This design comes from an exercise in tuning for small area and a short achievable clock period on the open sky130 flow, not from production work.
At most, simulation tests tie the RTL to the original design; equivalence was not proved.
Not every run is shown, and edits may drop behaviour that the tests do not exercise.
For runs 2 to 4, 11 and 12, only the layout was checked, not whether the RTL still works.

==> run_1/io_fan.png <==
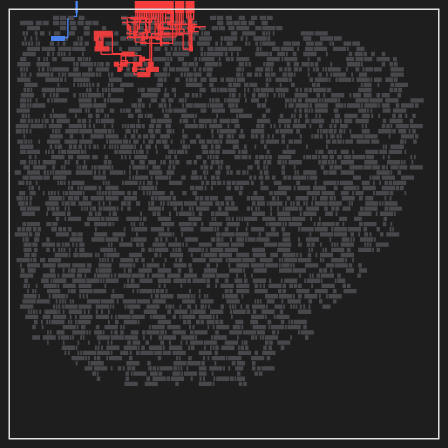
==> run_1/wires.png <==
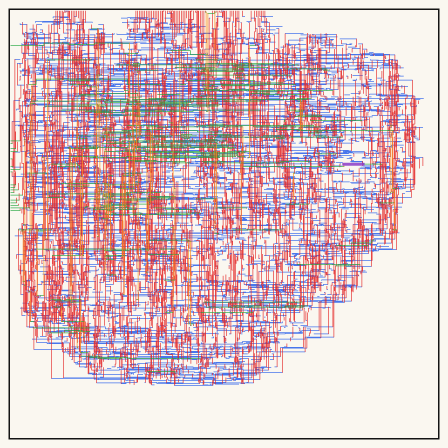
==> run_1/placement_by_type.png <==
The bar under the picture is 50 um long.
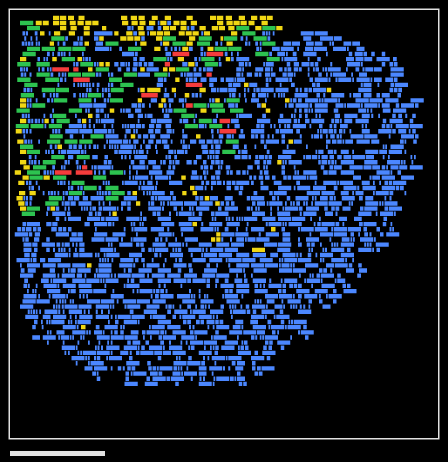
==> flow/design.v <==
module APB_Square
#(parameter storona_a_ADDR = 4'h0,   
  parameter storona_b_ADDR = 4'h4,   
  parameter output_reg_ADDR = 4'h8)  
(
    input wire PWRITE,             
    input wire PCLK,               
    input wire PSEL,               
    input wire [31:0] PADDR,       
    input wire [31:0] PWDATA,      
    output reg [31:0] PRDATA,      
    input wire PENABLE,            
    output reg PREADY,             
	  input PRESET                   
);
reg  [31:0] storona_a;    
reg  [31:0] storona_b;    
reg  [31:0] output_reg;   
always @(posedge PCLK) 
begin
    if(PRESET)  
	  begin
	    storona_a <= 0;
      storona_b <= 0;
      PRDATA    <= 0;
      PREADY    <= 0;
	  end
    else if (PSEL && !PWRITE && PENABLE)  
     begin
        case(PADDR)
         storona_a_ADDR  : PRDATA <= storona_a;
         storona_b_ADDR  : PRDATA <= storona_b;
         output_reg_ADDR : PRDATA <= output_reg;
        endcase
        PREADY <= 1'd1;
     end
     else if(PSEL && PWRITE && PENABLE)  
     begin
      case(PADDR)
         storona_a_ADDR : storona_a <= PWDATA;
         storona_b_ADDR : storona_b <= PWDATA;
      endcase
        PREADY <= 1'd1;
     end
   if (PREADY)  
    begin
      PREADY <= !PREADY;
    end
  end
always @(*) begin  
    if(PRESET)
	  begin
	    output_reg = 0;
	  end
    else begin
      output_reg = storona_a * storona_b;
    end
end
endmodule
==> flow/run.sh <==
#!/bin/bash
# synth_recipe.tcl (not shown) runs the flow's synth.tcl, then flattens the netlist and writes it again
# the make line also repeats each setting of config.mk as NAME=value (left out here)
make -C /OpenROAD-flow-scripts/flow DESIGN_CONFIG=/design/flow/config.mk WORK_HOME=/design/flow/orfs CLKGATE_MAP_FILE= SYNTH_SCRIPT=/design/flow/synth_recipe.tcl finish
==> flow/config.mk <==
export PLATFORM = sky130hd
export DESIGN_NAME = APB_Square
export DESIGN_NICKNAME = APB_Square
export VERILOG_FILES = /design/flow/design.v
export SDC_FILE = /design/flow/constraint.sdc
export NUM_CORES = 4
export LEC_CHECK = 0
export CAP_MARGIN = 20
export CORE_MARGIN = 2
export CORE_UTILIZATION = 40
export SLEW_MARGIN = 20
==> flow/constraint.sdc <==
create_clock -name core_clock -period 8.5 [get_ports {PCLK}]
set_input_delay 1.7000 -clock core_clock [delete_from_list [all_inputs] [get_ports {PCLK}]]
set_output_delay 1.7000 -clock core_clock [all_outputs]
set_load 0.01 [all_outputs]
==> impl_metrics.json, run 1 <==
{
  "post_cts_buffers": 0,
  "clk_latency_ns": 0.36,
  "clockBufferDepth": 2,
  "antenna_found_initial": 2,
  "finalHoldViolCount": 0,
  "worstPathRequired_ns": 8.78,
  "syn2layout_area_growth_pct": 10.3,
  "wl_mm": 60.7,
  "fin_crit_sh_pct": 89.5,
  "crit_arrival_ns": 7.89,
  "drtIter0Drc": 1087,
  "ant_nets": 0,
  "start_util_pct": 40.4,
  "grt_usage_pct": 25.1,
  "drv_slew": 0,
  "ys_dominant_reg_cell": "dfxtp_1",
  "yosysMostFrequentCell": "fa_1",
  "tightest_slew_ns": 1.13,
  "path_buf_inv": 2,
  "cts_resized": 0,
  "cp_top_family": "adder cells",
  "path_max_fanout": 18,
  "firstDrtPassIters": 5,
  "finalSetupTns_ns": 0,
  "first_global_vias": 16700,
  "fin_cells": 2935,
  "fp.dieH_um": 226,
  "antenna_cells": 0,
  "yosysTopAreaCell": "fa_1",
  "yosys_register_bits": 97,
  "setup_viol": 0,
  "dp_slack_ns": 0.984,
  "fill_cells": 4830,
  "crit_path_max_incr_delay_ns": 1.06,
  "rows": 81,
  "ys_top_cells_by_area": "fa_1 (41%), dfxtp_1 (9.9%), and2_1 (9.8%)",
  "htree_levels": 3,
  "synth_edf_count": 0,
  "io_buffers": 101,
  "endpoint_kind": "flop",
  "rsz0062_at_grt": "no",
  "finalNetCount": 2867,
  "hold_buffers": 0,
  "coreArea_sq_mm": 0.0487,
  "period_needed_ns": 7.61,
  "slowest_stage": "dfxtp_1",
  "drc": 0,
  "skew_ns": 0.0129,
  "die_x_um": 226,
  "synth.cell_area_sq_mm": 0.0197,
  "grt_pass1_wl_mm": 96.2,
  "path_cells": "and2_1 > fa_1 > fa_1 > inv_1 > fa_1 > fa_1 > inv_1 > fa_1 > fa_1 > fa_1 > fa_1 > ha_1 > and3_1 > and3_1 > a211o_1 > a221oi_1 > o21ai_1 > xnor2_1 > nand2_1 > a211oi_1",
  "max_cap_violations": 0,
  "numClockSinks": 97,
  "grt_max_degree": 82,
  "relSlewSlack_pct": 24.8,
  "synth_common_cells": "fa_1 (408), inv_1 (385), nand2_1 (369), and2_1 (309), clkbuf_1 (127)",
  "stdcell_area_sq_mm": 0.0217,
  "placed_area_sq_mm": 0.0214,
  "crit_top_cell": "fa_1",
  "place_inst": 2920,
  "layout-drive-gt1-share_pct": 3.61,
  "cts_tree": "done",
  "io_pins": 102,
  "synthCells": 2240,
  "clkTransAtPathRegs_ns": 0.08,
  "hp-class": "flop to flop",
  "syn_avg_cell_area_sq_um": 8.79,
  "synthArstFlopShare_pct": 0,
  "dp_hpwl_mm": 47.3,
  "die-area_sq_mm": 0.0510,
  "layout_setup_ws_ns": 0.894,
  "synth_top_area_share_pct": 41.5,
  "status": "no timing/DRC/antenna violations",
  "gp_congestion": 0.908,
  "cts_made_buffers": 9,
  "synth_cell_types": 58,
  "yosys_warnings": 1,
  "fmax_mhz": 131,
  "critPathKind": "flop to flop",
  "hold_slack_ns": 0.425
}
Notes on io_fan.png above:
legend:
  PADDR:
    color: red
    direction: input
    edge: north
    end_cells: 24
    buffers: 32
    wire: 885 um
  PREADY:
    color: blue
    direction: output
    edge: north
    end_cells: 1
    buffers: 1
    wire: 16.3 um

Notes on wires.png above:
legend:
  metal 1:
    color: blue
    wire_length: 25.2 mm
  metal 2:
    color: red
    wire_length: 28.7 mm
  metal 4:
    color: orange
    wire_length: 2470 um
  metal 5:
    color: purple
    wire_length: 10.1 um
  metal 3:
    color: green
    wire_length: 4280 um
via count: 15400
Avg WL per Cell: 20.7 um

Notes on placement_by_type.png above:
legend:
  sequential cells:
    color: green
    cells: 97
    share_of_their_area: 9.3%
  clock drivers and dummy loads:
    color: red
    cells: 15
    share_of_their_area: 1.4%
  combinational and other logic:
    color: blue
    cells: 2003
    share_of_their_area: 82%
  remaining buffers and delay cells:
    color: yellow
    cells: 156
    share_of_their_area: 6.9%

[run 1: placed cells by master (no fill, tap or decap), drive strengths merged, types with 56 or more instances in the layout]
| cell type | instances |
|---|---|
| fa | 408 |
| inv | 389 |
| nand2 | 369 |
| and2 | 309 |
| ha | 123 |
| a21oi | 108 |
| clkdlybuf4s50 | 100 |
| dfxtp | 97 |
| xnor2 | 60 |
| buf | 56 |
[run 1: cell families after synthesis]
group	after synthesis	synth area share, %
AOI/OAI and AO/OA	209	6.88
buffers and inverters	526	10.1
adders and majority gates	531	49.3
and+or+nand+nor	796	20.1
DFF	97	9.86
xor gates and xnor gates	81	3.67
[run 1: layer usage]
metal  share of wire, %  track usage (%)  vias up
li1                   -                -     6794
met1                 42             33.1     7928
met2                 47             41.5      551
met3                7.0             4.31      134
met4                4.1             8.74        2
met5              0.016                0        -
[run 1: state kept, by name (all words and copies together) (netlist names)]
name / count
storona_a: 32
PREADY: 1
PRDATA: 32
storona_b: 32
[run 1: final timing paths]
check	endpoint	start	cells past startpoint	slack [ns]
setup / recovery	PRDATA[31]	storona_a[10]	20	0.89
hold / removal	PREADY	PREADY	1	0.42
setup reg to reg	PRDATA[31]	storona_a[10]	20	0.89
hold reg to reg	PREADY	PREADY	1	0.42
[run 1: worst register-to-register path, stage by stage (launching register included)]
cell      delay [ns]
dfxtp_1         1.06
and2_1          0.29
fa_1            0.44
fa_1            0.51
inv_1           0.05
fa_1            0.46
fa_1            0.51
inv_1           0.05
fa_1            0.61
fa_1            0.46
fa_1            0.54
fa_1            0.42
ha_1            0.33
and3_1          0.19
and3_1          0.23
a211o_1         0.26
a221oi_1        0.47
o21ai_1         0.18
xnor2_1         0.16
nand2_1         0.08
a211oi_1        0.22
[run 1: cell type report]
cell class              instances  area, sq um  share of cell area, %
clock buffers                   9          225                   1.04
clock inverters                 6         62.6                  0.288
inverters                     386         1450                   6.67
multi-input cells            1617        15800                   72.6
flip-flops and latches         97         1940                   8.95
well taps                     664          831                   3.83
repair buffers                156         1440                   6.65
[run 1: metrics by stage]
step	utilization [%]
floorplan	-
detailed placement	43.9
global route	44.5
CTS	44.5
global placement	43.9
finish	44.5
==> run_1/ir_drop.png <==
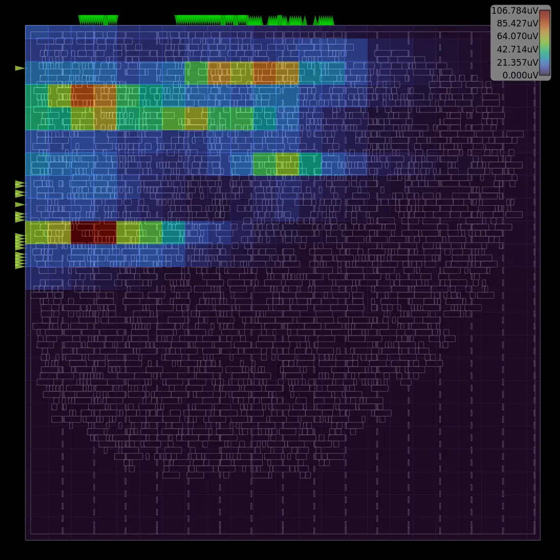

--- run 2: outline of the changes from run 1 ---
flow/design.v: 59 -> 1188 lines; modules unchanged: 0
  APB_Square: edited, 59 -> 1177 lines
  apb_fa: new, 4 lines
  apb_ha: new, 4 lines
  apb_bsel: new, 3 lines
==> module apb_bsel as of run 2 <==
module apb_bsel (input wire one, input wire two, input wire neg, input wire x, input wire y, output wire p);
  assign p = ((one & y) | (two & x)) ^ neg;
endmodule
==> module apb_fa as of run 2 <==
module apb_fa (input wire x, input wire y, input wire z, output wire s, output wire c);
  assign s = x ^ y ^ z;
  assign c = (x & y) | (x & z) | (y & z);
endmodule
==> module apb_ha as of run 2 <==
module apb_ha (input wire x, input wire y, output wire s, output wire c);
  assign s = x ^ y;
  assign c = x & y;
endmodule
--- a/flow/config.mk
+++ b/flow/config.mk
@@ -9,3 +9,5 @@
 export CORE_MARGIN = 2
 export CORE_UTILIZATION = 40
+export SETUP_SLACK_MARGIN = 5
 export SLEW_MARGIN = 20
+export SYNTH_HIERARCHICAL = 1
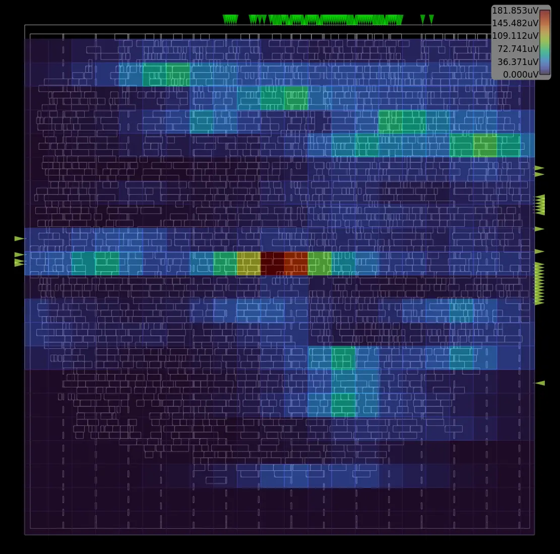
(run_2/ir_drop.png)

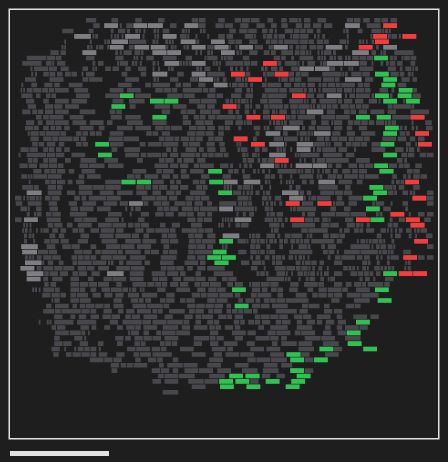
(run_2/flops_by_reg.png)
The bar under the picture is 50 um long. Other sequential cells in the stronger gray, the rest of the logic in the fainter gray.
legend:
  PRDATA:
    color: red
    sequential_cells: 32
  cs_r:
    color: green
    sequential_cells: 63

==> run 2 against run 1 <==
Net effect:
- die area is 8.5% lower
- fmax is 70% higher
- flip-flop and latch count is 64 higher
- still clean
- clock-buffer cell count is 8 higher
- cell count is 11% lower
==> impl_metrics.json, run 2 <==
{
  "status": "no timing/DRC/antenna violations",
  "gp_congestion": 0.894,
  "rows": 77,
  "critPathKind": "flop to flop",
  "io_buffers": 101,
  "max_cap_violations": 0,
  "antenna_found_initial": 1,
  "endpoint_kind": "flop",
  "fp.dieH_um": 216,
  "finalHoldViolCount": 0,
  "hp-class": "flop to flop",
  "place_inst": 2415,
  "rsz0062_at_grt": "yes",
  "relSlewSlack_pct": 46.4,
  "antenna_cells": 0,
  "min-delay-start": "PREADY",
  "syn2layout_area_growth_pct": 30.8,
  "tightest_slew_ns": 0.802,
  "htree_levels": 4,
  "start_util_pct": 40.6,
  "ys_top_cells_by_area": "fa_1 (22%), a22oi_2 (19%), dfxtp_1 (18%)",
  "synth_common_cells": "xnor2_1 (312), a22oi_2 (272), nand2_1 (197), fa_1 (196), dfxtp_1 (161)",
  "clkTransAtPathRegs_ns": 0.08,
  "whs_path_depth": 1,
  "hold_slack_ns": 0.428,
  "start_kind": "flop",
  "path_max_fanout": 6,
  "yosysTopAreaCell": "fa_1",
  "ff2ff_setup_slack_ns": 4.03,
  "io_pins": 102,
  "period_needed_ns": 4.47,
  "synthCells": 1721,
  "dp_slack_ns": 3.05,
  "drc": 0,
  "yosys_register_bits": 161,
  "grt_pass1_wl_mm": 105,
  "crit_arrival_ns": 4.83,
  "synth_compound_area_share_pct": 27.8,
  "skew_ns": 0.0156,
  "yosysMostFrequentCell": "xnor2_1",
  "r2r_end": "cs_r[61]",
  "synth.cell_area_sq_mm": 0.0180,
  "final_cell_mix": "xnor2_1 (284), a22oi_2 (272), nand2_1 (189)",
  "fmax_mhz": 224,
  "layout_setup_ws_ns": 4.03,
  "setup_viol": 0,
  "fin_crit_sh_pct": 52.5,
  "syn_avg_cell_area_sq_um": 10.4,
  "die-area_sq_mm": 0.0466,
  "stdcell_area_sq_mm": 0.0235,
  "firstDrtPassIters": 5,
  "ys_dominant_reg_cell": "dfxtp_1",
  "synthArstFlopShare_pct": 0,
  "ant_nets": 0,
  "fin_cells": 2610,
  "drtIter0Drc": 1499,
  "synth_top_area_share_pct": 21.8,
  "final_common_cell": "xnor2_1",
  "reg2reg_from": "b[12]",
  "finalNetCount": 2331,
  "first_global_vias": 16100,
  "dp_hpwl_mm": 45.7,
  "layout-drive-gt1-share_pct": 35.0,
  "top_register": "cs_r",
  "numClockSinks": 161,
  "clockBufferDepth": 2,
  "wl_mm": 70.1,
  "coreArea_sq_mm": 0.0443,
  "synth-xor-area-share_pct": 16.4,
  "worstPathRequired_ns": 8.86,
  "synth_cell_types": 69,
  "cts_tree": "done",
  "drv_slew": 0,
  "vias": 15700,
  "synthMuxAreaShare_pct": 1.84,
  "wl_per_cell_um": 26.9,
  "cts_made_buffers": 17,
  "die_x_um": 216,
  "fill_cells": 3867,
  "synth-simple-area-share_pct": 8.43,
  "synthAdderAreaFrac_pct": 26.0,
  "holdPathEnd": "PREADY",
  "grt_max_degree": 54,
  "grt_usage_pct": 30.2,
  "cts-root-buf": "clkbuf_16",
  "synth_top_family_by_area": "compound AO/OA/AOI/OAI gates",
  "largest_reg_flops": 63,
  "overflow": 0,
  "placed_area_sq_mm": 0.0203,
  "finalSetupTns_ns": 0,
  "ys_seq_area_share_pct": 17.9,
  "rr_worst_depth": 15,
  "clk_latency_ns": 0.48,
  "via_per_inst": 6.00,
  "yosys_warnings": 7,
  "synth_edf_count": 0
}
[run 2: through the flow]
stage,util [%]
after floorplan,-
after global placement,45.8
after detailed placement,45.8
after CTS,52.2
after global routing,53.1
final,53.1
[run 2: logic make-up after synthesis]
logic type                 Yosys count
buffers and inverters               69
xor gates and xnor gates           336
adders and majority gates          256
DFF                                161
other                                1
AOI/OAI and AO/OA                  523
muxes                               32
and+or+nand+nor                    343
[run 2: worst max-delay path, cell delays in order, from the launching register on]
cell and delay, ns:
dfxtp_4 0.47, nor2_1 0.06, nand2_1 0.21, o21ai_4 0.10, a22oi_2 0.21, xnor2_2 0.16
fa_2 0.52, fa_1 0.58, fa_1 0.46, fa_1 0.47, fa_2 0.37, xor2_2 0.17
xnor2_2 0.15, xnor2_1 0.15, xnor2_1 0.20, xnor2_1 0.09
[run 2: how the worst max path moves through the flow]
stage | from | endpoint | slack (ns)
final | b[12] | cs_r[61] | 4.03
after global routing | b[3] | cs_r[61] | 3.92
after CTS | b[1] | cs_r[61] | 4.10
after detailed placement | b[13] | cs_r[61] | 3.05
after global placement | b[1] | cs_r[61] | 3.06
after floorplan | b[3] | cs_r[61] | 3.49
[run 2: timing repair]
item,4_1_cts,5_1_grt
cloned,17,1
pin swaps,67,67
setup buffers,139,7
gates resized for setup,167,83
endpoints found under the setup margin,145,126
hold buffers,0,0
[run 2: layout make-up]
type / count / area, sq um / share of cell area, %
repair buffers: 299 / 3310 / 14.1
multi-input cells: 1513 / 15500 / 65.9
flip-flops and latches: 161 / 3320 / 14.1
inverters: 14 / 52.6 / 0.223
clock inverters: 14 / 170 / 0.724
clock buffers: 17 / 425 / 1.81
well taps: 592 / 741 / 3.15
[run 2: metal layers]
layer  wire, um  part of all wire [%]  track usage (%)
met3       6730                   9.6             7.50
met2      32100                    46             47.5
met5         12                 0.017                0
met1      28500                    41             40.1
met4       2680                   3.8             11.1
[run 2: modules after synthesis, one instance, submodules excluded]
| module | times used | cell area, sq um |
|---|---|---|
| apb_ha | 29 | 12.5 |
| apb_fa | 196 | 20.0 |
| apb_bsel | 272 | 21.3 |
| APB_Square | 1 | 7900 |
==> run_2/wires.png <==
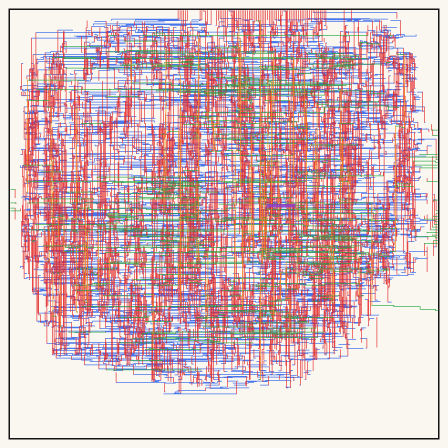

==> inputs of run 3 (changes only) <==
--- a/flow/config.mk
+++ b/flow/config.mk
@@ -8,6 +8,5 @@
 export CAP_MARGIN = 20
 export CORE_MARGIN = 2
 export CORE_UTILIZATION = 40
-export SETUP_SLACK_MARGIN = 5
 export SLEW_MARGIN = 20
 export SYNTH_HIERARCHICAL = 1
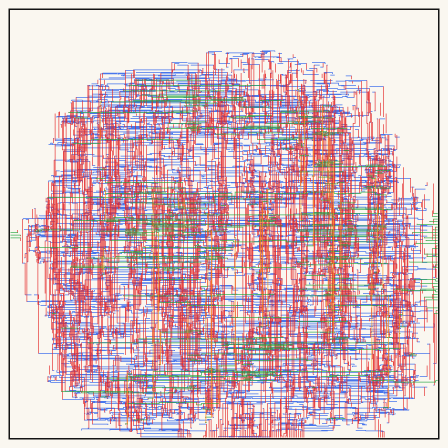
(run_3/wires.png)
legend:
  metal 1:
    color: blue
    wire_length: 27.2 mm
  metal 2:
    color: red
    wire_length: 29.1 mm
  metal 4:
    color: orange
    wire_length: 1490 um
  metal 3:
    color: green
    wire_length: 4940 um

==> run 3 against run 2 <==
Net effect:
- register-to-register slack got worse by 0.98 ns
- largest cell class unchanged
- global-route usage decreased by 3.0 points
- sequential share of layout area increased by 1.5 points
- core utilization decreased by 6.2 points
- setup slack got worse by 0.98 ns
- routed wire length decreased by 11%
- critical path type unchanged
- synthesized area unchanged
- first-iteration DRC count decreased by 10%
- die area unchanged
- highest routed layer is now met4
==> impl_metrics.json, run 3 <==
{
  "io_buffers": 101,
  "grt_usage_pct": 27.2,
  "syn_avg_cell_area_sq_um": 10.4,
  "final_cell_mix": "xnor2_1 (312), a22oi_2 (272), nand2_1 (197)",
  "syn2layout_area_growth_pct": 15.6,
  "yosysTopAreaCell": "fa_1",
  "synth_top_area_share_pct": 21.8,
  "cts_tree": "done",
  "wl_per_cell_um": 25.4,
  "die_x_um": 216,
  "synth_cell_types": 69,
  "synth_edf_count": 0,
  "grt_use_met1_pct": 36.9,
  "drv_slew": 0,
  "htree_levels": 4,
  "wl_mm": 62.7,
  "largest_reg_flops": 63,
  "layout_setup_ws_ns": 3.05,
  "cts_resized": 0,
  "hold_slack_ns": 0.435,
  "drc": 0,
  "grt_util_met3_pct": 5.61,
  "final_common_cell": "xnor2_1",
  "top_register": "cs_r",
  "fp.dieH_um": 216,
  "synthCells": 1721,
  "dp_hpwl_mm": 45.6,
  "clkTransAtPathRegs_ns": 0.08,
  "yosys_register_bits": 161,
  "fmax_mhz": 184,
  "antenna_cells": 0,
  "numClockSinks": 161,
  "endpoint_kind": "flop",
  "vias": 14600,
  "ff2ff_setup_slack_ns": 3.05,
  "gp_congestion": 0.914,
  "synthArstFlopShare_pct": 0,
  "drtIter0Drc": 1347,
  "hp-class": "flop to flop",
  "dp_slack_ns": 3.08,
  "die-area_sq_mm": 0.0466,
  "max_cap_violations": 0,
  "io_pins": 102,
  "overflow": 0,
  "ys_dominant_reg_cell": "dfxtp_1",
  "cts_made_buffers": 17,
  "ys_top_cells_by_area": "fa_1 (22%), a22oi_2 (19%), dfxtp_1 (18%)",
  "path_max_fanout": 32,
  "slowest_stage": "dfxtp_2",
  "grt_max_degree": 60,
  "synth.cell_area_sq_mm": 0.0180,
  "finalNetCount": 2189,
  "tightest_slew_ns": 1.15,
  "relSlewSlack_pct": 23.2,
  "worstPathRequired_ns": 8.86,
  "ant_nets": 0,
  "synth_common_cells": "xnor2_1 (312), a22oi_2 (272), nand2_1 (197), fa_1 (196), dfxtp_1 (161)",
  "top_usage_layer": "met2",
  "layout-drive-gt1-share_pct": 22.7,
  "finalHoldViolCount": 0,
  "fin_crit_sh_pct": 64.1,
  "first_global_vias": 14900,
  "grt_pass1_wl_mm": 95.2,
  "via_per_inst": 5.90,
  "firstDrtPassIters": 5,
  "status": "no timing/DRC/antenna violations",
  "crit_arrival_ns": 5.81,
  "critPathKind": "flop to flop",
  "start_util_pct": 40.6,
  "rsz0062_at_grt": "no",
  "post_cts_buffers": 0,
  "clockBufferDepth": 2,
  "setup_viol": 0,
  "start_kind": "flop",
  "crit_path_max_incr_delay_ns": 0.69,
  "ys_seq_area_share_pct": 17.9,
  "yosys_warnings": 7,
  "period_needed_ns": 5.45,
  "clk_latency_ns": 0.48,
  "cts-root-buf": "clkbuf_16",
  "path_cells": "buf_4 > nor2b_4 > buf_4 > a22oi_2 > xnor2_1 > fa_1 > fa_1 > fa_1 > fa_1 > fa_1 > xor2_1 > xnor2_1 > xnor2_1 > xnor2_1 > xnor2_1",
  "hold_buffers": 0,
  "use_met2_pct": 44.1,
  "finalSetupTns_ns": 0,
  "antenna_found_initial": 0,
  "skew_ns": 0.0140,
  "yosysMostFrequentCell": "xnor2_1"
}
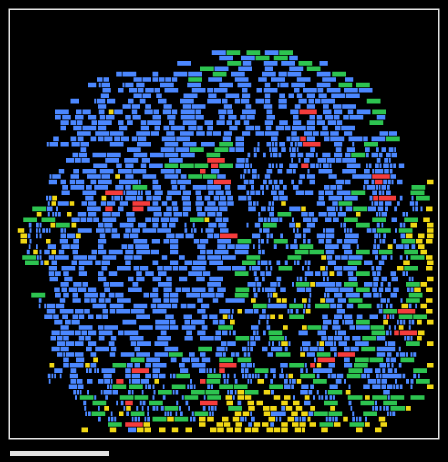
(run_3/placement_by_type.png)
The bar under the picture is 50 um long.
legend:
  sequential cells:
    color: green
    cells: 161
    share_of_their_area: 16%
  remaining buffers and delay cells:
    color: yellow
    cells: 164
    share_of_their_area: 7.4%
  clock drivers and dummy loads:
    color: red
    cells: 32
    share_of_their_area: 2.8%
  combinational and other logic:
    color: blue
    cells: 1520
    share_of_their_area: 74%
sequential cell area share: 15.6%
Rows: 77
Design Area, Final: 0.0208 sq mm
post-layout util: 46.9%
core box area: 0.0443 sq mm

==> run 3: worst paths after layout <==
path                             start       end  cells after the start
worst max register to register    b[1]  cs_r[61]                     15
worst min-delay path            PREADY    PREADY                      1
worst min register to register  PREADY    PREADY                      1
worst max-delay path              b[1]  cs_r[61]                     15
==> run 3: worst max-delay path: cells and delay by family (launching register included) <==
kind            cells  cell delay (ns)
compound gates      1             0.12
buf+inv             2             0.95
flops               1             0.69
simple gates        1             0.21
xor+xnor            6             0.96
fa+ha+maj           5             2.37
==> run 3: cell families after synthesis <==
kind of cell	after synthesis	synth area share, %
flip-flops	161	17.9
adder cells (fa/ha/maj)	256	26.0
AND/OR/NAND/NOR	343	8.43
multiplexers	32	1.84
AO/OA/AOI/OAI	523	27.8
buffers and inverters	69	1.61
other	1	0.0209
XOR/XNOR	336	16.4
==> run 3: per-module statistics from Yosys (local to each module, per instance) <==
module | cells inside | copies in the design | flops+latches
apb_fa | 1 | 196 | 0
apb_ha | 1 | 29 | 0
APB_Square | 952 | 1 | 161
apb_bsel | 2 | 272 | 0
==> run 3: final cells by class <==
type | instances | area, sq um
fillers | 4188 | 23500
multi-input cells | 1506 | 14700
flip-flops and latches | 161 | 3240
repair buffers | 164 | 1470
well taps | 592 | 741
clock buffers | 18 | 429
clock inverters | 14 | 141
inverters | 14 | 52.6
==> run 3: routing by layer <==
layer | vias up | share of wire (%) | wire [um]
met5 | - | 0 | 0
met4 | 0 | 2.4 | 1490
met3 | 99 | 7.9 | 4940
met2 | 602 | 46 | 29100
met1 | 7402 | 43 | 27200
li1 | 6473 | - | -
==> run 3: through the flow <==
stage	area (sq um)	std cells
2_1_floorplan	18000	1736
3_3_place_gp	20200	2437
3_5_place_dp	20200	2437
4_1_cts	20800	2469
5_1_grt	20800	2469
6_report	20800	2469
==> run_3/io_fan.png <==
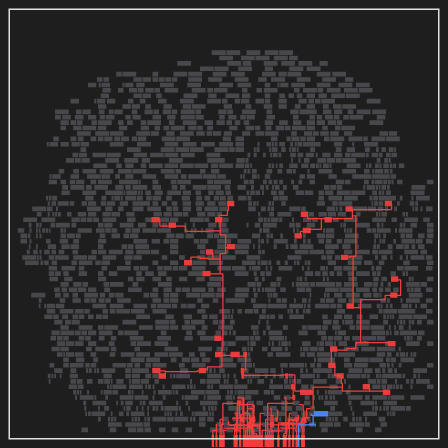

==> run 4: too many edits to list; what changed since run 3 <==
flow/design.v: 1188 -> 1437 lines; modules unchanged: 2
  APB_Square: edited, 1177 -> 1423 lines
  apb_sel: new, 3 lines
  apb_xor: new, 3 lines
  removed: apb_bsel
==> module apb_sel as of run 4 <==
module apb_sel (input wire none, input wire ntwo, input wire nx, input wire ny, output wire t);
  assign t = ~((none | ny) & (ntwo | nx));
endmodule
==> module apb_xor as of run 4 <==
module apb_xor (input wire t, input wire neg, output wire p);
  assign p = t ^ neg;
endmodule
--- a/flow/config.mk
+++ b/flow/config.mk
@@ -9,4 +9,5 @@
 export CORE_MARGIN = 2
 export CORE_UTILIZATION = 40
+export SETUP_SLACK_MARGIN = 4
 export SLEW_MARGIN = 20
 export SYNTH_HIERARCHICAL = 1
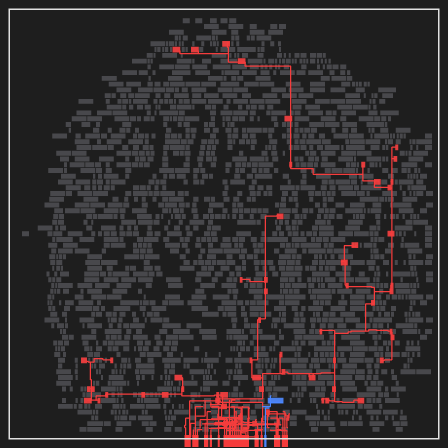
(run_4/io_fan.png)
legend:
  PADDR:
    color: red
    direction: input
    edge: south
    end_cells: 70
    buffers: 33
    wire: 1430 um
  PREADY:
    color: blue
    direction: output
    edge: south
    end_cells: 1
    buffers: 1
    wire: 30.8 um
port bufs: 101
num ports: 102

==> run 4 against run 3 <==
Net effect:
- design area shrank 6.7%
- sequential share of layout area up 1.3 points
- first-iteration DRC count grew 25%
- non-clock buffer count up 48
- via count decreased by 0.61%
- flip-flop and latch count is the same
- die area decreased by 12%
- setup slack improved by 0.88 ns
==> impl_metrics.json, run 4 <==
{
  "fill_cells": 3619,
  "fp.dieH_um": 202,
  "synth_common_cells": "xor2_1 (286), o22ai_1 (267), fa_1 (197), nand2_1 (193), dfxtp_1 (161)",
  "tightest_slew_ns": 1.16,
  "antenna_found_initial": 1,
  "vias": 14500,
  "overflow": 0,
  "status": "no timing/DRC/antenna violations",
  "grt_max_degree": 64,
  "fin_crit_sh_pct": 53.7,
  "clk_latency_ns": 0.47,
  "max_cap_violations": 0,
  "crit_path_max_incr_delay_ns": 0.60,
  "via_per_inst": 5.93,
  "final_common_cell": "xor2_1",
  "relSlewSlack_pct": 22.4,
  "cts_tree": "done",
  "yosys_warnings": 7,
  "ys_dominant_reg_cell": "dfxtp_1",
  "drc": 0,
  "synth.cell_area_sq_mm": 0.0157,
  "synth_cell_types": 48,
  "grt_pass1_wl_mm": 88.0,
  "drtIter0Drc": 1685,
  "layout-drive-gt1-share_pct": 12.9,
  "yosys_register_bits": 161,
  "skew_ns": 0.0144,
  "top_register": "cs_r",
  "hp-class": "flop to flop",
  "finalNetCount": 2223,
  "die-area_sq_mm": 0.0409,
  "slowest_stage": "fa_1",
  "syn2layout_area_growth_pct": 23.2,
  "synthCells": 1734,
  "yosysTopAreaCell": "fa_1",
  "finalHoldViolCount": 0,
  "setup_viol": 0,
  "layout_setup_ws_ns": 3.93,
  "yosysMostFrequentCell": "xor2_1",
  "wl_mm": 57.3,
  "synth_top_area_share_pct": 25.1,
  "synth_edf_count": 0,
  "clkTransAtPathRegs_ns": 0.07,
  "path_cells": "buf_4 > a21oi_4 > buf_8 > o22ai_2 > xor2_1 > fa_1 > fa_1 > fa_1 > fa_1 > fa_2 > xor2_2 > xnor2_2 > xnor2_1 > xnor2_1 > xnor2_1 > xnor2_1",
  "critPathKind": "flop to flop",
  "numClockSinks": 161,
  "dp_hpwl_mm": 39.5,
  "htree_levels": 4,
  "largest_reg_flops": 63,
  "antenna_cells": 0,
  "start_util_pct": 40.6,
  "grt_usage_pct": 28.3,
  "start_kind": "flop",
  "ant_nets": 0,
  "first_global_vias": 14500,
  "cts_made_buffers": 17,
  "die_x_um": 202,
  "placed_area_sq_mm": 0.0176,
  "period_needed_ns": 4.57,
  "syn_avg_cell_area_sq_um": 9.07,
  "synthArstFlopShare_pct": 0,
  "final_cell_mix": "xor2_1 (276), o22ai_1 (255), nand2_1 (192)",
  "rsz0062_at_grt": "yes",
  "worstPathRequired_ns": 8.90,
  "drv_slew": 0,
  "cts-root-buf": "clkbuf_16",
  "path_max_fanout": 19,
  "dp_slack_ns": 3.09,
  "firstDrtPassIters": 6,
  "gp_congestion": 0.883,
  "ys_seq_area_share_pct": 20.5,
  "finalSetupTns_ns": 0,
  "ys_top_cells_by_area": "fa_1 (25%), dfxtp_1 (20%), xor2_1 (16%)",
  "endpoint_kind": "flop",
  "clockBufferDepth": 2,
  "wl_per_cell_um": 23.5,
  "crit_arrival_ns": 4.96,
  "fmax_mhz": 219
}
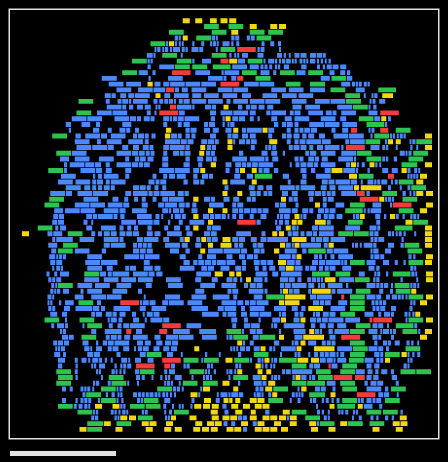
(run_4/placement_by_type.png)
The bar under the picture is 50 um long.
Rows: 72
Design Area, Final: 0.0194 sq mm
core box area: 0.0387 sq mm
sequential cell area share: 16.9%
post-layout util: 50.0%

## run 4: final timing paths
| kind | endpoint | slack [ns] | from | depth (start not counted) |
|---|---|---|---|---|
| setup / recovery | cs_r[61] | 3.93 | b[13] | 16 |
| hold / removal | PREADY | 0.43 | PREADY | 1 |
| setup reg to reg | cs_r[61] | 3.93 | b[13] | 16 |
| hold reg to reg | PREADY | 0.43 | PREADY | 1 |
## run 4: area by class of cell
| type | instances | area, sq um | share of cell area, % |
|---|---|---|---|
| well taps | 518 | 648 | 3.35 |
| clock buffers | 19 | 443 | 2.29 |
| clock inverters | 13 | 118 | 0.607 |
| inverters | 55 | 249 | 1.29 |
| repair buffers | 212 | 2050 | 10.6 |
| multi-input cells | 1461 | 12600 | 64.8 |
| repair inverters | 5 | 25.0 | 0.129 |
| flip-flops and latches | 161 | 3280 | 16.9 |
## run 4: worst max-delay path, delay by kind of cell (launching register included)
kind                     cells  cell delay (ns)
AO/OA/AOI/OAI                2             0.21
XOR/XNOR                     7             1.12
adder cells (fa/ha/maj)      5             2.43
buffers and inverters        2             0.34
flip-flops                   1             0.39
## run 4: routing by layer
layer | vias to the layer above | global-route usage (%) | wire, um
met4 | 0 | 12.8 | 2730
met1 | 7169 | 37.5 | 23700
met3 | 151 | 4.71 | 4370
met5 | - | 0 | 0
li1 | 6484 | - | -
met2 | 683 | 45.2 | 26500
## run 4: cell families after synthesis
| group | share of synthesized area, % |
|---|---|
| XOR/XNOR | 18.1 |
| AND/OR/NAND/NOR | 10.1 |
| flip-flops | 20.5 |
| buffers and inverters | 2.78 |
| multiplexers | 0.382 |
| adder cells (fa/ha/maj) | 28.6 |
| AO/OA/AOI/OAI | 19.6 |
## run 4: per-stage QoR
step                      cells  hold slack, ns
after floorplan            1734           0.432
after global placement     2323           0.411
after detailed placement   2323           0.416
after CTS                  2417           0.435
after global routing       2444           0.447
final                      2444           0.434
## run 4: per-module statistics from Yosys (local to each module, per instance)
module / area [sq um] / times used / cells inside / flip-flops and latches
APB_Square: 7790 / 1 / 1012 / 161
apb_xor: 8.76 / 256 / 1 / 0
apb_sel: 6.26 / 256 / 1 / 0
apb_fa: 20.0 / 196 / 1 / 0
apb_ha: 12.5 / 14 / 1 / 0
## run 4: what timing repair did
action                                  CTS  global route
hold buffers                              0             0
pin swaps                                 7            35
cloned                                    8             2
setup buffers                            54            25
endpoints found under the hold margin     0             0
resized for setup                        47            51
endpoints found under the setup margin   61            25
==> run_4/ir_drop.png <==
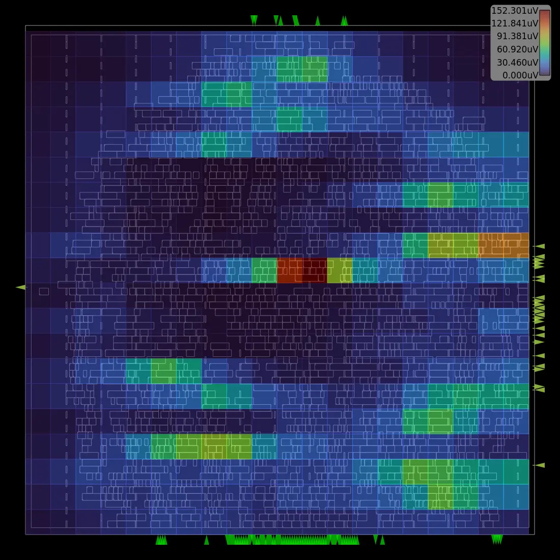

==> inputs of run 5 (changes only) <==
--- a/flow/design.v
+++ b/flow/design.v
@@ -1242,184 +1242,240 @@
   apb_fa u_s322 (.x(k218), .y(k220), .z(k222), .s(s322), .c(k323));
   wire s324 = s229 ^ s230 ^ s231;
   wire s325 = k224 ^ k226 ^ k228;
+  reg [118:0] cs_r;
+  always @(posedge PCLK) begin
+    cs_r[0] <= pp0_0;
+    cs_r[1] <= nc0;
+    cs_r[2] <= pp0_1;
+    cs_r[3] <= pp0_2;
+    cs_r[4] <= pp1_0;
+    cs_r[5] <= pp0_3;
+    cs_r[6] <= nc1;
+    cs_r[7] <= pp1_1;
+    cs_r[8] <= pp0_4;
+    cs_r[9] <= pp1_2;
+    cs_r[10] <= pp2_0;
+    cs_r[11] <= pp0_5;
+    cs_r[12] <= pp1_3;
+    cs_r[13] <= nc2;
+    cs_r[14] <= pp2_1;
+    cs_r[15] <= pp0_6;
+    cs_r[16] <= pp1_4;
+    cs_r[17] <= pp2_2;
+    cs_r[18] <= pp3_0;
+    cs_r[19] <= pp2_3;
+    cs_r[20] <= nc3;
+    cs_r[21] <= pp3_1;
+    cs_r[22] <= s232;
+    cs_r[23] <= pp3_2;
+    cs_r[24] <= pp4_0;
+    cs_r[25] <= s234;
+    cs_r[26] <= k233;
+    cs_r[27] <= pp4_1;
+    cs_r[28] <= s236;
+    cs_r[29] <= s238;
+    cs_r[30] <= k235;
+    cs_r[31] <= s240;
+    cs_r[32] <= s242;
+    cs_r[33] <= k237;
+    cs_r[34] <= k239;
+    cs_r[35] <= s244;
+    cs_r[36] <= s246;
+    cs_r[37] <= k241;
+    cs_r[38] <= k243;
+    cs_r[39] <= s248;
+    cs_r[40] <= s250;
+    cs_r[41] <= k245;
+    cs_r[42] <= k247;
+    cs_r[43] <= s252;
+    cs_r[44] <= s254;
+    cs_r[45] <= k249;
+    cs_r[46] <= k251;
+    cs_r[47] <= s256;
+    cs_r[48] <= s258;
+    cs_r[49] <= k253;
+    cs_r[50] <= k255;
+    cs_r[51] <= s260;
+    cs_r[52] <= s262;
+    cs_r[53] <= k257;
+    cs_r[54] <= k259;
+    cs_r[55] <= s264;
+    cs_r[56] <= s266;
+    cs_r[57] <= k261;
+    cs_r[58] <= k263;
+    cs_r[59] <= s268;
+    cs_r[60] <= s270;
+    cs_r[61] <= k265;
+    cs_r[62] <= k267;
+    cs_r[63] <= s272;
+    cs_r[64] <= s274;
+    cs_r[65] <= k269;
+    cs_r[66] <= k271;
+    cs_r[67] <= s276;
+    cs_r[68] <= s278;
+    cs_r[69] <= k273;
+    cs_r[70] <= k275;
+    cs_r[71] <= s280;
+    cs_r[72] <= s282;
+    cs_r[73] <= k277;
+    cs_r[74] <= k279;
+    cs_r[75] <= s284;
+    cs_r[76] <= s286;
+    cs_r[77] <= k281;
+    cs_r[78] <= k283;
+    cs_r[79] <= s288;
+    cs_r[80] <= s290;
+    cs_r[81] <= k285;
+    cs_r[82] <= k287;
+    cs_r[83] <= s292;
+    cs_r[84] <= s294;
+    cs_r[85] <= k289;
+    cs_r[86] <= k291;
+    cs_r[87] <= s296;
+    cs_r[88] <= s298;
+    cs_r[89] <= k293;
+    cs_r[90] <= k295;
+    cs_r[91] <= s300;
+    cs_r[92] <= s302;
+    cs_r[93] <= k297;
+    cs_r[94] <= k299;
+    cs_r[95] <= s304;
+    cs_r[96] <= s306;
+    cs_r[97] <= k301;
+    cs_r[98] <= k303;
+    cs_r[99] <= s308;
+    cs_r[100] <= s310;
+    cs_r[101] <= k305;
+    cs_r[102] <= k307;
+    cs_r[103] <= s312;
+    cs_r[104] <= s314;
+    cs_r[105] <= k309;
+    cs_r[106] <= k311;
+    cs_r[107] <= s316;
+    cs_r[108] <= s318;
+    cs_r[109] <= k313;
+    cs_r[110] <= k315;
+    cs_r[111] <= s320;
+    cs_r[112] <= s322;
+    cs_r[113] <= k317;
+    cs_r[114] <= k319;
+    cs_r[115] <= s324;
+    cs_r[116] <= s325;
+    cs_r[117] <= k321;
+    cs_r[118] <= k323;
+  end
   wire s326, k327;
-  apb_ha u_s326 (.x(pp0_5), .y(pp1_3), .s(s326), .c(k327));
+  apb_ha u_s326 (.x(cs_r[11]), .y(cs_r[12]), .s(s326), .c(k327));
   wire s328, k329;
-  apb_fa u_s328 (.x(pp0_6), .y(pp1_4), .z(pp2_2), .s(s328), .c(k329));
+  apb_fa u_s328 (.x(cs_r[15]), .y(cs_r[16]), .z(cs_r[17]), .s(s328), .c(k329));
   wire s330, k331;
-  apb_fa u_s330 (.x(pp2_3), .y(nc3), .z(pp3_1), .s(s330), .c(k331));
+  apb_fa u_s330 (.x(cs_r[19]), .y(cs_r[20]), .z(cs_r[21]), .s(s330), .c(k331));
   wire s332, k333;
-  apb_fa u_s332 (.x(pp3_2), .y(pp4_0), .z(s234), .s(s332), .c(k333));
+  apb_fa u_s332 (.x(cs_r[23]), .y(cs_r[24]), .z(cs_r[25]), .s(s332), .c(k333));
   wire s334, k335;
-  apb_fa u_s334 (.x(pp4_1), .y(s236), .z(s238), .s(s334), .c(k335));
+  apb_fa u_s334 (.x(cs_r[27]), .y(cs_r[28]), .z(cs_r[29]), .s(s334), .c(k335));
   wire s336, k337;
-  apb_fa u_s336 (.x(s240), .y(s242), .z(k237), .s(s336), .c(k337));
+  apb_fa u_s336 (.x(cs_r[31]), .y(cs_r[32]), .z(cs_r[33]), .s(s336), .c(k337));
   wire s338, k339;
-  apb_fa u_s338 (.x(s244), .y(s246), .z(k241), .s(s338), .c(k339));
+  apb_fa u_s338 (.x(cs_r[35]), .y(cs_r[36]), .z(cs_r[37]), .s(s338), .c(k339));
   wire s340, k341;
-  apb_fa u_s340 (.x(s248), .y(s250), .z(k245), .s(s340), .c(k341));
+  apb_fa u_s340 (.x(cs_r[39]), .y(cs_r[40]), .z(cs_r[41]), .s(s340), .c(k341));
   wire s342, k343;
-  apb_fa u_s342 (.x(s252), .y(s254), .z(k249), .s(s342), .c(k343));
+  apb_fa u_s342 (.x(cs_r[43]), .y(cs_r[44]), .z(cs_r[45]), .s(s342), .c(k343));
   wire s344, k345;
-  apb_fa u_s344 (.x(s256), .y(s258), .z(k253), .s(s344), .c(k345));
+  apb_fa u_s344 (.x(cs_r[47]), .y(cs_r[48]), .z(cs_r[49]), .s(s344), .c(k345));
   wire s346, k347;
-  apb_fa u_s346 (.x(s260), .y(s262), .z(k257), .s(s346), .c(k347));
+  apb_fa u_s346 (.x(cs_r[51]), .y(cs_r[52]), .z(cs_r[53]), .s(s346), .c(k347));
   wire s348, k349;
-  apb_fa u_s348 (.x(s264), .y(s266), .z(k261), .s(s348), .c(k349));
+  apb_fa u_s348 (.x(cs_r[55]), .y(cs_r[56]), .z(cs_r[57]), .s(s348), .c(k349));
   wire s350, k351;
-  apb_fa u_s350 (.x(s268), .y(s270), .z(k265), .s(s350), .c(k351));
+  apb_fa u_s350 (.x(cs_r[59]), .y(cs_r[60]), .z(cs_r[61]), .s(s350), .c(k351));
   wire s352, k353;
-  apb_fa u_s352 (.x(s272), .y(s274), .z(k269), .s(s352), .c(k353));
+  apb_fa u_s352 (.x(cs_r[63]), .y(cs_r[64]), .z(cs_r[65]), .s(s352), .c(k353));
   wire s354, k355;
-  apb_fa u_s354 (.x(s276), .y(s278), .z(k273), .s(s354), .c(k355));
+  apb_fa u_s354 (.x(cs_r[67]), .y(cs_r[68]), .z(cs_r[69]), .s(s354), .c(k355));
   wire s356, k357;
-  apb_fa u_s356 (.x(s280), .y(s282), .z(k277), .s(s356), .c(k357));
+  apb_fa u_s356 (.x(cs_r[71]), .y(cs_r[72]), .z(cs_r[73]), .s(s356), .c(k357));
   wire s358, k359;
-  apb_fa u_s358 (.x(s284), .y(s286), .z(k281), .s(s358), .c(k359));
+  apb_fa u_s358 (.x(cs_r[75]), .y(cs_r[76]), .z(cs_r[77]), .s(s358), .c(k359));
   wire s360, k361;
-  apb_fa u_s360 (.x(s288), .y(s290), .z(k285), .s(s360), .c(k361));
+  apb_fa u_s360 (.x(cs_r[79]), .y(cs_r[80]), .z(cs_r[81]), .s(s360), .c(k361));
   wire s362, k363;
-  apb_fa u_s362 (.x(s292), .y(s294), .z(k289), .s(s362), .c(k363));
+  apb_fa u_s362 (.x(cs_r[83]), .y(cs_r[84]), .z(cs_r[85]), .s(s362), .c(k363));
   wire s364, k365;
-  apb_fa u_s364 (.x(s296), .y(s298), .z(k293), .s(s364), .c(k365));
+  apb_fa u_s364 (.x(cs_r[87]), .y(cs_r[88]), .z(cs_r[89]), .s(s364), .c(k365));
   wire s366, k367;
-  apb_fa u_s366 (.x(s300), .y(s302), .z(k297), .s(s366), .c(k367));
+  apb_fa u_s366 (.x(cs_r[91]), .y(cs_r[92]), .z(cs_r[93]), .s(s366), .c(k367));
   wire s368, k369;
-  apb_fa u_s368 (.x(s304), .y(s306), .z(k301), .s(s368), .c(k369));
+  apb_fa u_s368 (.x(cs_r[95]), .y(cs_r[96]), .z(cs_r[97]), .s(s368), .c(k369));
   wire s370, k371;
-  apb_fa u_s370 (.x(s308), .y(s310), .z(k305), .s(s370), .c(k371));
+  apb_fa u_s370 (.x(cs_r[99]), .y(cs_r[100]), .z(cs_r[101]), .s(s370), .c(k371));
   wire s372, k373;
-  apb_fa u_s372 (.x(s312), .y(s314), .z(k309), .s(s372), .c(k373));
+  apb_fa u_s372 (.x(cs_r[103]), .y(cs_r[104]), .z(cs_r[105]), .s(s372), .c(k373));
   wire s374, k375;
-  apb_fa u_s374 (.x(s316), .y(s318), .z(k313), .s(s374), .c(k375));
+  apb_fa u_s374 (.x(cs_r[107]), .y(cs_r[108]), .z(cs_r[109]), .s(s374), .c(k375));
   wire s376, k377;
-  apb_fa u_s376 (.x(s320), .y(s322), .z(k317), .s(s376), .c(k377));
-  wire s378 = s324 ^ s325 ^ k321;
+  apb_fa u_s376 (.x(cs_r[111]), .y(cs_r[112]), .z(cs_r[113]), .s(s376), .c(k377));
+  wire s378 = cs_r[115] ^ cs_r[116] ^ cs_r[117];
   wire s379, k380;
-  apb_ha u_s379 (.x(pp0_3), .y(nc1), .s(s379), .c(k380));
+  apb_ha u_s379 (.x(cs_r[5]), .y(cs_r[6]), .s(s379), .c(k380));
   wire s381, k382;
-  apb_fa u_s381 (.x(pp0_4), .y(pp1_2), .z(pp2_0), .s(s381), .c(k382));
+  apb_fa u_s381 (.x(cs_r[8]), .y(cs_r[9]), .z(cs_r[10]), .s(s381), .c(k382));
   wire s383, k384;
-  apb_fa u_s383 (.x(nc2), .y(pp2_1), .z(s326), .s(s383), .c(k384));
+  apb_fa u_s383 (.x(cs_r[13]), .y(cs_r[14]), .z(s326), .s(s383), .c(k384));
   wire s385, k386;
-  apb_fa u_s385 (.x(pp3_0), .y(s328), .z(k327), .s(s385), .c(k386));
+  apb_fa u_s385 (.x(cs_r[18]), .y(s328), .z(k327), .s(s385), .c(k386));
   wire s387, k388;
-  apb_fa u_s387 (.x(s232), .y(s330), .z(k329), .s(s387), .c(k388));
+  apb_fa u_s387 (.x(cs_r[22]), .y(s330), .z(k329), .s(s387), .c(k388));
   wire s389, k390;
-  apb_fa u_s389 (.x(k233), .y(s332), .z(k331), .s(s389), .c(k390));
+  apb_fa u_s389 (.x(cs_r[26]), .y(s332), .z(k331), .s(s389), .c(k390));
   wire s391, k392;
-  apb_fa u_s391 (.x(k235), .y(s334), .z(k333), .s(s391), .c(k392));
+  apb_fa u_s391 (.x(cs_r[30]), .y(s334), .z(k333), .s(s391), .c(k392));
   wire s393, k394;
-  apb_fa u_s393 (.x(k239), .y(s336), .z(k335), .s(s393), .c(k394));
+  apb_fa u_s393 (.x(cs_r[34]), .y(s336), .z(k335), .s(s393), .c(k394));
   wire s395, k396;
-  apb_fa u_s395 (.x(k243), .y(s338), .z(k337), .s(s395), .c(k396));
+  apb_fa u_s395 (.x(cs_r[38]), .y(s338), .z(k337), .s(s395), .c(k396));
   wire s397, k398;
-  apb_fa u_s397 (.x(k247), .y(s340), .z(k339), .s(s397), .c(k398));
+  apb_fa u_s397 (.x(cs_r[42]), .y(s340), .z(k339), .s(s397), .c(k398));
   wire s399, k400;
-  apb_fa u_s399 (.x(k251), .y(s342), .z(k341), .s(s399), .c(k400));
+  apb_fa u_s399 (.x(cs_r[46]), .y(s342), .z(k341), .s(s399), .c(k400));
   wire s401, k402;
-  apb_fa u_s401 (.x(k255), .y(s344), .z(k343), .s(s401), .c(k402));
+  apb_fa u_s401 (.x(cs_r[50]), .y(s344), .z(k343), .s(s401), .c(k402));
   wire s403, k404;
-  apb_fa u_s403 (.x(k259), .y(s346), .z(k345), .s(s403), .c(k404));
+  apb_fa u_s403 (.x(cs_r[54]), .y(s346), .z(k345), .s(s403), .c(k404));
   wire s405, k406;
-  apb_fa u_s405 (.x(k263), .y(s348), .z(k347), .s(s405), .c(k406));
+  apb_fa u_s405 (.x(cs_r[58]), .y(s348), .z(k347), .s(s405), .c(k406));
   wire s407, k408;
-  apb_fa u_s407 (.x(k267), .y(s350), .z(k349), .s(s407), .c(k408));
+  apb_fa u_s407 (.x(cs_r[62]), .y(s350), .z(k349), .s(s407), .c(k408));
   wire s409, k410;
-  apb_fa u_s409 (.x(k271), .y(s352), .z(k351), .s(s409), .c(k410));
+  apb_fa u_s409 (.x(cs_r[66]), .y(s352), .z(k351), .s(s409), .c(k410));
   wire s411, k412;
-  apb_fa u_s411 (.x(k275), .y(s354), .z(k353), .s(s411), .c(k412));
+  apb_fa u_s411 (.x(cs_r[70]), .y(s354), .z(k353), .s(s411), .c(k412));
   wire s413, k414;
-  apb_fa u_s413 (.x(k279), .y(s356), .z(k355), .s(s413), .c(k414));
+  apb_fa u_s413 (.x(cs_r[74]), .y(s356), .z(k355), .s(s413), .c(k414));
   wire s415, k416;
-  apb_fa u_s415 (.x(k283), .y(s358), .z(k357), .s(s415), .c(k416));
+  apb_fa u_s415 (.x(cs_r[78]), .y(s358), .z(k357), .s(s415), .c(k416));
   wire s417, k418;
-  apb_fa u_s417 (.x(k287), .y(s360), .z(k359), .s(s417), .c(k418));
+  apb_fa u_s417 (.x(cs_r[82]), .y(s360), .z(k359), .s(s417), .c(k418));
   wire s419, k420;
-  apb_fa u_s419 (.x(k291), .y(s362), .z(k361), .s(s419), .c(k420));
+  apb_fa u_s419 (.x(cs_r[86]), .y(s362), .z(k361), .s(s419), .c(k420));
   wire s421, k422;
-  apb_fa u_s421 (.x(k295), .y(s364), .z(k363), .s(s421), .c(k422));
+  apb_fa u_s421 (.x(cs_r[90]), .y(s364), .z(k363), .s(s421), .c(k422));
   wire s423, k424;
-  apb_fa u_s423 (.x(k299), .y(s366), .z(k365), .s(s423), .c(k424));
+  apb_fa u_s423 (.x(cs_r[94]), .y(s366), .z(k365), .s(s423), .c(k424));
   wire s425, k426;
-  apb_fa u_s425 (.x(k303), .y(s368), .z(k367), .s(s425), .c(k426));
+  apb_fa u_s425 (.x(cs_r[98]), .y(s368), .z(k367), .s(s425), .c(k426));
   wire s427, k428;
-  apb_fa u_s427 (.x(k307), .y(s370), .z(k369), .s(s427), .c(k428));
+  apb_fa u_s427 (.x(cs_r[102]), .y(s370), .z(k369), .s(s427), .c(k428));
   wire s429, k430;
-  apb_fa u_s429 (.x(k311), .y(s372), .z(k371), .s(s429), .c(k430));
+  apb_fa u_s429 (.x(cs_r[106]), .y(s372), .z(k371), .s(s429), .c(k430));
   wire s431, k432;
-  apb_fa u_s431 (.x(k315), .y(s374), .z(k373), .s(s431), .c(k432));
+  apb_fa u_s431 (.x(cs_r[110]), .y(s374), .z(k373), .s(s431), .c(k432));
   wire s433, k434;
-  apb_fa u_s433 (.x(k319), .y(s376), .z(k375), .s(s433), .c(k434));
-  wire s435 = k323 ^ s378 ^ k377;
-  reg [62:0] cs_r;
-  always @(posedge PCLK) begin
-    cs_r[0] <= pp0_0;
-    cs_r[1] <= nc0;
-    cs_r[2] <= pp0_1;
-    cs_r[3] <= pp0_2;
-    cs_r[4] <= pp1_0;
-    cs_r[5] <= pp1_1;
-    cs_r[6] <= s379;
-    cs_r[7] <= s381;
-    cs_r[8] <= k380;
-    cs_r[9] <= s383;
-    cs_r[10] <= k382;
-    cs_r[11] <= s385;
-    cs_r[12] <= k384;
-    cs_r[13] <= s387;
-    cs_r[14] <= k386;
-    cs_r[15] <= s389;
-    cs_r[16] <= k388;
-    cs_r[17] <= s391;
-    cs_r[18] <= k390;
-    cs_r[19] <= s393;
-    cs_r[20] <= k392;
-    cs_r[21] <= s395;
-    cs_r[22] <= k394;
-    cs_r[23] <= s397;
-    cs_r[24] <= k396;
-    cs_r[25] <= s399;
-    cs_r[26] <= k398;
-    cs_r[27] <= s401;
-    cs_r[28] <= k400;
-    cs_r[29] <= s403;
-    cs_r[30] <= k402;
-    cs_r[31] <= s405;
-    cs_r[32] <= k404;
-    cs_r[33] <= s407;
-    cs_r[34] <= k406;
-    cs_r[35] <= s409;
-    cs_r[36] <= k408;
-    cs_r[37] <= s411;
-    cs_r[38] <= k410;
-    cs_r[39] <= s413;
-    cs_r[40] <= k412;
-    cs_r[41] <= s415;
-    cs_r[42] <= k414;
-    cs_r[43] <= s417;
-    cs_r[44] <= k416;
-    cs_r[45] <= s419;
-    cs_r[46] <= k418;
-    cs_r[47] <= s421;
-    cs_r[48] <= k420;
-    cs_r[49] <= s423;
-    cs_r[50] <= k422;
-    cs_r[51] <= s425;
-    cs_r[52] <= k424;
-    cs_r[53] <= s427;
-    cs_r[54] <= k426;
-    cs_r[55] <= s429;
-    cs_r[56] <= k428;
-    cs_r[57] <= s431;
-    cs_r[58] <= k430;
-    cs_r[59] <= s433;
-    cs_r[60] <= k432;
-    cs_r[61] <= s435;
-    cs_r[62] <= k434;
-  end
-  wire s436 = cs_r[61] ^ cs_r[62];
-  wire [31:0] prod = {s436, cs_r[59], cs_r[57], cs_r[55], cs_r[53], cs_r[51], cs_r[49], cs_r[47], cs_r[45], cs_r[43], cs_r[41], cs_r[39], cs_r[37], cs_r[35], cs_r[33], cs_r[31], cs_r[29], cs_r[27], cs_r[25], cs_r[23], cs_r[21], cs_r[19], cs_r[17], cs_r[15], cs_r[13], cs_r[11], cs_r[9], cs_r[7], cs_r[5], cs_r[3], cs_r[1], cs_r[0]} + {1'b0, cs_r[60], cs_r[58], cs_r[56], cs_r[54], cs_r[52], cs_r[50], cs_r[48], cs_r[46], cs_r[44], cs_r[42], cs_r[40], cs_r[38], cs_r[36], cs_r[34], cs_r[32], cs_r[30], cs_r[28], cs_r[26], cs_r[24], cs_r[22], cs_r[20], cs_r[18], cs_r[16], cs_r[14], cs_r[12], cs_r[10], cs_r[8], cs_r[6], cs_r[4], cs_r[2], 1'b0};
+  apb_fa u_s433 (.x(cs_r[114]), .y(s376), .z(k375), .s(s433), .c(k434));
+  wire s435 = cs_r[118] ^ s378 ^ k377;
+  wire s436 = s435 ^ k434;
+  wire [31:0] prod = {s436, s433, s431, s429, s427, s425, s423, s421, s419, s417, s415, s413, s411, s409, s407, s405, s403, s401, s399, s397, s395, s393, s391, s389, s387, s385, s383, s381, cs_r[7], cs_r[3], cs_r[1], cs_r[0]} + {1'b0, k432, k430, k428, k426, k424, k422, k420, k418, k416, k414, k412, k410, k408, k406, k404, k402, k400, k398, k396, k394, k392, k390, k388, k386, k384, k382, k380, s379, cs_r[4], cs_r[2], 1'b0};
 endmodule
 module apb_fa (input wire x, input wire y, input wire z, output wire s, output wire c);
   assign s = x ^ y ^ z;
--- a/flow/config.mk
+++ b/flow/config.mk
@@ -8,6 +8,6 @@
 export CAP_MARGIN = 20
 export CORE_MARGIN = 2
 export CORE_UTILIZATION = 40
-export SETUP_SLACK_MARGIN = 4
+export SETUP_SLACK_MARGIN = 5
 export SLEW_MARGIN = 20
 export SYNTH_HIERARCHICAL = 1
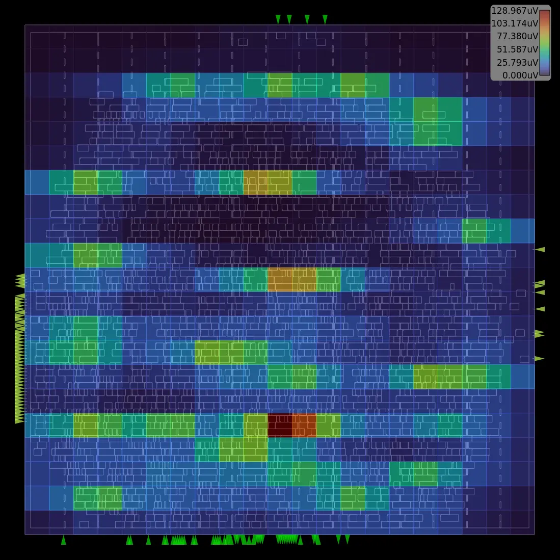
(run_5/ir_drop.png)

==> run 5 against run 4 <==
Net effect:
- register-to-register slack gained 1.0 ns
- routed wire length grew 14%
- die area grew 7.5%
- design area grew 12%
- fmax grew 30%
- synthesized area grew 7.6%
- synthesized cell count grew 2.2%
- critical path depth shrank 9
- core utilization grew 1.6 points
==> impl_metrics.json, run 5 <==
{
  "dp_slack_ns": 3.61,
  "firstDrtPassIters": 6,
  "path_max_fanout": 17,
  "synth.cell_area_sq_mm": 0.0169,
  "cts_tree": "done",
  "first_global_vias": 15600,
  "max_cap_violations": 0,
  "tightest_slew_ns": 1.10,
  "final_common_cell": "xor2_1",
  "ys_dominant_reg_cell": "dfxtp_1",
  "yosys_warnings": 7,
  "overflow": 0,
  "htree_levels": 1,
  "start_util_pct": 40.5,
  "period_needed_ns": 3.52,
  "fp.dieH_um": 210,
  "place_inst": 2383,
  "grt_use_met1_pct": 37.9,
  "yosysTopAreaCell": "dfxtp_1",
  "grt_util_met3_pct": 6.34,
  "hp-class": "flop to flop",
  "fmax_mhz": 284,
  "hold_buffers": 0,
  "via_per_inst": 6.17,
  "top_usage_layer": "met2",
  "die-area_sq_mm": 0.0440,
  "gp_congestion": 0.914,
  "skew_ns": 0.0108,
  "drv_slew": 0,
  "drtIter0Drc": 1952,
  "stdcell_area_sq_mm": 0.0216,
  "use_met2_pct": 46.5,
  "wl_mm": 65.5,
  "layout-drive-gt1-share_pct": 17.1,
  "placed_area_sq_mm": 0.0188,
  "utilization_pct": 51.7,
  "finalSetupTns_ns": 0,
  "vias": 15600,
  "grt_usage_pct": 29.2,
  "antenna_found_initial": 0,
  "rsz0062_at_grt": "yes",
  "relSlewSlack_pct": 26.4,
  "synth_common_cells": "xor2_1 (287), o22ai_1 (258), dfxtp_1 (217), fa_1 (197), nand2_1 (182)",
  "cts_made_buffers": 25,
  "drc": 0,
  "status": "no timing/DRC/antenna violations",
  "grt_pass1_wl_mm": 96.9,
  "io_pins": 102,
  "fin_crit_sh_pct": 41.4,
  "ys_seq_area_share_pct": 25.7,
  "die_x_um": 210,
  "io_buffers": 101,
  "dp_hpwl_mm": 40.3,
  "largest_reg_flops": 119,
  "synthCells": 1773,
  "endpoint_kind": "flop",
  "syn2layout_area_growth_pct": 27.7,
  "finalHoldViolCount": 0,
  "clockBufferDepth": 3,
  "layout_setup_ws_ns": 4.98,
  "fin_cells": 2534,
  "ant_nets": 0,
  "cts-root-buf": "clkbuf_16",
  "synth_cell_types": 59,
  "finalNetCount": 2286,
  "crit_arrival_ns": 3.94,
  "coreArea_sq_mm": 0.0419,
  "synthArstFlopShare_pct": 0,
  "setup_viol": 0,
  "syn_avg_cell_area_sq_um": 9.55,
  "clk_latency_ns": 0.57,
  "worstPathRequired_ns": 8.92,
  "top_register": "cs_r",
  "final_cell_mix": "xor2_1 (276), o22ai_1 (249), dfxtp_1 (196)",
  "yosysMostFrequentCell": "xor2_1",
  "antenna_cells": 0,
  "critPathKind": "flop to flop",
  "yosys_register_bits": 217,
  "synth_edf_count": 0,
  "wl_per_cell_um": 25.8,
  "grt_max_degree": 59,
  "rows": 75,
  "start_kind": "flop",
  "clkTransAtPathRegs_ns": 0.06,
  "numClockSinks": 217,
  "ff2ff_setup_slack_ns": 4.98,
  "synth_top_area_share_pct": 25.7,
  "ys_top_cells_by_area": "dfxtp_1 (26%), fa_1 (23%), xor2_1 (15%)"
}
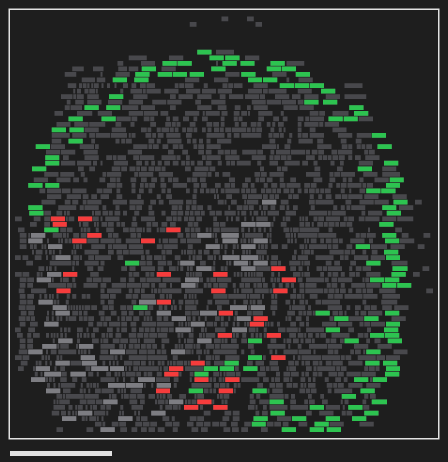
(run_5/flops_by_reg.png)
The bar under the picture is 50 um long. Other sequential cells in the stronger gray, the rest of the logic in the fainter gray.
legend:
  PRDATA:
    color: red
    sequential_cells: 32
  cs_r:
    color: green
    sequential_cells: 119
    where: spread over the die
not colored: 66
Register Area: 0.00440 sq mm

==> run 5: changes by cell type after synthesis, moves of 9 or more <==
| cell | delta |
|---|---|
| nand3_1 | +9 |
| a211oi_1 | -14 |
| a221oi_1 | -10 |
| nand2_1 | -11 |
| o22ai_1 | -9 |
| nor3_1 | -9 |
| buf_2 | +12 |
| mux2i_1 | +15 |
| clkbuf_1 | -18 |
| dfxtp_1 | +56 |
==> run 5: logic make-up after synthesis <==
family          count (synthesis)  share of synthesized area [%]
mux                            21                           1.24
buf+inv                       113                           2.65
fa+ha+maj                     241                           26.5
flops                         217                           25.7
simple gates                  358                           9.06
compound gates                496                           17.9
xor+xnor                      327                           16.9
==> run 5: timing repair <==
item	in CTS	in global routing
endpoints found under the setup margin	147	122
gates cloned	9	3
pin swaps	51	60
buffers inserted	67	26
gates resized for setup	152	78
==> run 5: per-stage QoR <==
step           hold slack (ns)
6_report                 0.425
5_1_grt                  0.471
4_1_cts                  0.430
3_5_place_dp             0.421
3_3_place_gp             0.420
2_1_floorplan            0.432
==> run 5: per-module statistics from Yosys (local to each module, per instance) <==
module | copies in the design | cells
apb_xor | 256 | 1
APB_Square | 1 | 1051
apb_fa | 196 | 1
apb_ha | 14 | 1
apb_sel | 256 | 1
==> run 5: final timing paths <==
check	cells past startpoint	endpoint	from
worst max-delay path	7	cs_r[111]	a[15]
worst min-delay path	1	PREADY	PREADY
worst max register to register	7	cs_r[111]	a[15]
worst min register to register	1	PREADY	PREADY
==> run 5: cell type report <==
cell class	count	area, sq um
fillers	3747	20200
clock buffers	37	741
well taps	539	674
repair inverters	1	5.00
flip-flops and latches	217	4400
multi-input cells	1452	13200
clock inverters	9	111
inverters	55	241
repair buffers	224	2250
==> run 5: metal layers <==
metal  wire [um]  part of all wire (%)  vias to the layer above
met5           0                     0                        -
met4        3420                   5.2                        0
met3        6980                    11                      214
met2       29500                    45                     1052
met1       25600                    39                     7711
li1            -                     -                     6656
==> run 5: critical path, cell delays in order, from the launching register on <==
cell and delay, ns:
dfxtp_1 0.32, inv_1 0.49, o22ai_1 0.23, xor2_1 0.21, fa_1 0.60, fa_1 0.45
fa_1 0.59, fa_1 0.47
==> run_5/placement_by_type.png <==
The bar under the picture is 50 um long.
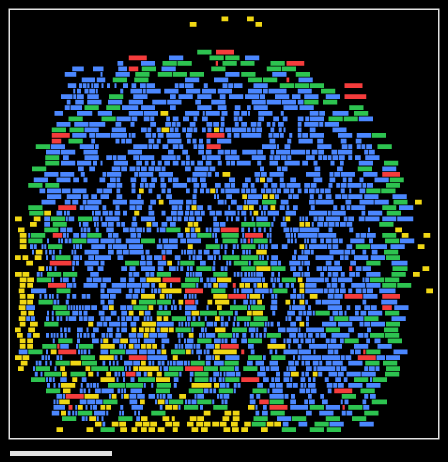

==> inputs of run 6 (changes only) <==
==> flow/flow/run.sh (new file) <==
#!/bin/bash
# The standard layout (standard.sh: standard synthesis through finish), with the
# port buffers that buffer_ports inserts made the smallest buffer cell.
set -euo pipefail
export BUFFER_PORTS_ARGS="-buffer_cell sky130_fd_sc_hd__buf_1"
bash standard.sh > standard.log 2>&1
==> flow/standard.sh (new file) <==
#!/bin/bash
# synth_recipe.tcl (not shown) runs the flow's synth.tcl, then flattens the netlist and writes it again
# the make line also repeats each setting of config.mk as NAME=value (left out here)
make -C /OpenROAD-flow-scripts/flow DESIGN_CONFIG=/design/flow/config.mk WORK_HOME=/design/flow/orfs CLKGATE_MAP_FILE= SYNTH_SCRIPT=/design/flow/synth_recipe.tcl "${@:-finish}"
removed: flow/run.sh
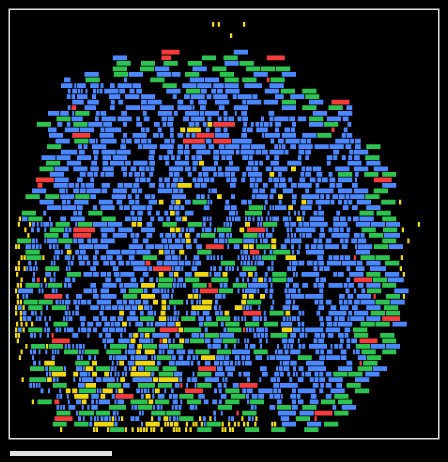
(run_6/placement_by_type.png)
The bar under the picture is 50 um long.
legend:
  sequential cells:
    color: green
    cells: 217
    share_of_their_area: 22%
  combinational and other logic:
    color: blue
    cells: 1506
    share_of_their_area: 67%
  remaining buffers and delay cells:
    color: yellow
    cells: 201
    share_of_their_area: 7.1%
  clock drivers and dummy loads:
    color: red
    cells: 48
    share_of_their_area: 4.3%
Design Area, Final: 0.0206 sq mm
sequential cell area share: 21.3%
Rows: 75
core box area: 0.0419 sq mm
post-layout util: 49.3%

==> run 6 against run 5 <==
Net effect:
- flip-flop and latch count is the same
- setup slack gained 0.028 ns
- design area shrank 4.7%
- core utilization shrank 2.4 points
- critical endpoint is now PRDATA[29]
- largest cell class unchanged
- highest routed layer unchanged
==> impl_metrics.json, run 6 <==
{
  "dp_hpwl_mm": 39.5,
  "max_cap_violations": 0,
  "dp_slack_ns": 3.45,
  "cts-root-buf": "clkbuf_16",
  "endpoint_kind": "flop",
  "yosysTopAreaCell": "dfxtp_1",
  "die-area_sq_mm": 0.0440,
  "fin_crit_sh_pct": 41.1,
  "synth_edf_count": 0,
  "synth.cell_area_sq_mm": 0.0169,
  "status": "no timing/DRC/antenna violations",
  "layout-drive-gt1-share_pct": 14.4,
  "yosys_register_bits": 217,
  "io_pins": 102,
  "yosysMostFrequentCell": "xor2_1",
  "final_cell_mix": "xor2_1 (276), o22ai_1 (248), dfxtp_1 (202)",
  "grt_pass1_wl_mm": 94.6,
  "finalHoldViolCount": 0,
  "cts_tree": "done",
  "tightest_slew_ns": 0.971,
  "fp.dieH_um": 210,
  "rr_worst_depth": 11,
  "ys_seq_area_share_pct": 25.7,
  "grt_max_degree": 85,
  "synth_common_cells": "xor2_1 (287), o22ai_1 (258), dfxtp_1 (217), fa_1 (197), nand2_1 (182)",
  "die_x_um": 210,
  "relSlewSlack_pct": 35.2,
  "yosys_warnings": 7,
  "io_buffers": 101,
  "firstDrtPassIters": 5,
  "final_common_cell": "xor2_1",
  "hold_buffers": 0,
  "wl_per_cell_um": 25.2,
  "wl_mm": 63.4,
  "cts_made_buffers": 26,
  "period_needed_ns": 3.49,
  "drc": 0,
  "ant_nets": 0,
  "rsz0062_at_grt": "yes",
  "synth_top_area_share_pct": 25.7,
  "clk_latency_ns": 0.58,
  "path_max_fanout": 36,
  "start_kind": "primary input",
  "finalSetupTns_ns": 0,
  "first_global_vias": 15400,
  "via_per_inst": 6.15,
  "vias": 15400,
  "drtIter0Drc": 1691,
  "syn_avg_cell_area_sq_um": 9.55,
  "synthCells": 1773,
  "synth_cell_types": 59,
  "finalNetCount": 2262,
  "ys_dominant_reg_cell": "dfxtp_1",
  "critPathKind": "primary input to flop",
  "clockBufferDepth": 3,
  "whs_path_depth": 1,
  "layout_setup_ws_ns": 5.01,
  "skew_ns": 0.0231,
  "fill_cells": 3881,
  "fmax_mhz": 286,
  "syn2layout_area_growth_pct": 21.7,
  "drv_slew": 0,
  "htree_levels": 1,
  "synthArstFlopShare_pct": 0,
  "worstPathRequired_ns": 8.99,
  "antenna_found_initial": 0,
  "start_util_pct": 40.5,
  "largest_reg_flops": 119,
  "ys_top_cells_by_area": "dfxtp_1 (26%), fa_1 (23%), xor2_1 (15%)",
  "top_register": "cs_r",
  "grt_usage_pct": 28.4,
  "antenna_cells": 0,
  "hp-class": "flop to flop",
  "numClockSinks": 217,
  "gp_congestion": 0.893,
  "crit_arrival_ns": 3.98,
  "clkTransAtPathRegs_ns": 0.06,
  "overflow": 0,
  "setup_viol": 0
}
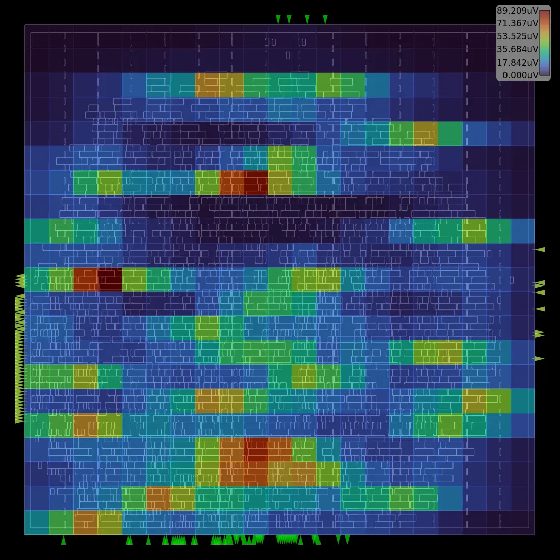
(run_6/ir_drop.png)

-- run 6: cell types whose count changed in the layout (fill, tap and decap cells not counted), moves of 7 or more --
cell and delta:
buf_1 +99, buf_4 -13, buf_6 -8, clkdlybuf4s50_1 -75, dfxtp_2 -7, dlygate4sd2_1 -21
-- run 6: area by class of cell --
class                           instances  area (sq um)  area share (%)
Multi-Input combinational cell       1450         13000            63.2
Sequential cell                       217          4390            21.3
Timing Repair Buffer                  201          1410            6.85
Clock buffer                           31           689            3.34
Tap cell                              539           674            3.27
Inverter                               55           253            1.23
Clock inverter                         17           163           0.789
Timing Repair inverter                  1          5.00          0.0243
-- run 6: timing repair --
action / in CTS / in global routing
pin swaps: 31 / 33
endpoints found under the setup margin: 148 / 102
cloned: 7 / 1
buffers inserted: 55 / 15
gates resized for setup: 95 / 54
-- run 6: routing by layer --
layer | vias to the layer above | wire length, um | track usage (%)
li1 | 6588 | - | -
met1 | 7693 | 25100 | 37.9
met5 | - | 0 | 0
met4 | 0 | 2710 | 12.6
met2 | 978 | 29100 | 45.1
met3 | 177 | 6500 | 5.49
-- run 6: path summary, 6_finish.rpt --
path	from	to	slack, ns
min	PREADY	PREADY	0.43
max reg2reg	cs_r[51]	PRDATA[24]	5.05
max	PADDR[15]	PRDATA[29]	5.01
min reg2reg	PREADY	PREADY	0.43
-- run 6: kinds of logic after synthesis --
kind of cell	Yosys count	synth area share, %
AO/OA/AOI/OAI	496	17.9
XOR/XNOR	327	16.9
adder cells (fa/ha/maj)	241	26.5
buffers and inverters	113	2.65
flip-flops	217	25.7
multiplexers	21	1.24
AND/OR/NAND/NOR	358	9.06
-- run 6: worst max-delay path, stage by stage --
cell	delay, ns
buf_1	0.10
nor4_4	0.41
nand4_1	0.21
or3_1	0.34
buf_4	0.27
or4_4	0.59
nor2_2	0.21
a21oi_1	0.05
o21ai_0	0.09
-- run 6: per-stage QoR --
| stage | area [sq um] | std cells | hold slack [ns] |
|---|---|---|---|
| 2_1_floorplan | 17200 | 1773 | 0.432 |
| 3_3_place_gp | 18200 | 2384 | 0.411 |
| 3_5_place_dp | 18200 | 2384 | 0.419 |
| 4_1_cts | 20200 | 2494 | 0.428 |
| 5_1_grt | 20600 | 2511 | 0.450 |
| 6_report | 20600 | 2511 | 0.429 |
-- run 6: modules after synthesis, one instance, submodules excluded --
module      flip-flops and latches  area (sq um)  copies in the design  cells inside
apb_fa                           0          20.0                   196             1
APB_Square                     217          8990                     1          1051
apb_xor                          0          8.76                   256             1
apb_ha                           0          12.5                    14             1
apb_sel                          0          6.26                   256             1
==> run_6/flops_by_reg.png <==
The bar under the picture is 50 um long. Other sequential cells in the stronger gray, the rest of the logic in the fainter gray.
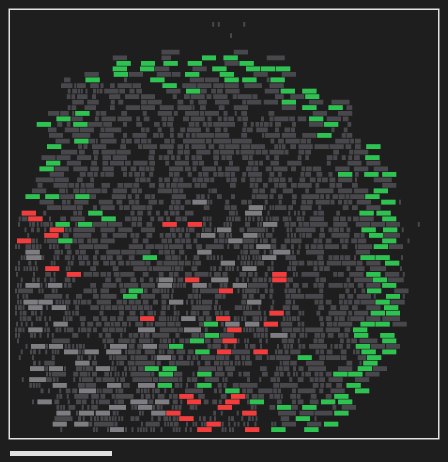

==> inputs of run 7 (changes only) <==
--- a/flow/flow/run.sh
+++ b/flow/flow/run.sh
@@ -3,4 +3,5 @@
 # port buffers that buffer_ports inserts made the smallest buffer cell.
 set -euo pipefail
 export BUFFER_PORTS_ARGS="-buffer_cell sky130_fd_sc_hd__buf_1"
+export SETUP_SLACK_MARGIN=6
 bash standard.sh > standard.log 2>&1
--- a/flow/config.mk
+++ b/flow/config.mk
@@ -8,6 +8,5 @@
 export CAP_MARGIN = 20
 export CORE_MARGIN = 2
 export CORE_UTILIZATION = 40
-export SETUP_SLACK_MARGIN = 5
 export SLEW_MARGIN = 20
 export SYNTH_HIERARCHICAL = 1
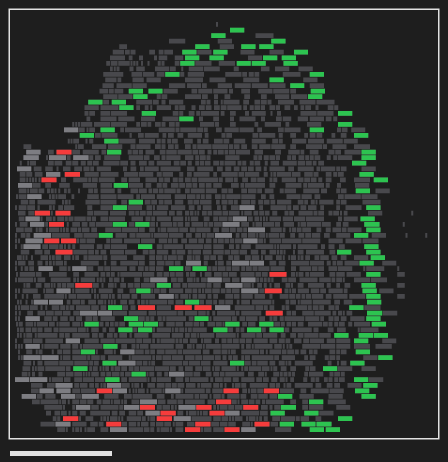
(run_7/flops_by_reg.png)
The bar under the picture is 50 um long. Other sequential cells in the stronger gray, the rest of the logic in the fainter gray.
legend:
  PRDATA:
    color: red
    sequential_cells: 32
  cs_r:
    color: green
    sequential_cells: 119
    where: spread over the die

==> run 7 against run 6 <==
Net effect:
- highest routed layer unchanged
- core utilization rose by 12 points
- synthesized area did not move
- design area rose by 24%
- critical endpoint is now PRDATA[24]
- die area did not move
- global-route usage rose by 3.6 points
- worst hold slack improved by 0.051 ns
- register-to-register slack got worse by 0.23 ns
- via count rose by 15%
- still clean on timing, DRC and antenna
- first-iteration DRC count rose by 66%
==> impl_metrics.json, run 7 <==
{
  "status": "no timing/DRC/antenna violations",
  "seq_area_sq_mm": 0.00450,
  "rsz0062_at_grt": "yes",
  "crit_arrival_ns": 4.14,
  "grt_usage_pct": 32.1,
  "yosysTopAreaCell": "dfxtp_1",
  "cp_top_family": "adder cells",
  "start_kind": "flop",
  "yosys_warnings": 7,
  "finalHoldViolCount": 0,
  "fp.dieH_um": 210,
  "firstDrtPassIters": 7,
  "cts-root-buf": "clkbuf_16",
  "crit_path_max_incr_delay_ns": 0.61,
  "synthCells": 1773,
  "largest_reg_flops": 119,
  "ys_dominant_reg_cell": "dfxtp_1",
  "synth_common_cells": "xor2_1 (287), o22ai_1 (258), dfxtp_1 (217), fa_1 (197), nand2_1 (182)",
  "finalNetCount": 2431,
  "relSlewSlack_pct": 8.63,
  "cts_tree": "done",
  "rows": 75,
  "ys_top_cells_by_area": "dfxtp_1 (26%), fa_1 (23%), xor2_1 (15%)",
  "fin_crit_sh_pct": 43.3,
  "endpoint_kind": "flop",
  "yosys_register_bits": 217,
  "worstPathRequired_ns": 8.96,
  "ant_nets": 0,
  "utilization_pct": 60.9,
  "synth_top_area_share_pct": 25.7,
  "io_buffers": 101,
  "first_global_vias": 17000,
  "top_register": "cs_r",
  "path_max_fanout": 4,
  "setup_viol": 0,
  "wl_mm": 79.2,
  "period_needed_ns": 3.68,
  "ys_seq_area_share_pct": 25.7,
  "start_util_pct": 40.5,
  "fill_cells": 3062,
  "fmax_mhz": 272,
  "crit_top_cell": "fa_1",
  "critPathKind": "flop to flop",
  "grt_max_degree": 96,
  "vias": 17800,
  "die_x_um": 210,
  "clockBufferDepth": 3,
  "synthArstFlopShare_pct": 0,
  "gp_congestion": 0.894,
  "wl_per_cell_um": 29.6,
  "final_cell_mix": "xor2_1 (251), o22ai_1 (203), dfxtp_1 (149)",
  "syn2layout_area_growth_pct": 50.5,
  "final_common_cell": "xor2_1",
  "antenna_found_initial": 1,
  "max_cap_violations": 0,
  "htree_levels": 1,
  "synth_edf_count": 0,
  "finalSetupTns_ns": 0,
  "grt_pass1_wl_mm": 106,
  "placed_area_sq_mm": 0.0183,
  "path_cells": "fa_1 > fa_1 > ha_4 > and3_4 > nand2_2 > a211oi_4 > o211ai_1 > buf_4 > nand3b_1 > a21oi_2 > xor2_2 > o221ai_2",
  "skew_ns": 0.0162,
  "tightest_slew_ns": 1.37,
  "synth.cell_area_sq_mm": 0.0169,
  "layout-drive-gt1-share_pct": 43.5
}
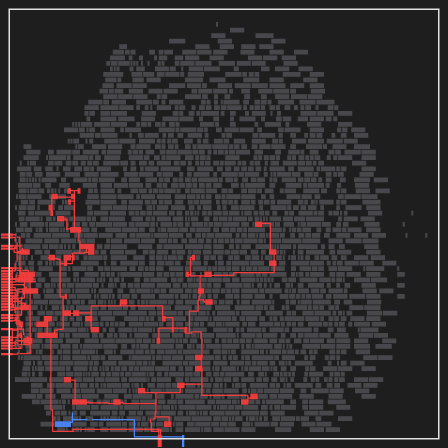
(run_7/io_fan.png)
legend:
  PADDR:
    color: red
    direction: input
    edge: 30 west, 2 south
    end_cells: 59
    buffers: 33
    wire: 1100 um
  PREADY:
    color: blue
    direction: output
    edge: south
    end_cells: 1
    buffers: 1
    wire: 66.7 um

==> run 7: cell counts after synthesis <==
Identical to the previous run, type by type.
==> run 7: Yosys stat by module, one instance, submodules excluded <==
module | flops+latches | area [sq um]
APB_Square | 217 | 8990
apb_fa | 0 | 20.0
apb_ha | 0 | 12.5
apb_sel | 0 | 6.26
apb_xor | 0 | 8.76
==> run 7: final cells by class <==
| class | count | share of cell area [%] |
|---|---|---|
| antenna | 2 | 0.0196 |
| sequential | 217 | 17.7 |
| timing repair buffer | 366 | 15.1 |
| timing repair inverter | 5 | 0.147 |
| clock inverter | 6 | 0.373 |
| tap | 539 | 2.65 |
| multi-input combinational | 1451 | 60.0 |
| inverter | 55 | 1.16 |
| clock buffer | 38 | 2.97 |
==> run 7: cells by family (layout without fill, tap and decap cells) <==
family	Yosys count	in the layout	share of synthesized area (%)
AO/OA/AOI/OAI	496	498	17.9
AND/OR/NAND/NOR	358	364	9.06
XOR/XNOR	327	327	16.9
adder cells (fa/ha/maj)	241	241	26.5
flip-flops	217	217	25.7
buffers and inverters	113	470	2.65
multiplexers	21	21	1.24
other	0	2	0
==> run 7: worst paths after layout <==
path                  from         end  slack [ns]  depth (start not counted)
setup / recovery  cs_r[23]  PRDATA[24]        4.82                         12
hold / removal        a[3]        a[3]        0.48                          2
setup reg to reg  cs_r[23]  PRDATA[24]        4.82                         12
hold reg to reg       a[3]        a[3]        0.48                          2
==> run 7: routing by layer <==
metal / vias up / share of wire [%] / GRT usage, %
li1: 6956 / - / -
met3: 576 / 13 / 8.38
met1: 8562 / 35 / 39.5
met4: 0 / 9.0 / 18.9
met5: - / 0 / 0
met2: 1658 / 43 / 50.8
==> run 7: worst register-to-register path, stage by stage (launching register included) <==
cell,delay (ns)
dfxtp_2,0.32
fa_1,0.61
fa_1,0.51
ha_4,0.35
and3_4,0.21
nand2_2,0.08
a211oi_4,0.46
o211ai_1,0.21
buf_4,0.18
nand3b_1,0.11
a21oi_2,0.09
xor2_2,0.29
o221ai_2,0.14
==> run 7: through the flow <==
step                cells  setup WS, ns  hold WS (ns)
floorplan            1773          4.83         0.439
global placement     2380          3.96         0.422
global route         2677          4.75         0.495
detailed placement   2380          3.96         0.429
CTS                  2610          5.03         0.460
finish               2679          4.82         0.480
==> run 7: timing repair <==
item,in CTS,in global routing
hold endpoints to repair,0,0
resized for setup,512,381
cloned,29,5
setup endpoints to repair,218,202
setup buffers,157,61
pin swaps,144,177
==> run_7/placement_by_type.png <==
The bar under the picture is 50 um long.
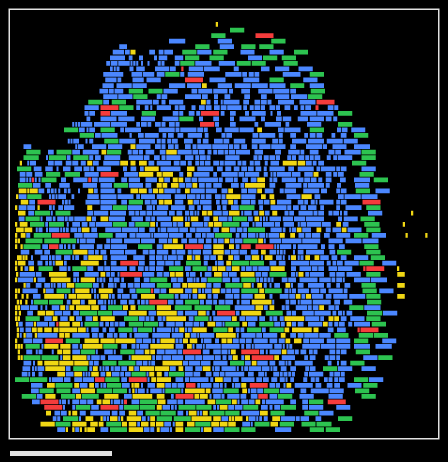

==> inputs of run 8 (changes only) <==
==> flow/flow/run.sh (replaced) <==
#!/bin/bash
# The standard layout (standard.sh: standard synthesis through finish), with the
# port buffers that buffer_ports inserts made the smallest buffer cell.
set -euo pipefail
export BUFFER_PORTS_ARGS="-buffer_cell sky130_fd_sc_hd__buf_1"
export SETUP_SLACK_MARGIN=5.3
bash standard.sh > standard.log 2>&1
--- a/flow/config.mk
+++ b/flow/config.mk
@@ -7,6 +7,7 @@
 export LEC_CHECK = 0
 export CAP_MARGIN = 20
 export CORE_MARGIN = 2
-export CORE_UTILIZATION = 40
+export CORE_UTILIZATION = 60
+export CTS_BUF_LIST = sky130_fd_sc_hd__clkbuf_4
 export SLEW_MARGIN = 20
 export SYNTH_HIERARCHICAL = 1
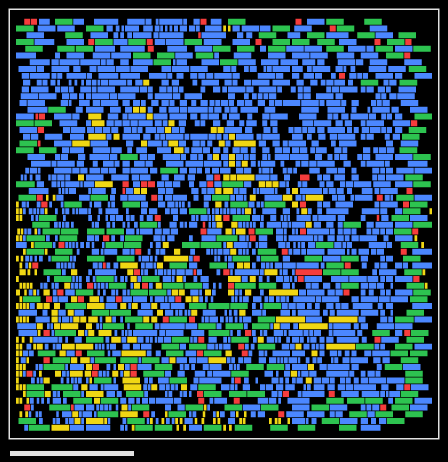
(run_8/placement_by_type.png)
The bar under the picture is 50 um long.
Rows: 61
core box area: 0.0278 sq mm
Design Area, Final: 0.0215 sq mm
post-layout util: 77.4%
sequential cell area share: 20.6%

==> run 8 against run 7 <==
Net effect:
- critical path type unchanged
- first-iteration DRC count is 16% lower
- core utilization increased by 16 points
- still clean on timing, DRC and antenna
- flip-flop and latch count did not move
- largest cell class unchanged
- register-to-register slack gained 0.24 ns
- synthesized area unchanged
==> impl_metrics.json, run 8 <==
{
  "skew_ns": 0.0469,
  "tightest_slew_ns": 1.04,
  "slowest_stage": "fa_2",
  "relSlewSlack_pct": 30.4,
  "syn_avg_cell_area_sq_um": 9.55,
  "status": "no timing/DRC/antenna violations",
  "firstDrtPassIters": 9,
  "syn2layout_area_growth_pct": 27.0,
  "multiInputGateArea_sq_mm": 0.0136,
  "fmax_mhz": 290,
  "rsz0062_at_grt": "yes",
  "antenna_found_initial": 1,
  "synth_common_cells": "xor2_1 (287), o22ai_1 (258), dfxtp_1 (217), fa_1 (197), nand2_1 (182)",
  "max_cap_violations": 0,
  "via_per_inst": 6.68,
  "ant_nets": 0,
  "clockBufferDepth": 3,
  "r2r_end": "cs_r[99]",
  "gp_congestion": 0.900,
  "io_buffers": 101,
  "drv_slew": 0,
  "grt_pass1_wl_mm": 97.1,
  "path_cells": "buf_6 > nor2_4 > a21oi_4 > buf_12 > buf_12 > o22ai_4 > xor2_2 > fa_2 > fa_2 > fa_2 > fa_2",
  "vias": 16400,
  "ff2ff_setup_slack_ns": 5.06,
  "placed_area_sq_mm": 0.0181,
  "synthArstFlopShare_pct": 0,
  "crit_arrival_ns": 4.05,
  "overflow": 0,
  "synth_top_area_share_pct": 25.7,
  "htree_levels": 2,
  "synth.cell_area_sq_mm": 0.0169,
  "reg2reg_from": "b[3]",
  "finalSetupTns_ns": 0,
  "grt_usage_pct": 44.3,
  "cts_tree": "done",
  "synthCells": 1773,
  "setup_viol": 0,
  "wl_per_cell_um": 26.9,
  "yosysMostFrequentCell": "xor2_1",
  "yosys_register_bits": 217,
  "cts_made_buffers": 57,
  "synth_cell_types": 59,
  "whs_path_depth": 1,
  "hp-class": "flop to flop",
  "worstPathRequired_ns": 9.11,
  "clkTransAtPathRegs_ns": 0.07,
  "start_kind": "flop",
  "final_common_cell": "xor2_1",
  "die-area_sq_mm": 0.0296,
  "crit_top_cell": "fa_2",
  "numClockSinks": 217,
  "fp.dieH_um": 172,
  "largest_reg_flops": 119,
  "yosysTopAreaCell": "dfxtp_1",
  "holdPathEnd": "PREADY",
  "first_global_vias": 16300,
  "fin_cells": 2454,
  "fin_crit_sh_pct": 40.5,
  "dp_hpwl_mm": 37.1,
  "fill_cells": 1911,
  "start_util_pct": 60.9,
  "synth_edf_count": 0,
  "clk_latency_ns": 0.76,
  "min-delay-start": "PREADY",
  "finalNetCount": 2348,
  "path_buf_inv": 3,
  "wl_mm": 66.0,
  "cts-root-buf": "clkbuf_4",
  "final_cell_mix": "xor2_1 (265), o22ai_1 (228), dfxtp_1 (192)",
  "path_max_fanout": 6,
  "finalHoldViolCount": 0,
  "rr_worst_depth": 11,
  "drc": 0,
  "top_register": "cs_r",
  "period_needed_ns": 3.44,
  "io_pins": 102,
  "critPathKind": "flop to flop",
  "cp_top_family": "adder cells",
  "ys_seq_area_share_pct": 25.7,
  "ys_dominant_reg_cell": "dfxtp_1",
  "place_inst": 2217,
  "ys_top_cells_by_area": "dfxtp_1 (26%), fa_1 (23%), xor2_1 (15%)",
  "endpoint_kind": "flop",
  "drtIter0Drc": 2358,
  "crit_path_max_incr_delay_ns": 0.56,
  "grt_max_degree": 95,
  "die_x_um": 172,
  "yosys_warnings": 7,
  "layout-drive-gt1-share_pct": 23.1
}
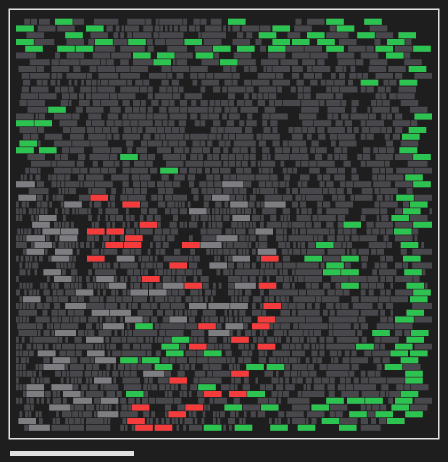
(run_8/flops_by_reg.png)
The bar under the picture is 50 um long. Other sequential cells in the stronger gray, the rest of the logic in the fainter gray.
legend:
  PRDATA:
    color: red
    sequential_cells: 32
  cs_r:
    color: green
    sequential_cells: 119
    where: spread over the die
not colored: 66
Register Area: 0.00442 sq mm

==> run 8: changes by cell type in the layout (fill, tap and decap cells not counted), sizes merged <==
cell,previous run,this run
buf,358,244
clkbuf,45,85
clkinv,4,11
bufbuf,1,5
inv,38,42
clkinvlp,22,19
nor2,95,94
or4,2,1
==> run 8: cell families (layout without fill, tap and decap cells) <==
group / count (synthesis) / in the layout / synth area share [%]
buf+inv: 113 / 408 / 2.65
fa+ha+maj: 241 / 241 / 26.5
flops: 217 / 217 / 25.7
other cells: 0 / 2 / 0
compound gates: 496 / 498 / 17.9
mux: 21 / 21 / 1.24
simple gates: 358 / 362 / 9.06
xor+xnor: 327 / 327 / 16.9
==> run 8: worst register-to-register path, cell delays in order (launching register included) <==
cell	delay, ns
dfxtp_4	0.43
buf_6	0.13
nor2_4	0.04
a21oi_4	0.16
buf_12	0.15
buf_12	0.12
o22ai_4	0.07
xor2_2	0.22
fa_2	0.56
fa_2	0.45
fa_2	0.55
fa_2	0.42
==> run 8: layout make-up <==
class | instances | share of cell area, %
multi-input combinational | 1449 | 63.2
sequential | 217 | 20.6
timing repair buffer | 251 | 9.22
clock buffer | 83 | 2.90
tap | 378 | 2.20
inverter | 55 | 1.30
clock inverter | 12 | 0.390
timing repair inverter | 7 | 0.175
antenna | 2 | 0.0233
==> run 8: stage by stage <==
step | hold slack (ns) | setup WS [ns] | utilization [%]
floorplan | 0.439 | 4.83 | -
global placement | 0.416 | 3.98 | 65.0
detailed placement | 0.411 | 3.94 | 65.0
CTS | 0.427 | 5.12 | 75.0
global route | 0.465 | 5.00 | 77.4
finish | 0.428 | 5.06 | 77.4
==> run 8: layer usage <==
metal / GRT usage, % / vias to the layer above / wire length [um]
met3: 15.7 / 366 / 10100
met4: 25.9 / 0 / 4910
met2: 64.6 / 1451 / 27400
met5: 0.522 / - / 0
li1: - / 6809 / -
met1: 56.9 / 7771 / 23600
==> run 8: timing repair <==
item                                    4_1_cts  5_1_grt
resized for setup                           189       83
setup buffers                                93       28
cloned                                       15        4
hold buffers                                  0        0
endpoints found under the hold margin         0        0
pin swaps                                    77       90
endpoints found under the setup margin      156      132
==> run 8: worst max path at each step <==
| stage | endpoint | startpoint | slack [ns] | cells past startpoint |
|---|---|---|---|---|
| after floorplan | cs_r[107] | b[3] | 4.83 | 9 |
| after global placement | PRDATA[23] | PADDR[28] | 3.98 | 8 |
| after detailed placement | PRDATA[23] | PADDR[28] | 3.94 | 8 |
| after CTS | cs_r[103] | b[3] | 5.12 | 10 |
| after global routing | cs_r[99] | b[3] | 5.00 | 11 |
| final | cs_r[99] | b[3] | 5.06 | 11 |
==> run 8: per-module statistics from Yosys (local to each module, per instance) <==
module,cells,cell area (sq um),flops+latches
apb_xor,1,8.76,0
apb_sel,1,6.26,0
apb_fa,1,20.0,0
APB_Square,1051,8990,217
apb_ha,1,12.5,0
==> run_8/wires.png <==
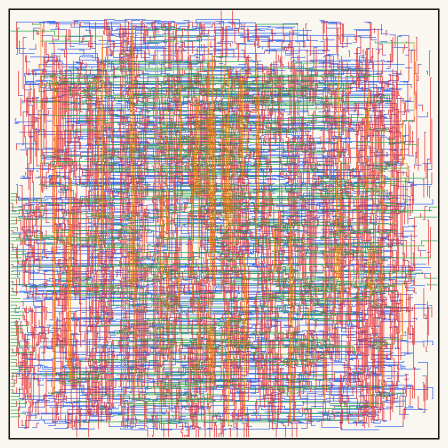

==> inputs of run 9 (changes only) <==
==> flow/flow/run.sh (replaced) <==
#!/bin/bash
# The standard layout (standard.sh: standard synthesis through finish), with the
# port buffers that buffer_ports inserts made the smallest buffer cell.
set -euo pipefail
export BUFFER_PORTS_ARGS="-buffer_cell sky130_fd_sc_hd__buf_1"
bash standard.sh > standard.log 2>&1
--- a/flow/config.mk
+++ b/flow/config.mk
@@ -9,5 +9,7 @@
 export CORE_MARGIN = 2
 export CORE_UTILIZATION = 60
 export CTS_BUF_LIST = sky130_fd_sc_hd__clkbuf_4
+export SETUP_SLACK_MARGIN = 5
 export SLEW_MARGIN = 20
 export SYNTH_HIERARCHICAL = 1
+export TNS_END_PERCENT = 5
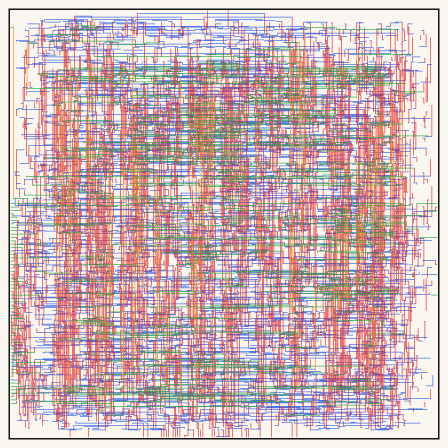
(run_9/wires.png)
legend:
  metal 2:
    color: red
    wire_length: 26.7 mm
  metal 1:
    color: blue
    wire_length: 23.4 mm
  metal 4:
    color: orange
    wire_length: 3380 um
  metal 3:
    color: green
    wire_length: 8040 um
via count: 15500
aggregate global-route resource usage: 41.8%
DRT Wirelength: 61.5 mm

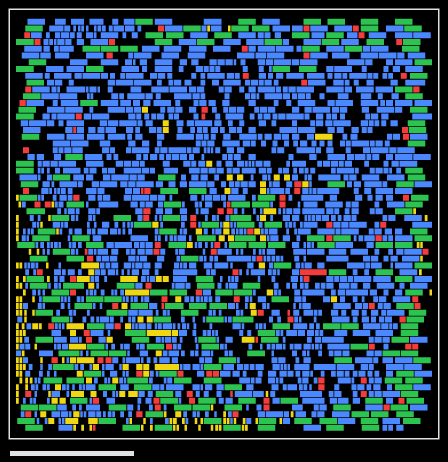
(run_9/placement_by_type.png)
The bar under the picture is 50 um long.
legend:
  combinational and other logic:
    color: blue
    cells: 1502
    share_of_their_area: 67%
  sequential cells:
    color: green
    cells: 217
    share_of_their_area: 23%
  remaining buffers and delay cells:
    color: yellow
    cells: 175
    share_of_their_area: 5.8%
  clock drivers and dummy loads:
    color: red
    cells: 109
    share_of_their_area: 4.2%
sequential cell area share: 22.2%
Design Area, Final: 0.0198 sq mm

==> run 9 against run 8 <==
Net effect:
- design area down 8.1%
- non-clock buffer count down 76
- worst hold slack worse by 0.0035 ns
- first-iteration DRC count down 12%
- routed wire length down 6.9%
- clock-buffer cell count up 13
- highest routed layer unchanged
- cell count down 2.9%
- clock skew up 0.0098 ns
==> impl_metrics.json, run 9 <==
{
  "syn_avg_cell_area_sq_um": 9.55,
  "dp_hpwl_mm": 38.2,
  "hold_slack_ns": 0.425,
  "yosys_warnings": 7,
  "synthArstFlopShare_pct": 0,
  "fp.dieH_um": 172,
  "rr_worst_depth": 7,
  "path_max_fanout": 17,
  "start_util_pct": 60.9,
  "r2r_end": "cs_r[111]",
  "tightest_slew_ns": 1.11,
  "whs_path_depth": 1,
  "layout_setup_ws_ns": 4.86,
  "grt_pass1_wl_mm": 91.7,
  "die_x_um": 172,
  "die-area_sq_mm": 0.0296,
  "min-delay-start": "PREADY",
  "htree_levels": 2,
  "skew_ns": 0.0567,
  "path_cells": "inv_1 > o22ai_1 > xor2_1 > fa_1 > fa_1 > fa_1 > fa_1",
  "coreArea_sq_mm": 0.0278,
  "cts_tree": "done",
  "finalHoldViolCount": 0,
  "hp-class": "flop to flop",
  "crit_path_max_incr_delay_ns": 0.64,
  "ys_seq_area_share_pct": 25.7,
  "yosysMostFrequentCell": "xor2_1",
  "final_common_cell": "xor2_1",
  "ys_dominant_reg_cell": "dfxtp_1",
  "syn2layout_area_growth_pct": 16.7,
  "fin_crit_sh_pct": 42.8,
  "finalSetupTns_ns": 0,
  "reg2reg_from": "a[15]",
  "yosysTopAreaCell": "dfxtp_1",
  "synth.cell_area_sq_mm": 0.0169,
  "largest_reg_flops": 119,
  "first_global_vias": 15400,
  "layout-drive-gt1-share_pct": 14.6,
  "antenna_found_initial": 1,
  "io_pins": 102,
  "worstPathRequired_ns": 9.09,
  "numClockSinks": 217,
  "clk_latency_ns": 0.77,
  "yosys_register_bits": 217,
  "ys_top_cells_by_area": "dfxtp_1 (26%), fa_1 (23%), xor2_1 (15%)",
  "rsz0062_at_grt": "yes",
  "drv_slew": 0,
  "top_register": "cs_r",
  "relSlewSlack_pct": 25.9,
  "cts_made_buffers": 60,
  "fmax_mhz": 275,
  "period_needed_ns": 3.64,
  "start_kind": "flop",
  "slowest_stage": "fa_1",
  "rows": 61,
  "place_inst": 2221,
  "ff2ff_setup_slack_ns": 4.86,
  "clockBufferDepth": 3,
  "fin_cells": 2383,
  "endpoint_kind": "flop",
  "firstDrtPassIters": 8,
  "ant_nets": 0,
  "drtIter0Drc": 2067,
  "crit_top_cell": "fa_1",
  "synth_edf_count": 0,
  "crit_arrival_ns": 4.23,
  "critPathKind": "flop to flop",
  "via_per_inst": 6.50,
  "synth_top_area_share_pct": 25.7,
  "wl_per_cell_um": 25.8,
  "placed_area_sq_mm": 0.0179,
  "finalNetCount": 2266,
  "status": "no timing/DRC/antenna violations",
  "gp_congestion": 0.926,
  "cts-root-buf": "clkbuf_4",
  "final_cell_mix": "xor2_1 (280), o22ai_1 (250), dfxtp_1 (202)",
  "grt_max_degree": 94,
  "dp_slack_ns": 4.11,
  "io_buffers": 101,
  "max_cap_violations": 0,
  "holdPathEnd": "PREADY",
  "drc": 0,
  "fill_cells": 2262,
  "synthCells": 1773,
  "clkTransAtPathRegs_ns": 0.07,
  "overflow": 0,
  "synth_common_cells": "xor2_1 (287), o22ai_1 (258), dfxtp_1 (217), fa_1 (197), nand2_1 (182)",
  "setup_viol": 0,
  "synth_cell_types": 59
}
==> run 9: cell count changes in the layout (fill, tap and decap cells not counted), sizes merged <==
cell and change:
buf -71, clkbuf +13, clkinvlp -12, inv +9, bufbuf -5, nor2b -3, bufinv -1, nand2 -1
==> run 9: cell type report <==
type                            count  area [sq um]  area share, %
Sequential cell                   217          4390           22.2
Inverter                           55           230           1.16
Clock inverter                     13          87.6          0.443
Tap cell                          378           473           2.39
Timing Repair Buffer              175          1120           5.67
Clock buffer                       96           721           3.65
Timing Repair inverter              2          10.0         0.0506
Antenna cell                        2          5.00         0.0253
Multi-Input combinational cell   1445         12700           64.4
==> run 9: how the worst max path moves through the flow <==
stage / from / to / depth (start not counted)
2_1_floorplan: b[3] / cs_r[107] / 9
3_3_place_gp: PADDR[27] / b[25] / 9
3_5_place_dp: PADDR[27] / b[6] / 10
4_1_cts: PADDR[27] / a[4] / 9
5_1_grt: cs_r[52] / PRDATA[28] / 11
6_report: a[15] / cs_r[111] / 7
==> run 9: worst max-delay path, delay by kind of cell, from the launching register on <==
family	cells	cell delay, ns
compound gates	1	0.22
buf+inv	1	0.54
flops	1	0.32
xor+xnor	1	0.21
fa+ha+maj	4	2.17
==> run 9: cell families after synthesis <==
| group | count (synthesis) | share of synthesized area [%] |
|---|---|---|
| DFF | 217 | 25.7 |
| xor gates and xnor gates | 327 | 16.9 |
| muxes | 21 | 1.24 |
| AOI/OAI and AO/OA | 496 | 17.9 |
| buffers and inverters | 113 | 2.65 |
| adders and majority gates | 241 | 26.5 |
| and+or+nand+nor | 358 | 9.06 |
==> run 9: layer usage <==
metal,part of all wire [%],up-vias,track usage [%]
met4,5.5,0,20.5
met3,13,249,13.5
li1,-,6641,-
met5,0,-,0
met2,43,1206,62.9
met1,38,7399,54.5
==> run 9: stage by stage <==
| stage | utilization, % |
|---|---|
| floorplan | - |
| global placement | 64.6 |
| detailed placement | 64.6 |
| CTS | 70.6 |
| global route | 71.1 |
| finish | 71.1 |
==> run 9: per-module statistics from Yosys, one instance, submodules excluded <==
module / flops+latches / copies in the design / cells / cell area, sq um
apb_fa: 0 / 196 / 1 / 20.0
apb_ha: 0 / 14 / 1 / 12.5
APB_Square: 217 / 1 / 1051 / 8990
apb_sel: 0 / 256 / 1 / 6.26
apb_xor: 0 / 256 / 1 / 8.76
==> run 9: what timing repair did <==
| item | CTS | global route |
|---|---|---|
| pin swaps | 15 | 5 |
| setup endpoints to repair | 104 | 98 |
| gates resized for setup | 78 | 19 |
| endpoints found under the hold margin | 0 | 0 |
| hold buffers | 0 | 0 |
| cloned | 4 | 0 |
| buffers inserted | 40 | 7 |
==> run_9/flops_by_reg.png <==
The bar under the picture is 50 um long. Other sequential cells in the stronger gray, the rest of the logic in the fainter gray.
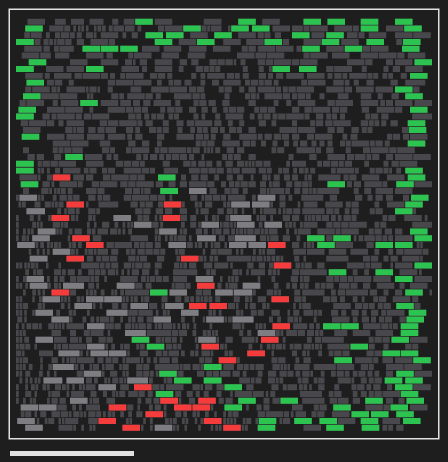

==> inputs of run 10 (changes only) <==
--- a/flow/config.mk
+++ b/flow/config.mk
@@ -12,4 +12,3 @@
 export SETUP_SLACK_MARGIN = 5
 export SLEW_MARGIN = 20
 export SYNTH_HIERARCHICAL = 1
-export TNS_END_PERCENT = 5
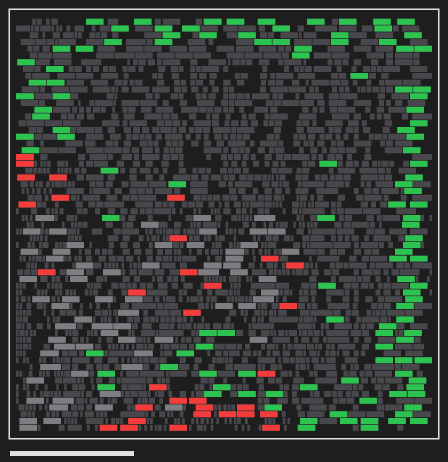
(run_10/flops_by_reg.png)
The bar under the picture is 50 um long. Other sequential cells in the stronger gray, the rest of the logic in the fainter gray.
legend:
  cs_r:
    color: green
    sequential_cells: 119
    where: spread over the die
  PRDATA:
    color: red
    sequential_cells: 32
not colored: 66

==> run 10 against run 9 <==
Net effect:
- synthesized cell count unchanged
- critical path depth up 4
- via count is 0.39% higher
- sequential share of layout area is 0.27 points lower
- first-iteration DRC count is 12% lower
- worst hold slack better by 0.013 ns
- critical path type unchanged
- highest routed layer unchanged
==> impl_metrics.json, run 10 <==
{
  "start_kind": "flop",
  "top_register": "cs_r",
  "crit_cells": 11,
  "slowest_stage": "fa_1",
  "tightest_slew_ns": 1.05,
  "startpoint": "cs_r[40]",
  "finalHoldViolCount": 0,
  "ys_seq_area_share_pct": 25.7,
  "cts_tree": "done",
  "fill_cells": 2208,
  "finalNetCount": 2277,
  "hp-class": "flop to flop",
  "rows": 61,
  "die_x_um": 172,
  "path_buf_inv": 0,
  "worstPathRequired_ns": 9.15,
  "start_util_pct": 60.9,
  "endpoint_kind": "flop",
  "first_global_vias": 15300,
  "wl_per_cell_um": 25.1,
  "synth.cell_area_sq_mm": 0.0169,
  "crit_path_max_incr_delay_ns": 0.55,
  "io_buffers": 101,
  "io_pins": 102,
  "largest_reg_flops": 119,
  "ant_nets": 0,
  "synth_cell_types": 59,
  "vias": 15600,
  "critPathKind": "flop to flop",
  "final_common_cell": "xor2_1",
  "relSlewSlack_pct": 29.9,
  "yosysMostFrequentCell": "xor2_1",
  "synthCells": 1773,
  "ys_dominant_reg_cell": "dfxtp_1",
  "multiInputGateArea_sq_mm": 0.0130,
  "status": "no timing/DRC/antenna violations",
  "crit_top_cell": "fa_1",
  "grt_max_degree": 95,
  "numClockSinks": 217,
  "drtIter0Drc": 1828,
  "syn2layout_area_growth_pct": 18.4,
  "hold_slack_ns": 0.438,
  "firstDrtPassIters": 8,
  "fin_crit_sh_pct": 40.8,
  "placed_area_sq_mm": 0.0180,
  "rsz0062_at_grt": "yes",
  "finalSetupTns_ns": 0,
  "htree_levels": 2,
  "yosys_register_bits": 217,
  "cts-root-buf": "clkbuf_4",
  "grt_pass1_wl_mm": 90.0,
  "gp_congestion": 0.890,
  "coreArea_sq_mm": 0.0278,
  "synth_edf_count": 0,
  "die-area_sq_mm": 0.0296,
  "path_max_fanout": 6,
  "antenna_found_initial": 3,
  "stdcell_area_sq_mm": 0.0200,
  "cp_top_family": "adder cells",
  "path_cells": "fa_1 > fa_1 > ha_4 > and3_1 > nand3_2 > a211oi_4 > o211ai_1 > nand2_2 > a41oi_2 > xor2_2 > o21ai_2",
  "seq_area_sq_mm": 0.00439,
  "via_per_inst": 6.51,
  "dp_hpwl_mm": 38.0,
  "cts_made_buffers": 57,
  "final_cell_mix": "xor2_1 (276), o22ai_1 (248), dfxtp_1 (200)",
  "crit_arrival_ns": 4.12,
  "ys_top_cells_by_area": "dfxtp_1 (26%), fa_1 (23%), xor2_1 (15%)"
}
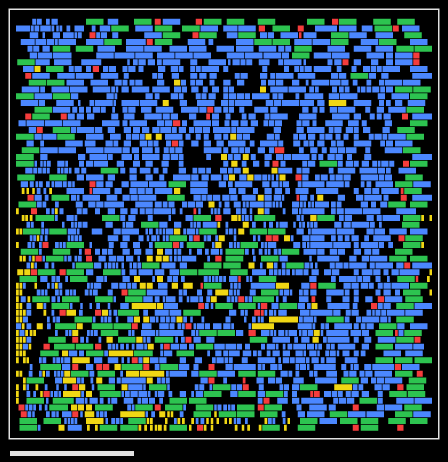
(run_10/placement_by_type.png)
The bar under the picture is 50 um long.
legend:
  clock drivers and dummy loads:
    color: red
    cells: 100
    share_of_their_area: 3.6%
  remaining buffers and delay cells:
    color: yellow
    cells: 189
    share_of_their_area: 6.5%
  sequential cells:
    color: green
    cells: 217
    share_of_their_area: 22%
  combinational and other logic:
    color: blue
    cells: 1502
    share_of_their_area: 67%

[run 10: cell counts after synthesis]
Identical to the previous run, type by type.
[run 10: modules after synthesis, one instance, submodules excluded]
module / area, sq um / cells inside / flops+latches / times used
apb_sel: 6.26 / 1 / 0 / 256
APB_Square: 8990 / 1051 / 217 / 1
apb_xor: 8.76 / 1 / 0 / 256
apb_ha: 12.5 / 1 / 0 / 14
apb_fa: 20.0 / 1 / 0 / 196
[run 10: metrics by stage]
| stage | instances | worst slack [ns] | utilization [%] |
|---|---|---|---|
| 3_3_place_gp | 2223 | 4.21 | 64.7 |
| 5_1_grt | 2389 | 4.96 | 72.1 |
| 2_1_floorplan | 1773 | 4.83 | - |
| 4_1_cts | 2364 | 4.99 | 70.2 |
| 3_5_place_dp | 2223 | 4.16 | 64.7 |
| 6_report | 2389 | 5.03 | 72.1 |
[run 10: how the worst min path moves through the flow]
stage / to / depth (start not counted) / start / slack [ns]
floorplan: a[14] / 2 / a[14] / 0.43
finish: PREADY / 1 / PREADY / 0.44
global placement: PREADY / 1 / PREADY / 0.43
global route: PREADY / 1 / PREADY / 0.46
CTS: PREADY / 1 / PREADY / 0.44
detailed placement: PREADY / 1 / PREADY / 0.43
[run 10: cell type report]
class / instances / area share [%]
sequential: 217 / 21.9
multi-input combinational: 1446 / 64.7
clock buffer: 83 / 3.11
antenna: 3 / 0.0375
timing repair buffer: 189 / 6.34
tap: 378 / 2.36
timing repair inverter: 1 / 0.0250
inverter: 55 / 1.14
clock inverter: 17 / 0.418
[run 10: logic make-up (layout without fill, tap and decap cells)]
| group | count (synthesis) | after routing | share of synthesized area (%) |
|---|---|---|---|
| muxes | 21 | 21 | 1.24 |
| and+or+nand+nor | 358 | 358 | 9.06 |
| DFF | 217 | 217 | 25.7 |
| buffers and inverters | 113 | 345 | 2.65 |
| other | 0 | 3 | 0 |
| xor gates and xnor gates | 327 | 327 | 16.9 |
| AOI/OAI and AO/OA | 496 | 499 | 17.9 |
| adders and majority gates | 241 | 241 | 26.5 |
[run 10: worst register-to-register path, stage by stage, from the launching register on]
cell      delay, ns
dfxtp_1        0.32
fa_1           0.54
fa_1           0.55
ha_4           0.32
and3_1         0.22
nand3_2        0.13
a211oi_4       0.29
o211ai_1       0.18
nand2_2        0.27
a41oi_2        0.18
xor2_2         0.31
o21ai_2        0.07
[run 10: routing by layer]
| layer | GRT usage [%] | part of all wire [%] | vias to the layer above |
|---|---|---|---|
| met4 | 19.0 | 5.1 | 0 |
| met5 | 0 | 0 | - |
| met2 | 62.4 | 44 | 1126 |
| met1 | 53.5 | 38 | 7521 |
| li1 | - | - | 6666 |
| met3 | 11.9 | 12 | 243 |
[run 10: what timing repair did]
action | CTS | global route
pin swaps | 14 | 30
resized for setup | 73 | 73
setup endpoints to repair | 94 | 99
setup buffers | 36 | 21
hold buffers | 0 | 0
gates cloned | 5 | 1
==> run_10/ir_drop.png <==
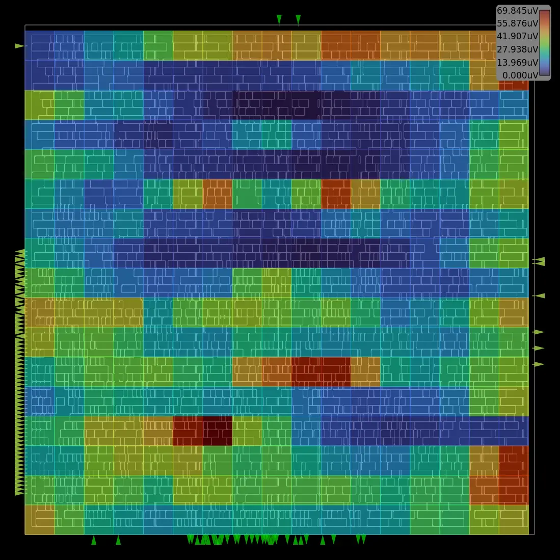

==> run 11: too many edits to list; what changed since run 10 <==
flow/design.v: 1493 -> 1480 lines; modules unchanged: 4
  APB_Square: edited, 1479 -> 1463 lines
  apb_x3: new, 3 lines
==> module apb_x3 as of run 11 <==
module apb_x3 (input wire x, input wire y, input wire z, output wire s);
  assign s = x ^ y ^ z;
endmodule
--- a/flow/config.mk
+++ b/flow/config.mk
@@ -8,6 +8,6 @@
 export CAP_MARGIN = 20
 export CORE_MARGIN = 2
-export CORE_UTILIZATION = 60
-export CTS_BUF_LIST = sky130_fd_sc_hd__clkbuf_4
+export CORE_UTILIZATION = 50
+export CTS_BUF_LIST = sky130_fd_sc_hd__clkbuf_8
 export SETUP_SLACK_MARGIN = 5
 export SLEW_MARGIN = 20
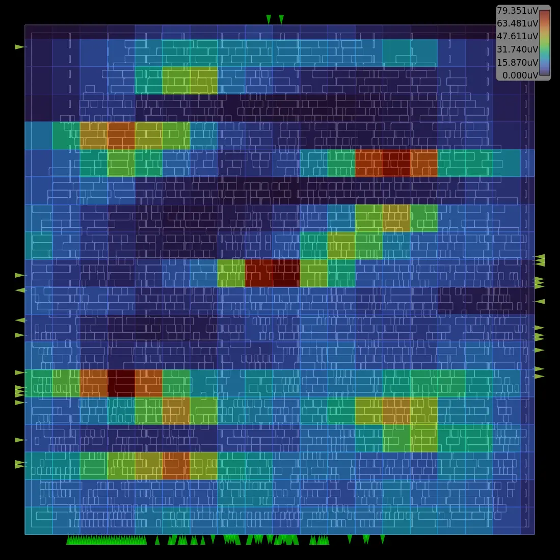
(run_11/ir_drop.png)

==> run 11 against run 10 <==
Net effect:
- critical endpoint is now cs_r[41]
- clock-buffer cell count down 66
- global-route usage shrank 2.1 points
- via count is 3.3% higher
==> impl_metrics.json, run 11 <==
{
  "largest_reg_flops": 80,
  "first_global_vias": 15500,
  "r2r_end": "cs_r[41]",
  "ys_seq_area_share_pct": 21.7,
  "yosys_register_bits": 178,
  "synth_top_family_by_area": "adder cells",
  "cts_tree": "done",
  "wl_per_cell_um": 27.9,
  "antenna_cells": 0,
  "yosysTopAreaCell": "fa_1",
  "antenna_found_initial": 0,
  "crit_top_cell": "fa_1",
  "synth_cell_types": 71,
  "fp.dieH_um": 185,
  "htree_levels": 4,
  "synthArstFlopShare_pct": 0,
  "period_needed_ns": 3.56,
  "max_cap_violations": 0,
  "grt_pass1_wl_mm": 96.7,
  "hold_slack_ns": 0.429,
  "status": "no timing/DRC/antenna violations",
  "place_inst": 2240,
  "setup_viol": 0,
  "clk_latency_ns": 0.55,
  "rr_worst_depth": 10,
  "synthAdderAreaFrac_pct": 27.6,
  "clkTransAtPathRegs_ns": 0.12,
  "firstDrtPassIters": 12,
  "layout_setup_ws_ns": 4.94,
  "via_per_inst": 6.65,
  "synth-simple-area-share_pct": 9.86,
  "synthMuxAreaShare_pct": 1.71,
  "finalSetupTns_ns": 0,
  "grt_usage_pct": 38.7,
  "synth.cell_area_sq_mm": 0.0164,
  "fin_crit_sh_pct": 41.8,
  "overflow": 0,
  "drv_slew": 0,
  "ant_nets": 0,
  "tightest_slew_ns": 1.12,
  "relSlewSlack_pct": 25.5,
  "path_max_fanout": 14,
  "slowest_stage": "fa_1",
  "vias": 16100,
  "io_pins": 102,
  "skew_ns": 0.0211,
  "dp_slack_ns": 4.02,
  "synth-xor-area-share_pct": 17.6,
  "drtIter0Drc": 2365,
  "io_buffers": 101,
  "layout-drive-gt1-share_pct": 18.8,
  "yosysMostFrequentCell": "xor2_1",
  "crit_path_max_incr_delay_ns": 0.52,
  "startpoint": "b[4]",
  "worstPathRequired_ns": 8.92,
  "grt_max_degree": 100,
  "synth_compound_area_share_pct": 18.3,
  "utilization_pct": 62.1,
  "die-area_sq_mm": 0.0343,
  "ys_dominant_reg_cell": "dfxtp_1",
  "syn2layout_area_growth_pct": 22.8,
  "final_common_cell": "xor2_1",
  "path_cells": "nand2_1 > nor2_4 > a21oi_4 > buf_12 > o22ai_1 > xor2_1 > fa_1 > fa_1 > fa_1 > fa_1"
}
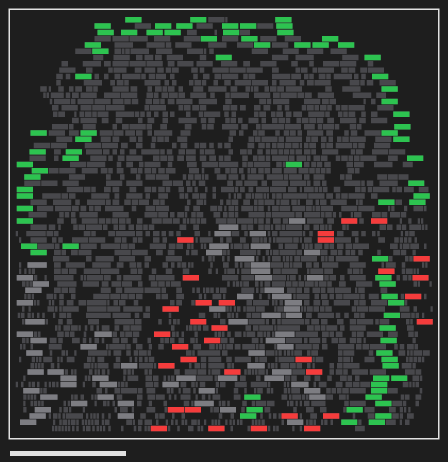
(run_11/flops_by_reg.png)
The bar under the picture is 50 um long. Other sequential cells in the stronger gray, the rest of the logic in the fainter gray.
Register Area: 0.00364 sq mm
sequential cell area share: 18.1%

-- run 11: changes by cell type in the layout (fill, tap and decap cells not counted), sizes merged, moves of 6 or more --
cell and change:
xnor2 -24, a31oi -6, inv -7, mux2i +7
clkinv -11, dfxtp -39, clkinvlp +23, or3 +7
clkbuf -67, xor3 +13, buf +64, xor2 -8
-- run 11: Yosys stat by module, one instance, submodules excluded --
module | flops+latches | copies in the design | cells inside | cell area [sq um]
APB_Square | 178 | 1 | 998 | 8110
apb_fa | 0 | 196 | 1 | 20.0
apb_ha | 0 | 17 | 1 | 12.5
apb_sel | 0 | 256 | 1 | 6.26
apb_x3 | 0 | 13 | 1 | 23.8
apb_xor | 0 | 257 | 1 | 8.76
-- run 11: cells by family (layout without fill, tap and decap cells) --
group / count (synthesis) / after routing
compound gates: 492 / 498
flops: 178 / 178
fa+ha+maj: 244 / 244
simple gates: 367 / 369
xor+xnor: 308 / 308
buf+inv: 120 / 350
mux: 28 / 28
-- run 11: area by class of cell --
cell class,count,area (sq um),share of cell area [%]
flip-flops and latches,178,3640,18.1
clock inverters,15,194,0.963
inverters,60,319,1.58
multi-input cells,1447,13100,65.1
clock buffers,17,234,1.16
repair inverters,7,52.6,0.261
repair buffers,251,2030,10.1
well taps,442,553,2.74
-- run 11: worst min path at each step --
stage,from,endpoint,cells past startpoint
2_1_floorplan,a[20],a[20],2
3_3_place_gp,PREADY,PREADY,1
3_5_place_dp,PREADY,PREADY,1
4_1_cts,PREADY,PREADY,1
5_1_grt,PREADY,PREADY,1
6_report,PREADY,PREADY,1
-- run 11: timing repair --
| action | in CTS | in global routing |
|---|---|---|
| gates resized for setup | 82 | 97 |
| endpoints found under the setup margin | 145 | 125 |
| gates cloned | 12 | 3 |
| pin swaps | 18 | 60 |
| setup buffers | 94 | 36 |
-- run 11: worst max-delay path: cells and delay by family (launching register included) --
family | cells | cell delay (ns)
xor gates and xnor gates | 1 | 0.27
AOI/OAI and AO/OA | 2 | 0.30
DFF | 1 | 0.42
and+or+nand+nor | 2 | 0.37
adders and majority gates | 4 | 1.90
buffers and inverters | 1 | 0.17
-- run 11: per-layer routing --
| layer | part of all wire (%) | global-route usage [%] | vias to the layer above |
|---|---|---|---|
| li1 | - | - | 6620 |
| met1 | 37 | 49.1 | 7782 |
| met2 | 43 | 58.8 | 1279 |
| met3 | 12 | 10.6 | 381 |
| met4 | 7.9 | 24.1 | 0 |
| met5 | 0 | 0 | - |
-- run 11: per-stage QoR --
stage	instance area [sq um]
global route	20100
floorplan	16700
global placement	17400
CTS	19400
detailed placement	17500
finish	20100
==> run_11/placement_by_type.png <==
The bar under the picture is 50 um long.
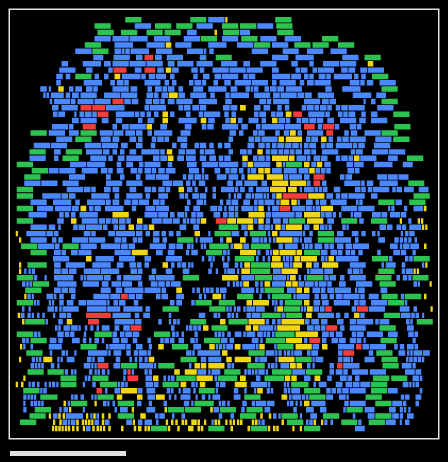

--- run 12: outline of the changes from run 11 ---
flow/design.v: 1480 -> 1524 lines; modules unchanged: 4
  APB_Square: edited, 1463 -> 1507 lines
  apb_xnor: new, 3 lines
  removed: apb_x3
==> module apb_xnor as of run 12 <==
module apb_xnor (input wire x, input wire n, output wire y);
  assign y = ~(x ^ n);
endmodule
--- a/flow/config.mk
+++ b/flow/config.mk
@@ -10,4 +10,6 @@
 export CORE_UTILIZATION = 50
 export CTS_BUF_LIST = sky130_fd_sc_hd__clkbuf_8
+export CTS_CLUSTER_DIAMETER = 50
+export CTS_CLUSTER_SIZE = 16
 export SETUP_SLACK_MARGIN = 5
 export SLEW_MARGIN = 20
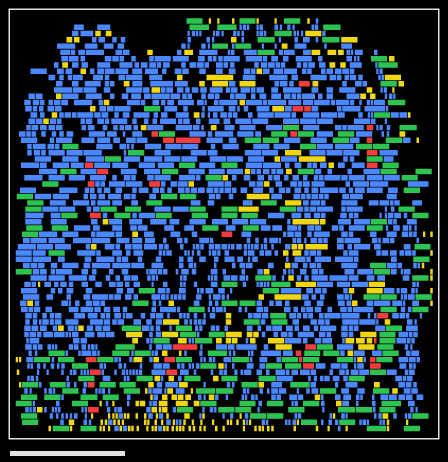
(run_12/placement_by_type.png)
The bar under the picture is 50 um long.
legend:
  sequential cells:
    color: green
    cells: 178
    share_of_their_area: 19%
  clock drivers and dummy loads:
    color: red
    cells: 32
    share_of_their_area: 2.1%
  combinational and other logic:
    color: blue
    cells: 1515
    share_of_their_area: 70%
  remaining buffers and delay cells:
    color: yellow
    cells: 233
    share_of_their_area: 9.3%
Design Area, Final: 0.0201 sq mm
sequential cell area share: 18.1%
post-layout util: 61.7%

==> run 12 against run 11 <==
Net effect:
- still clean
- synthesized cell count shrank 0.12%
- die area grew 0.58%
==> impl_metrics.json, run 12 <==
{
  "synthArstFlopShare_pct": 0,
  "yosysTopAreaCell": "fa_1",
  "finalNetCount": 2273,
  "path_buf_inv": 4,
  "crit_path_max_incr_delay_ns": 0.58,
  "rows": 66,
  "firstDrtPassIters": 6,
  "synth_top_area_share_pct": 23.9,
  "vias": 15400,
  "grt_use_met1_pct": 45.8,
  "slowest_stage": "fa_1",
  "die_x_um": 186,
  "via_per_inst": 6.40,
  "fp.dieH_um": 186,
  "fin_crit_sh_pct": 41.4,
  "period_needed_ns": 3.52,
  "critPathKind": "flop to flop",
  "final_cell_mix": "xnor2_1 (243), o22ai_1 (229), nand2_1 (181)",
  "gp_congestion": 0.935,
  "ys_top_cells_by_area": "fa_1 (24%), dfxtp_1 (22%), xnor2_1 (15%)",
  "synthMuxAreaShare_pct": 1.83,
  "first_global_vias": 15100,
  "start_kind": "flop",
  "synthAdderAreaFrac_pct": 28.6,
  "r2r_end": "cs_r[56]",
  "hold_buffers": 0,
  "rr_worst_depth": 12,
  "clkTransAtPathRegs_ns": 0.10,
  "synth_edf_count": 0,
  "syn2layout_area_growth_pct": 21.6,
  "cts_tree": "done",
  "yosys_register_bits": 178,
  "grt_usage_pct": 36.4,
  "crit_top_cell": "fa_1",
  "grt_util_met3_pct": 10.5,
  "tightest_slew_ns": 0.830,
  "clk_latency_ns": 0.54,
  "top_register": "cs_r",
  "rsz0062_at_grt": "yes",
  "io_buffers": 101,
  "setup_viol": 0,
  "yosys_warnings": 7,
  "start_util_pct": 50.7,
  "ant_nets": 0,
  "finalSetupTns_ns": 0,
  "grt_max_degree": 61,
  "grt_pass1_wl_mm": 91.1,
  "antenna_found_initial": 0,
  "synth_cell_types": 65,
  "coreArea_sq_mm": 0.0325,
  "ys_seq_area_share_pct": 21.6,
  "reg2reg_from": "b[8]",
  "io_pins": 102,
  "path_max_fanout": 5,
  "drc": 0,
  "crit_arrival_ns": 3.92,
  "status": "no timing/DRC/antenna violations",
  "use_met2_pct": 57.4,
  "drv_slew": 0,
  "cts-root-buf": "clkbuf_8",
  "syn_avg_cell_area_sq_um": 9.51,
  "min-delay-start": "PREADY",
  "finalHoldViolCount": 0,
  "htree_levels": 4,
  "hp-class": "flop to flop",
  "final_common_cell": "xnor2_1"
}
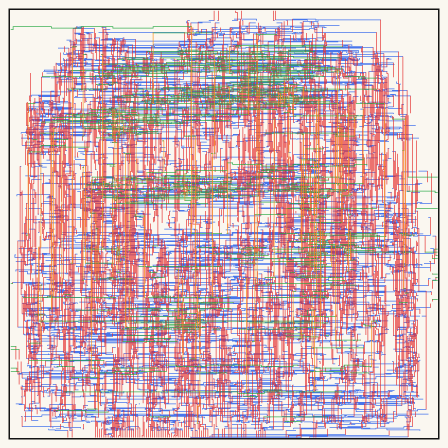
(run_12/wires.png)
DRT Wirelength: 61.5 mm
Avg WL per Cell: 25.6 um

-- run 12: layout make-up --
type / count / area, sq um
Fill cell: 2912 / 12500
Timing Repair inverter: 4 / 27.5
Tap cell: 442 / 553
Timing Repair Buffer: 233 / 1820
Clock buffer: 18 / 248
Sequential cell: 178 / 3620
Clock inverter: 14 / 155
Inverter: 26 / 116
Multi-Input combinational cell: 1485 / 13500
-- run 12: logic make-up (layout without fill, tap and decap cells) --
logic type | Yosys count | in the layout
AOI/OAI and AO/OA | 506 | 506
xor gates and xnor gates | 323 | 323
adders and majority gates | 259 | 259
buffers and inverters | 74 | 295
DFF | 178 | 178
muxes | 30 | 30
and+or+nand+nor | 365 | 367
-- run 12: stage by stage --
| stage | instances | instance area (sq um) |
|---|---|---|
| after floorplan | 1735 | 16600 |
| after global placement | 2276 | 17700 |
| after detailed placement | 2276 | 17700 |
| after CTS | 2388 | 19400 |
| after global routing | 2400 | 20100 |
| final | 2400 | 20100 |
-- run 12: how the worst max path moves through the flow --
| stage | slack, ns | from | depth (start not counted) | end |
|---|---|---|---|---|
| floorplan | 4.59 | b[1] | 8 | cs_r[56] |
| global placement | 3.77 | b[0] | 9 | cs_r[79] |
| detailed placement | 3.65 | b[0] | 9 | cs_r[79] |
| CTS | 5.00 | b[8] | 12 | cs_r[56] |
| global route | 4.91 | b[13] | 10 | cs_r[56] |
| finish | 4.98 | b[8] | 12 | cs_r[56] |
-- run 12: what timing repair did --
| action | 4_1_cts | 5_1_grt |
|---|---|---|
| gates cloned | 12 | 2 |
| buffers inserted | 68 | 10 |
| gates resized for setup | 130 | 89 |
| setup endpoints to repair | 120 | 82 |
| hold endpoints to repair | 0 | 0 |
| pin swaps | 34 | 48 |
-- run 12: Yosys stat by module, one instance, submodules excluded --
module | times used | area (sq um) | cells | flops+latches
APB_Square | 1 | 8140 | 967 | 178
apb_sel | 256 | 6.26 | 1 | 0
apb_fa | 196 | 20.0 | 1 | 0
apb_xor | 27 | 8.76 | 1 | 0
apb_xnor | 272 | 8.76 | 1 | 0
apb_ha | 17 | 12.5 | 1 | 0
-- run 12: routing by layer --
metal / wire [um] / vias to the layer above
met1: 24000 / 7574
met2: 28500 / 891
met4: 3150 / 0
met5: 0 / -
li1: - / 6682
met3: 5810 / 206

what the ideal ports hide:
Ports are ideal in the flow. The routed layouts listed here were re-timed in OpenROAD. Step 1 assumes that a clkbuf_16 drives the clock port and a buf_2 every other input. Step 2 times the ports against the registers' clock, not the clock port: input delays grow and output delays shrink by t, the midpoint of the rising clock arrivals with the driver on. Slacks: ideal / step 1 / step 2; pairs: ideal / step 1.
run | t, ns | slack for setup (ns) | hold slack, ns | worst setup path after step 2 | slew at the worst register clock pin (ns)
run 1 | 0.397 | 0.894 / 0.894 / 0.894 | 0.425 / 0.425 / 0.425 | register to register | 0.08 / 0.08
run 2 | 0.522 | 4.034 / 4.034 / 4.034 | 0.428 / 0.428 / 0.428 | register to register | 0.08 / 0.08
run 3 | 0.528 | 3.050 / 3.050 / 3.050 | 0.435 / 0.435 / 0.435 | register to register | 0.08 / 0.08
run 4 | 0.520 | 3.932 / 3.932 / 3.706 | 0.434 / 0.434 / 0.434 | input to register | 0.08 / 0.08
run 5 | 0.619 | 4.980 / 4.980 / 4.401 | 0.425 / 0.425 / 0.425 | input to register | 0.06 / 0.06
run 6 | 0.627 | 5.009 / 5.041 / 4.414 | 0.429 / 0.429 / 0.429 | input to register | 0.07 / 0.07
run 7 | 0.637 | 4.818 / 4.818 / 4.478 | 0.480 / 0.480 / 0.480 | input to register | 0.07 / 0.07
run 8 | 0.784 | 5.055 / 5.055 / 4.630 | 0.428 / 0.428 / 0.428 | input to register | 0.08 / 0.08
run 9 | 0.780 | 4.862 / 4.862 / 4.292 | 0.425 / 0.425 / 0.425 | input to register | 0.08 / 0.08
run 10 | 0.787 | 5.030 / 5.030 / 4.426 | 0.438 / 0.438 / 0.438 | input to register | 0.09 / 0.09
run 11 | 0.585 | 4.944 / 4.944 / 4.560 | 0.429 / 0.429 / 0.429 | input to register | 0.12 / 0.12
run 12 | 0.577 | 4.985 / 4.985 / 4.560 | 0.438 / 0.438 / 0.438 | input to register | 0.12 / 0.12
After both steps setup and hold are still met in every run listed. The setup slack of run 10, which loses most, moves by 0.000 ns with the drivers and by -0.604 ns with both steps.
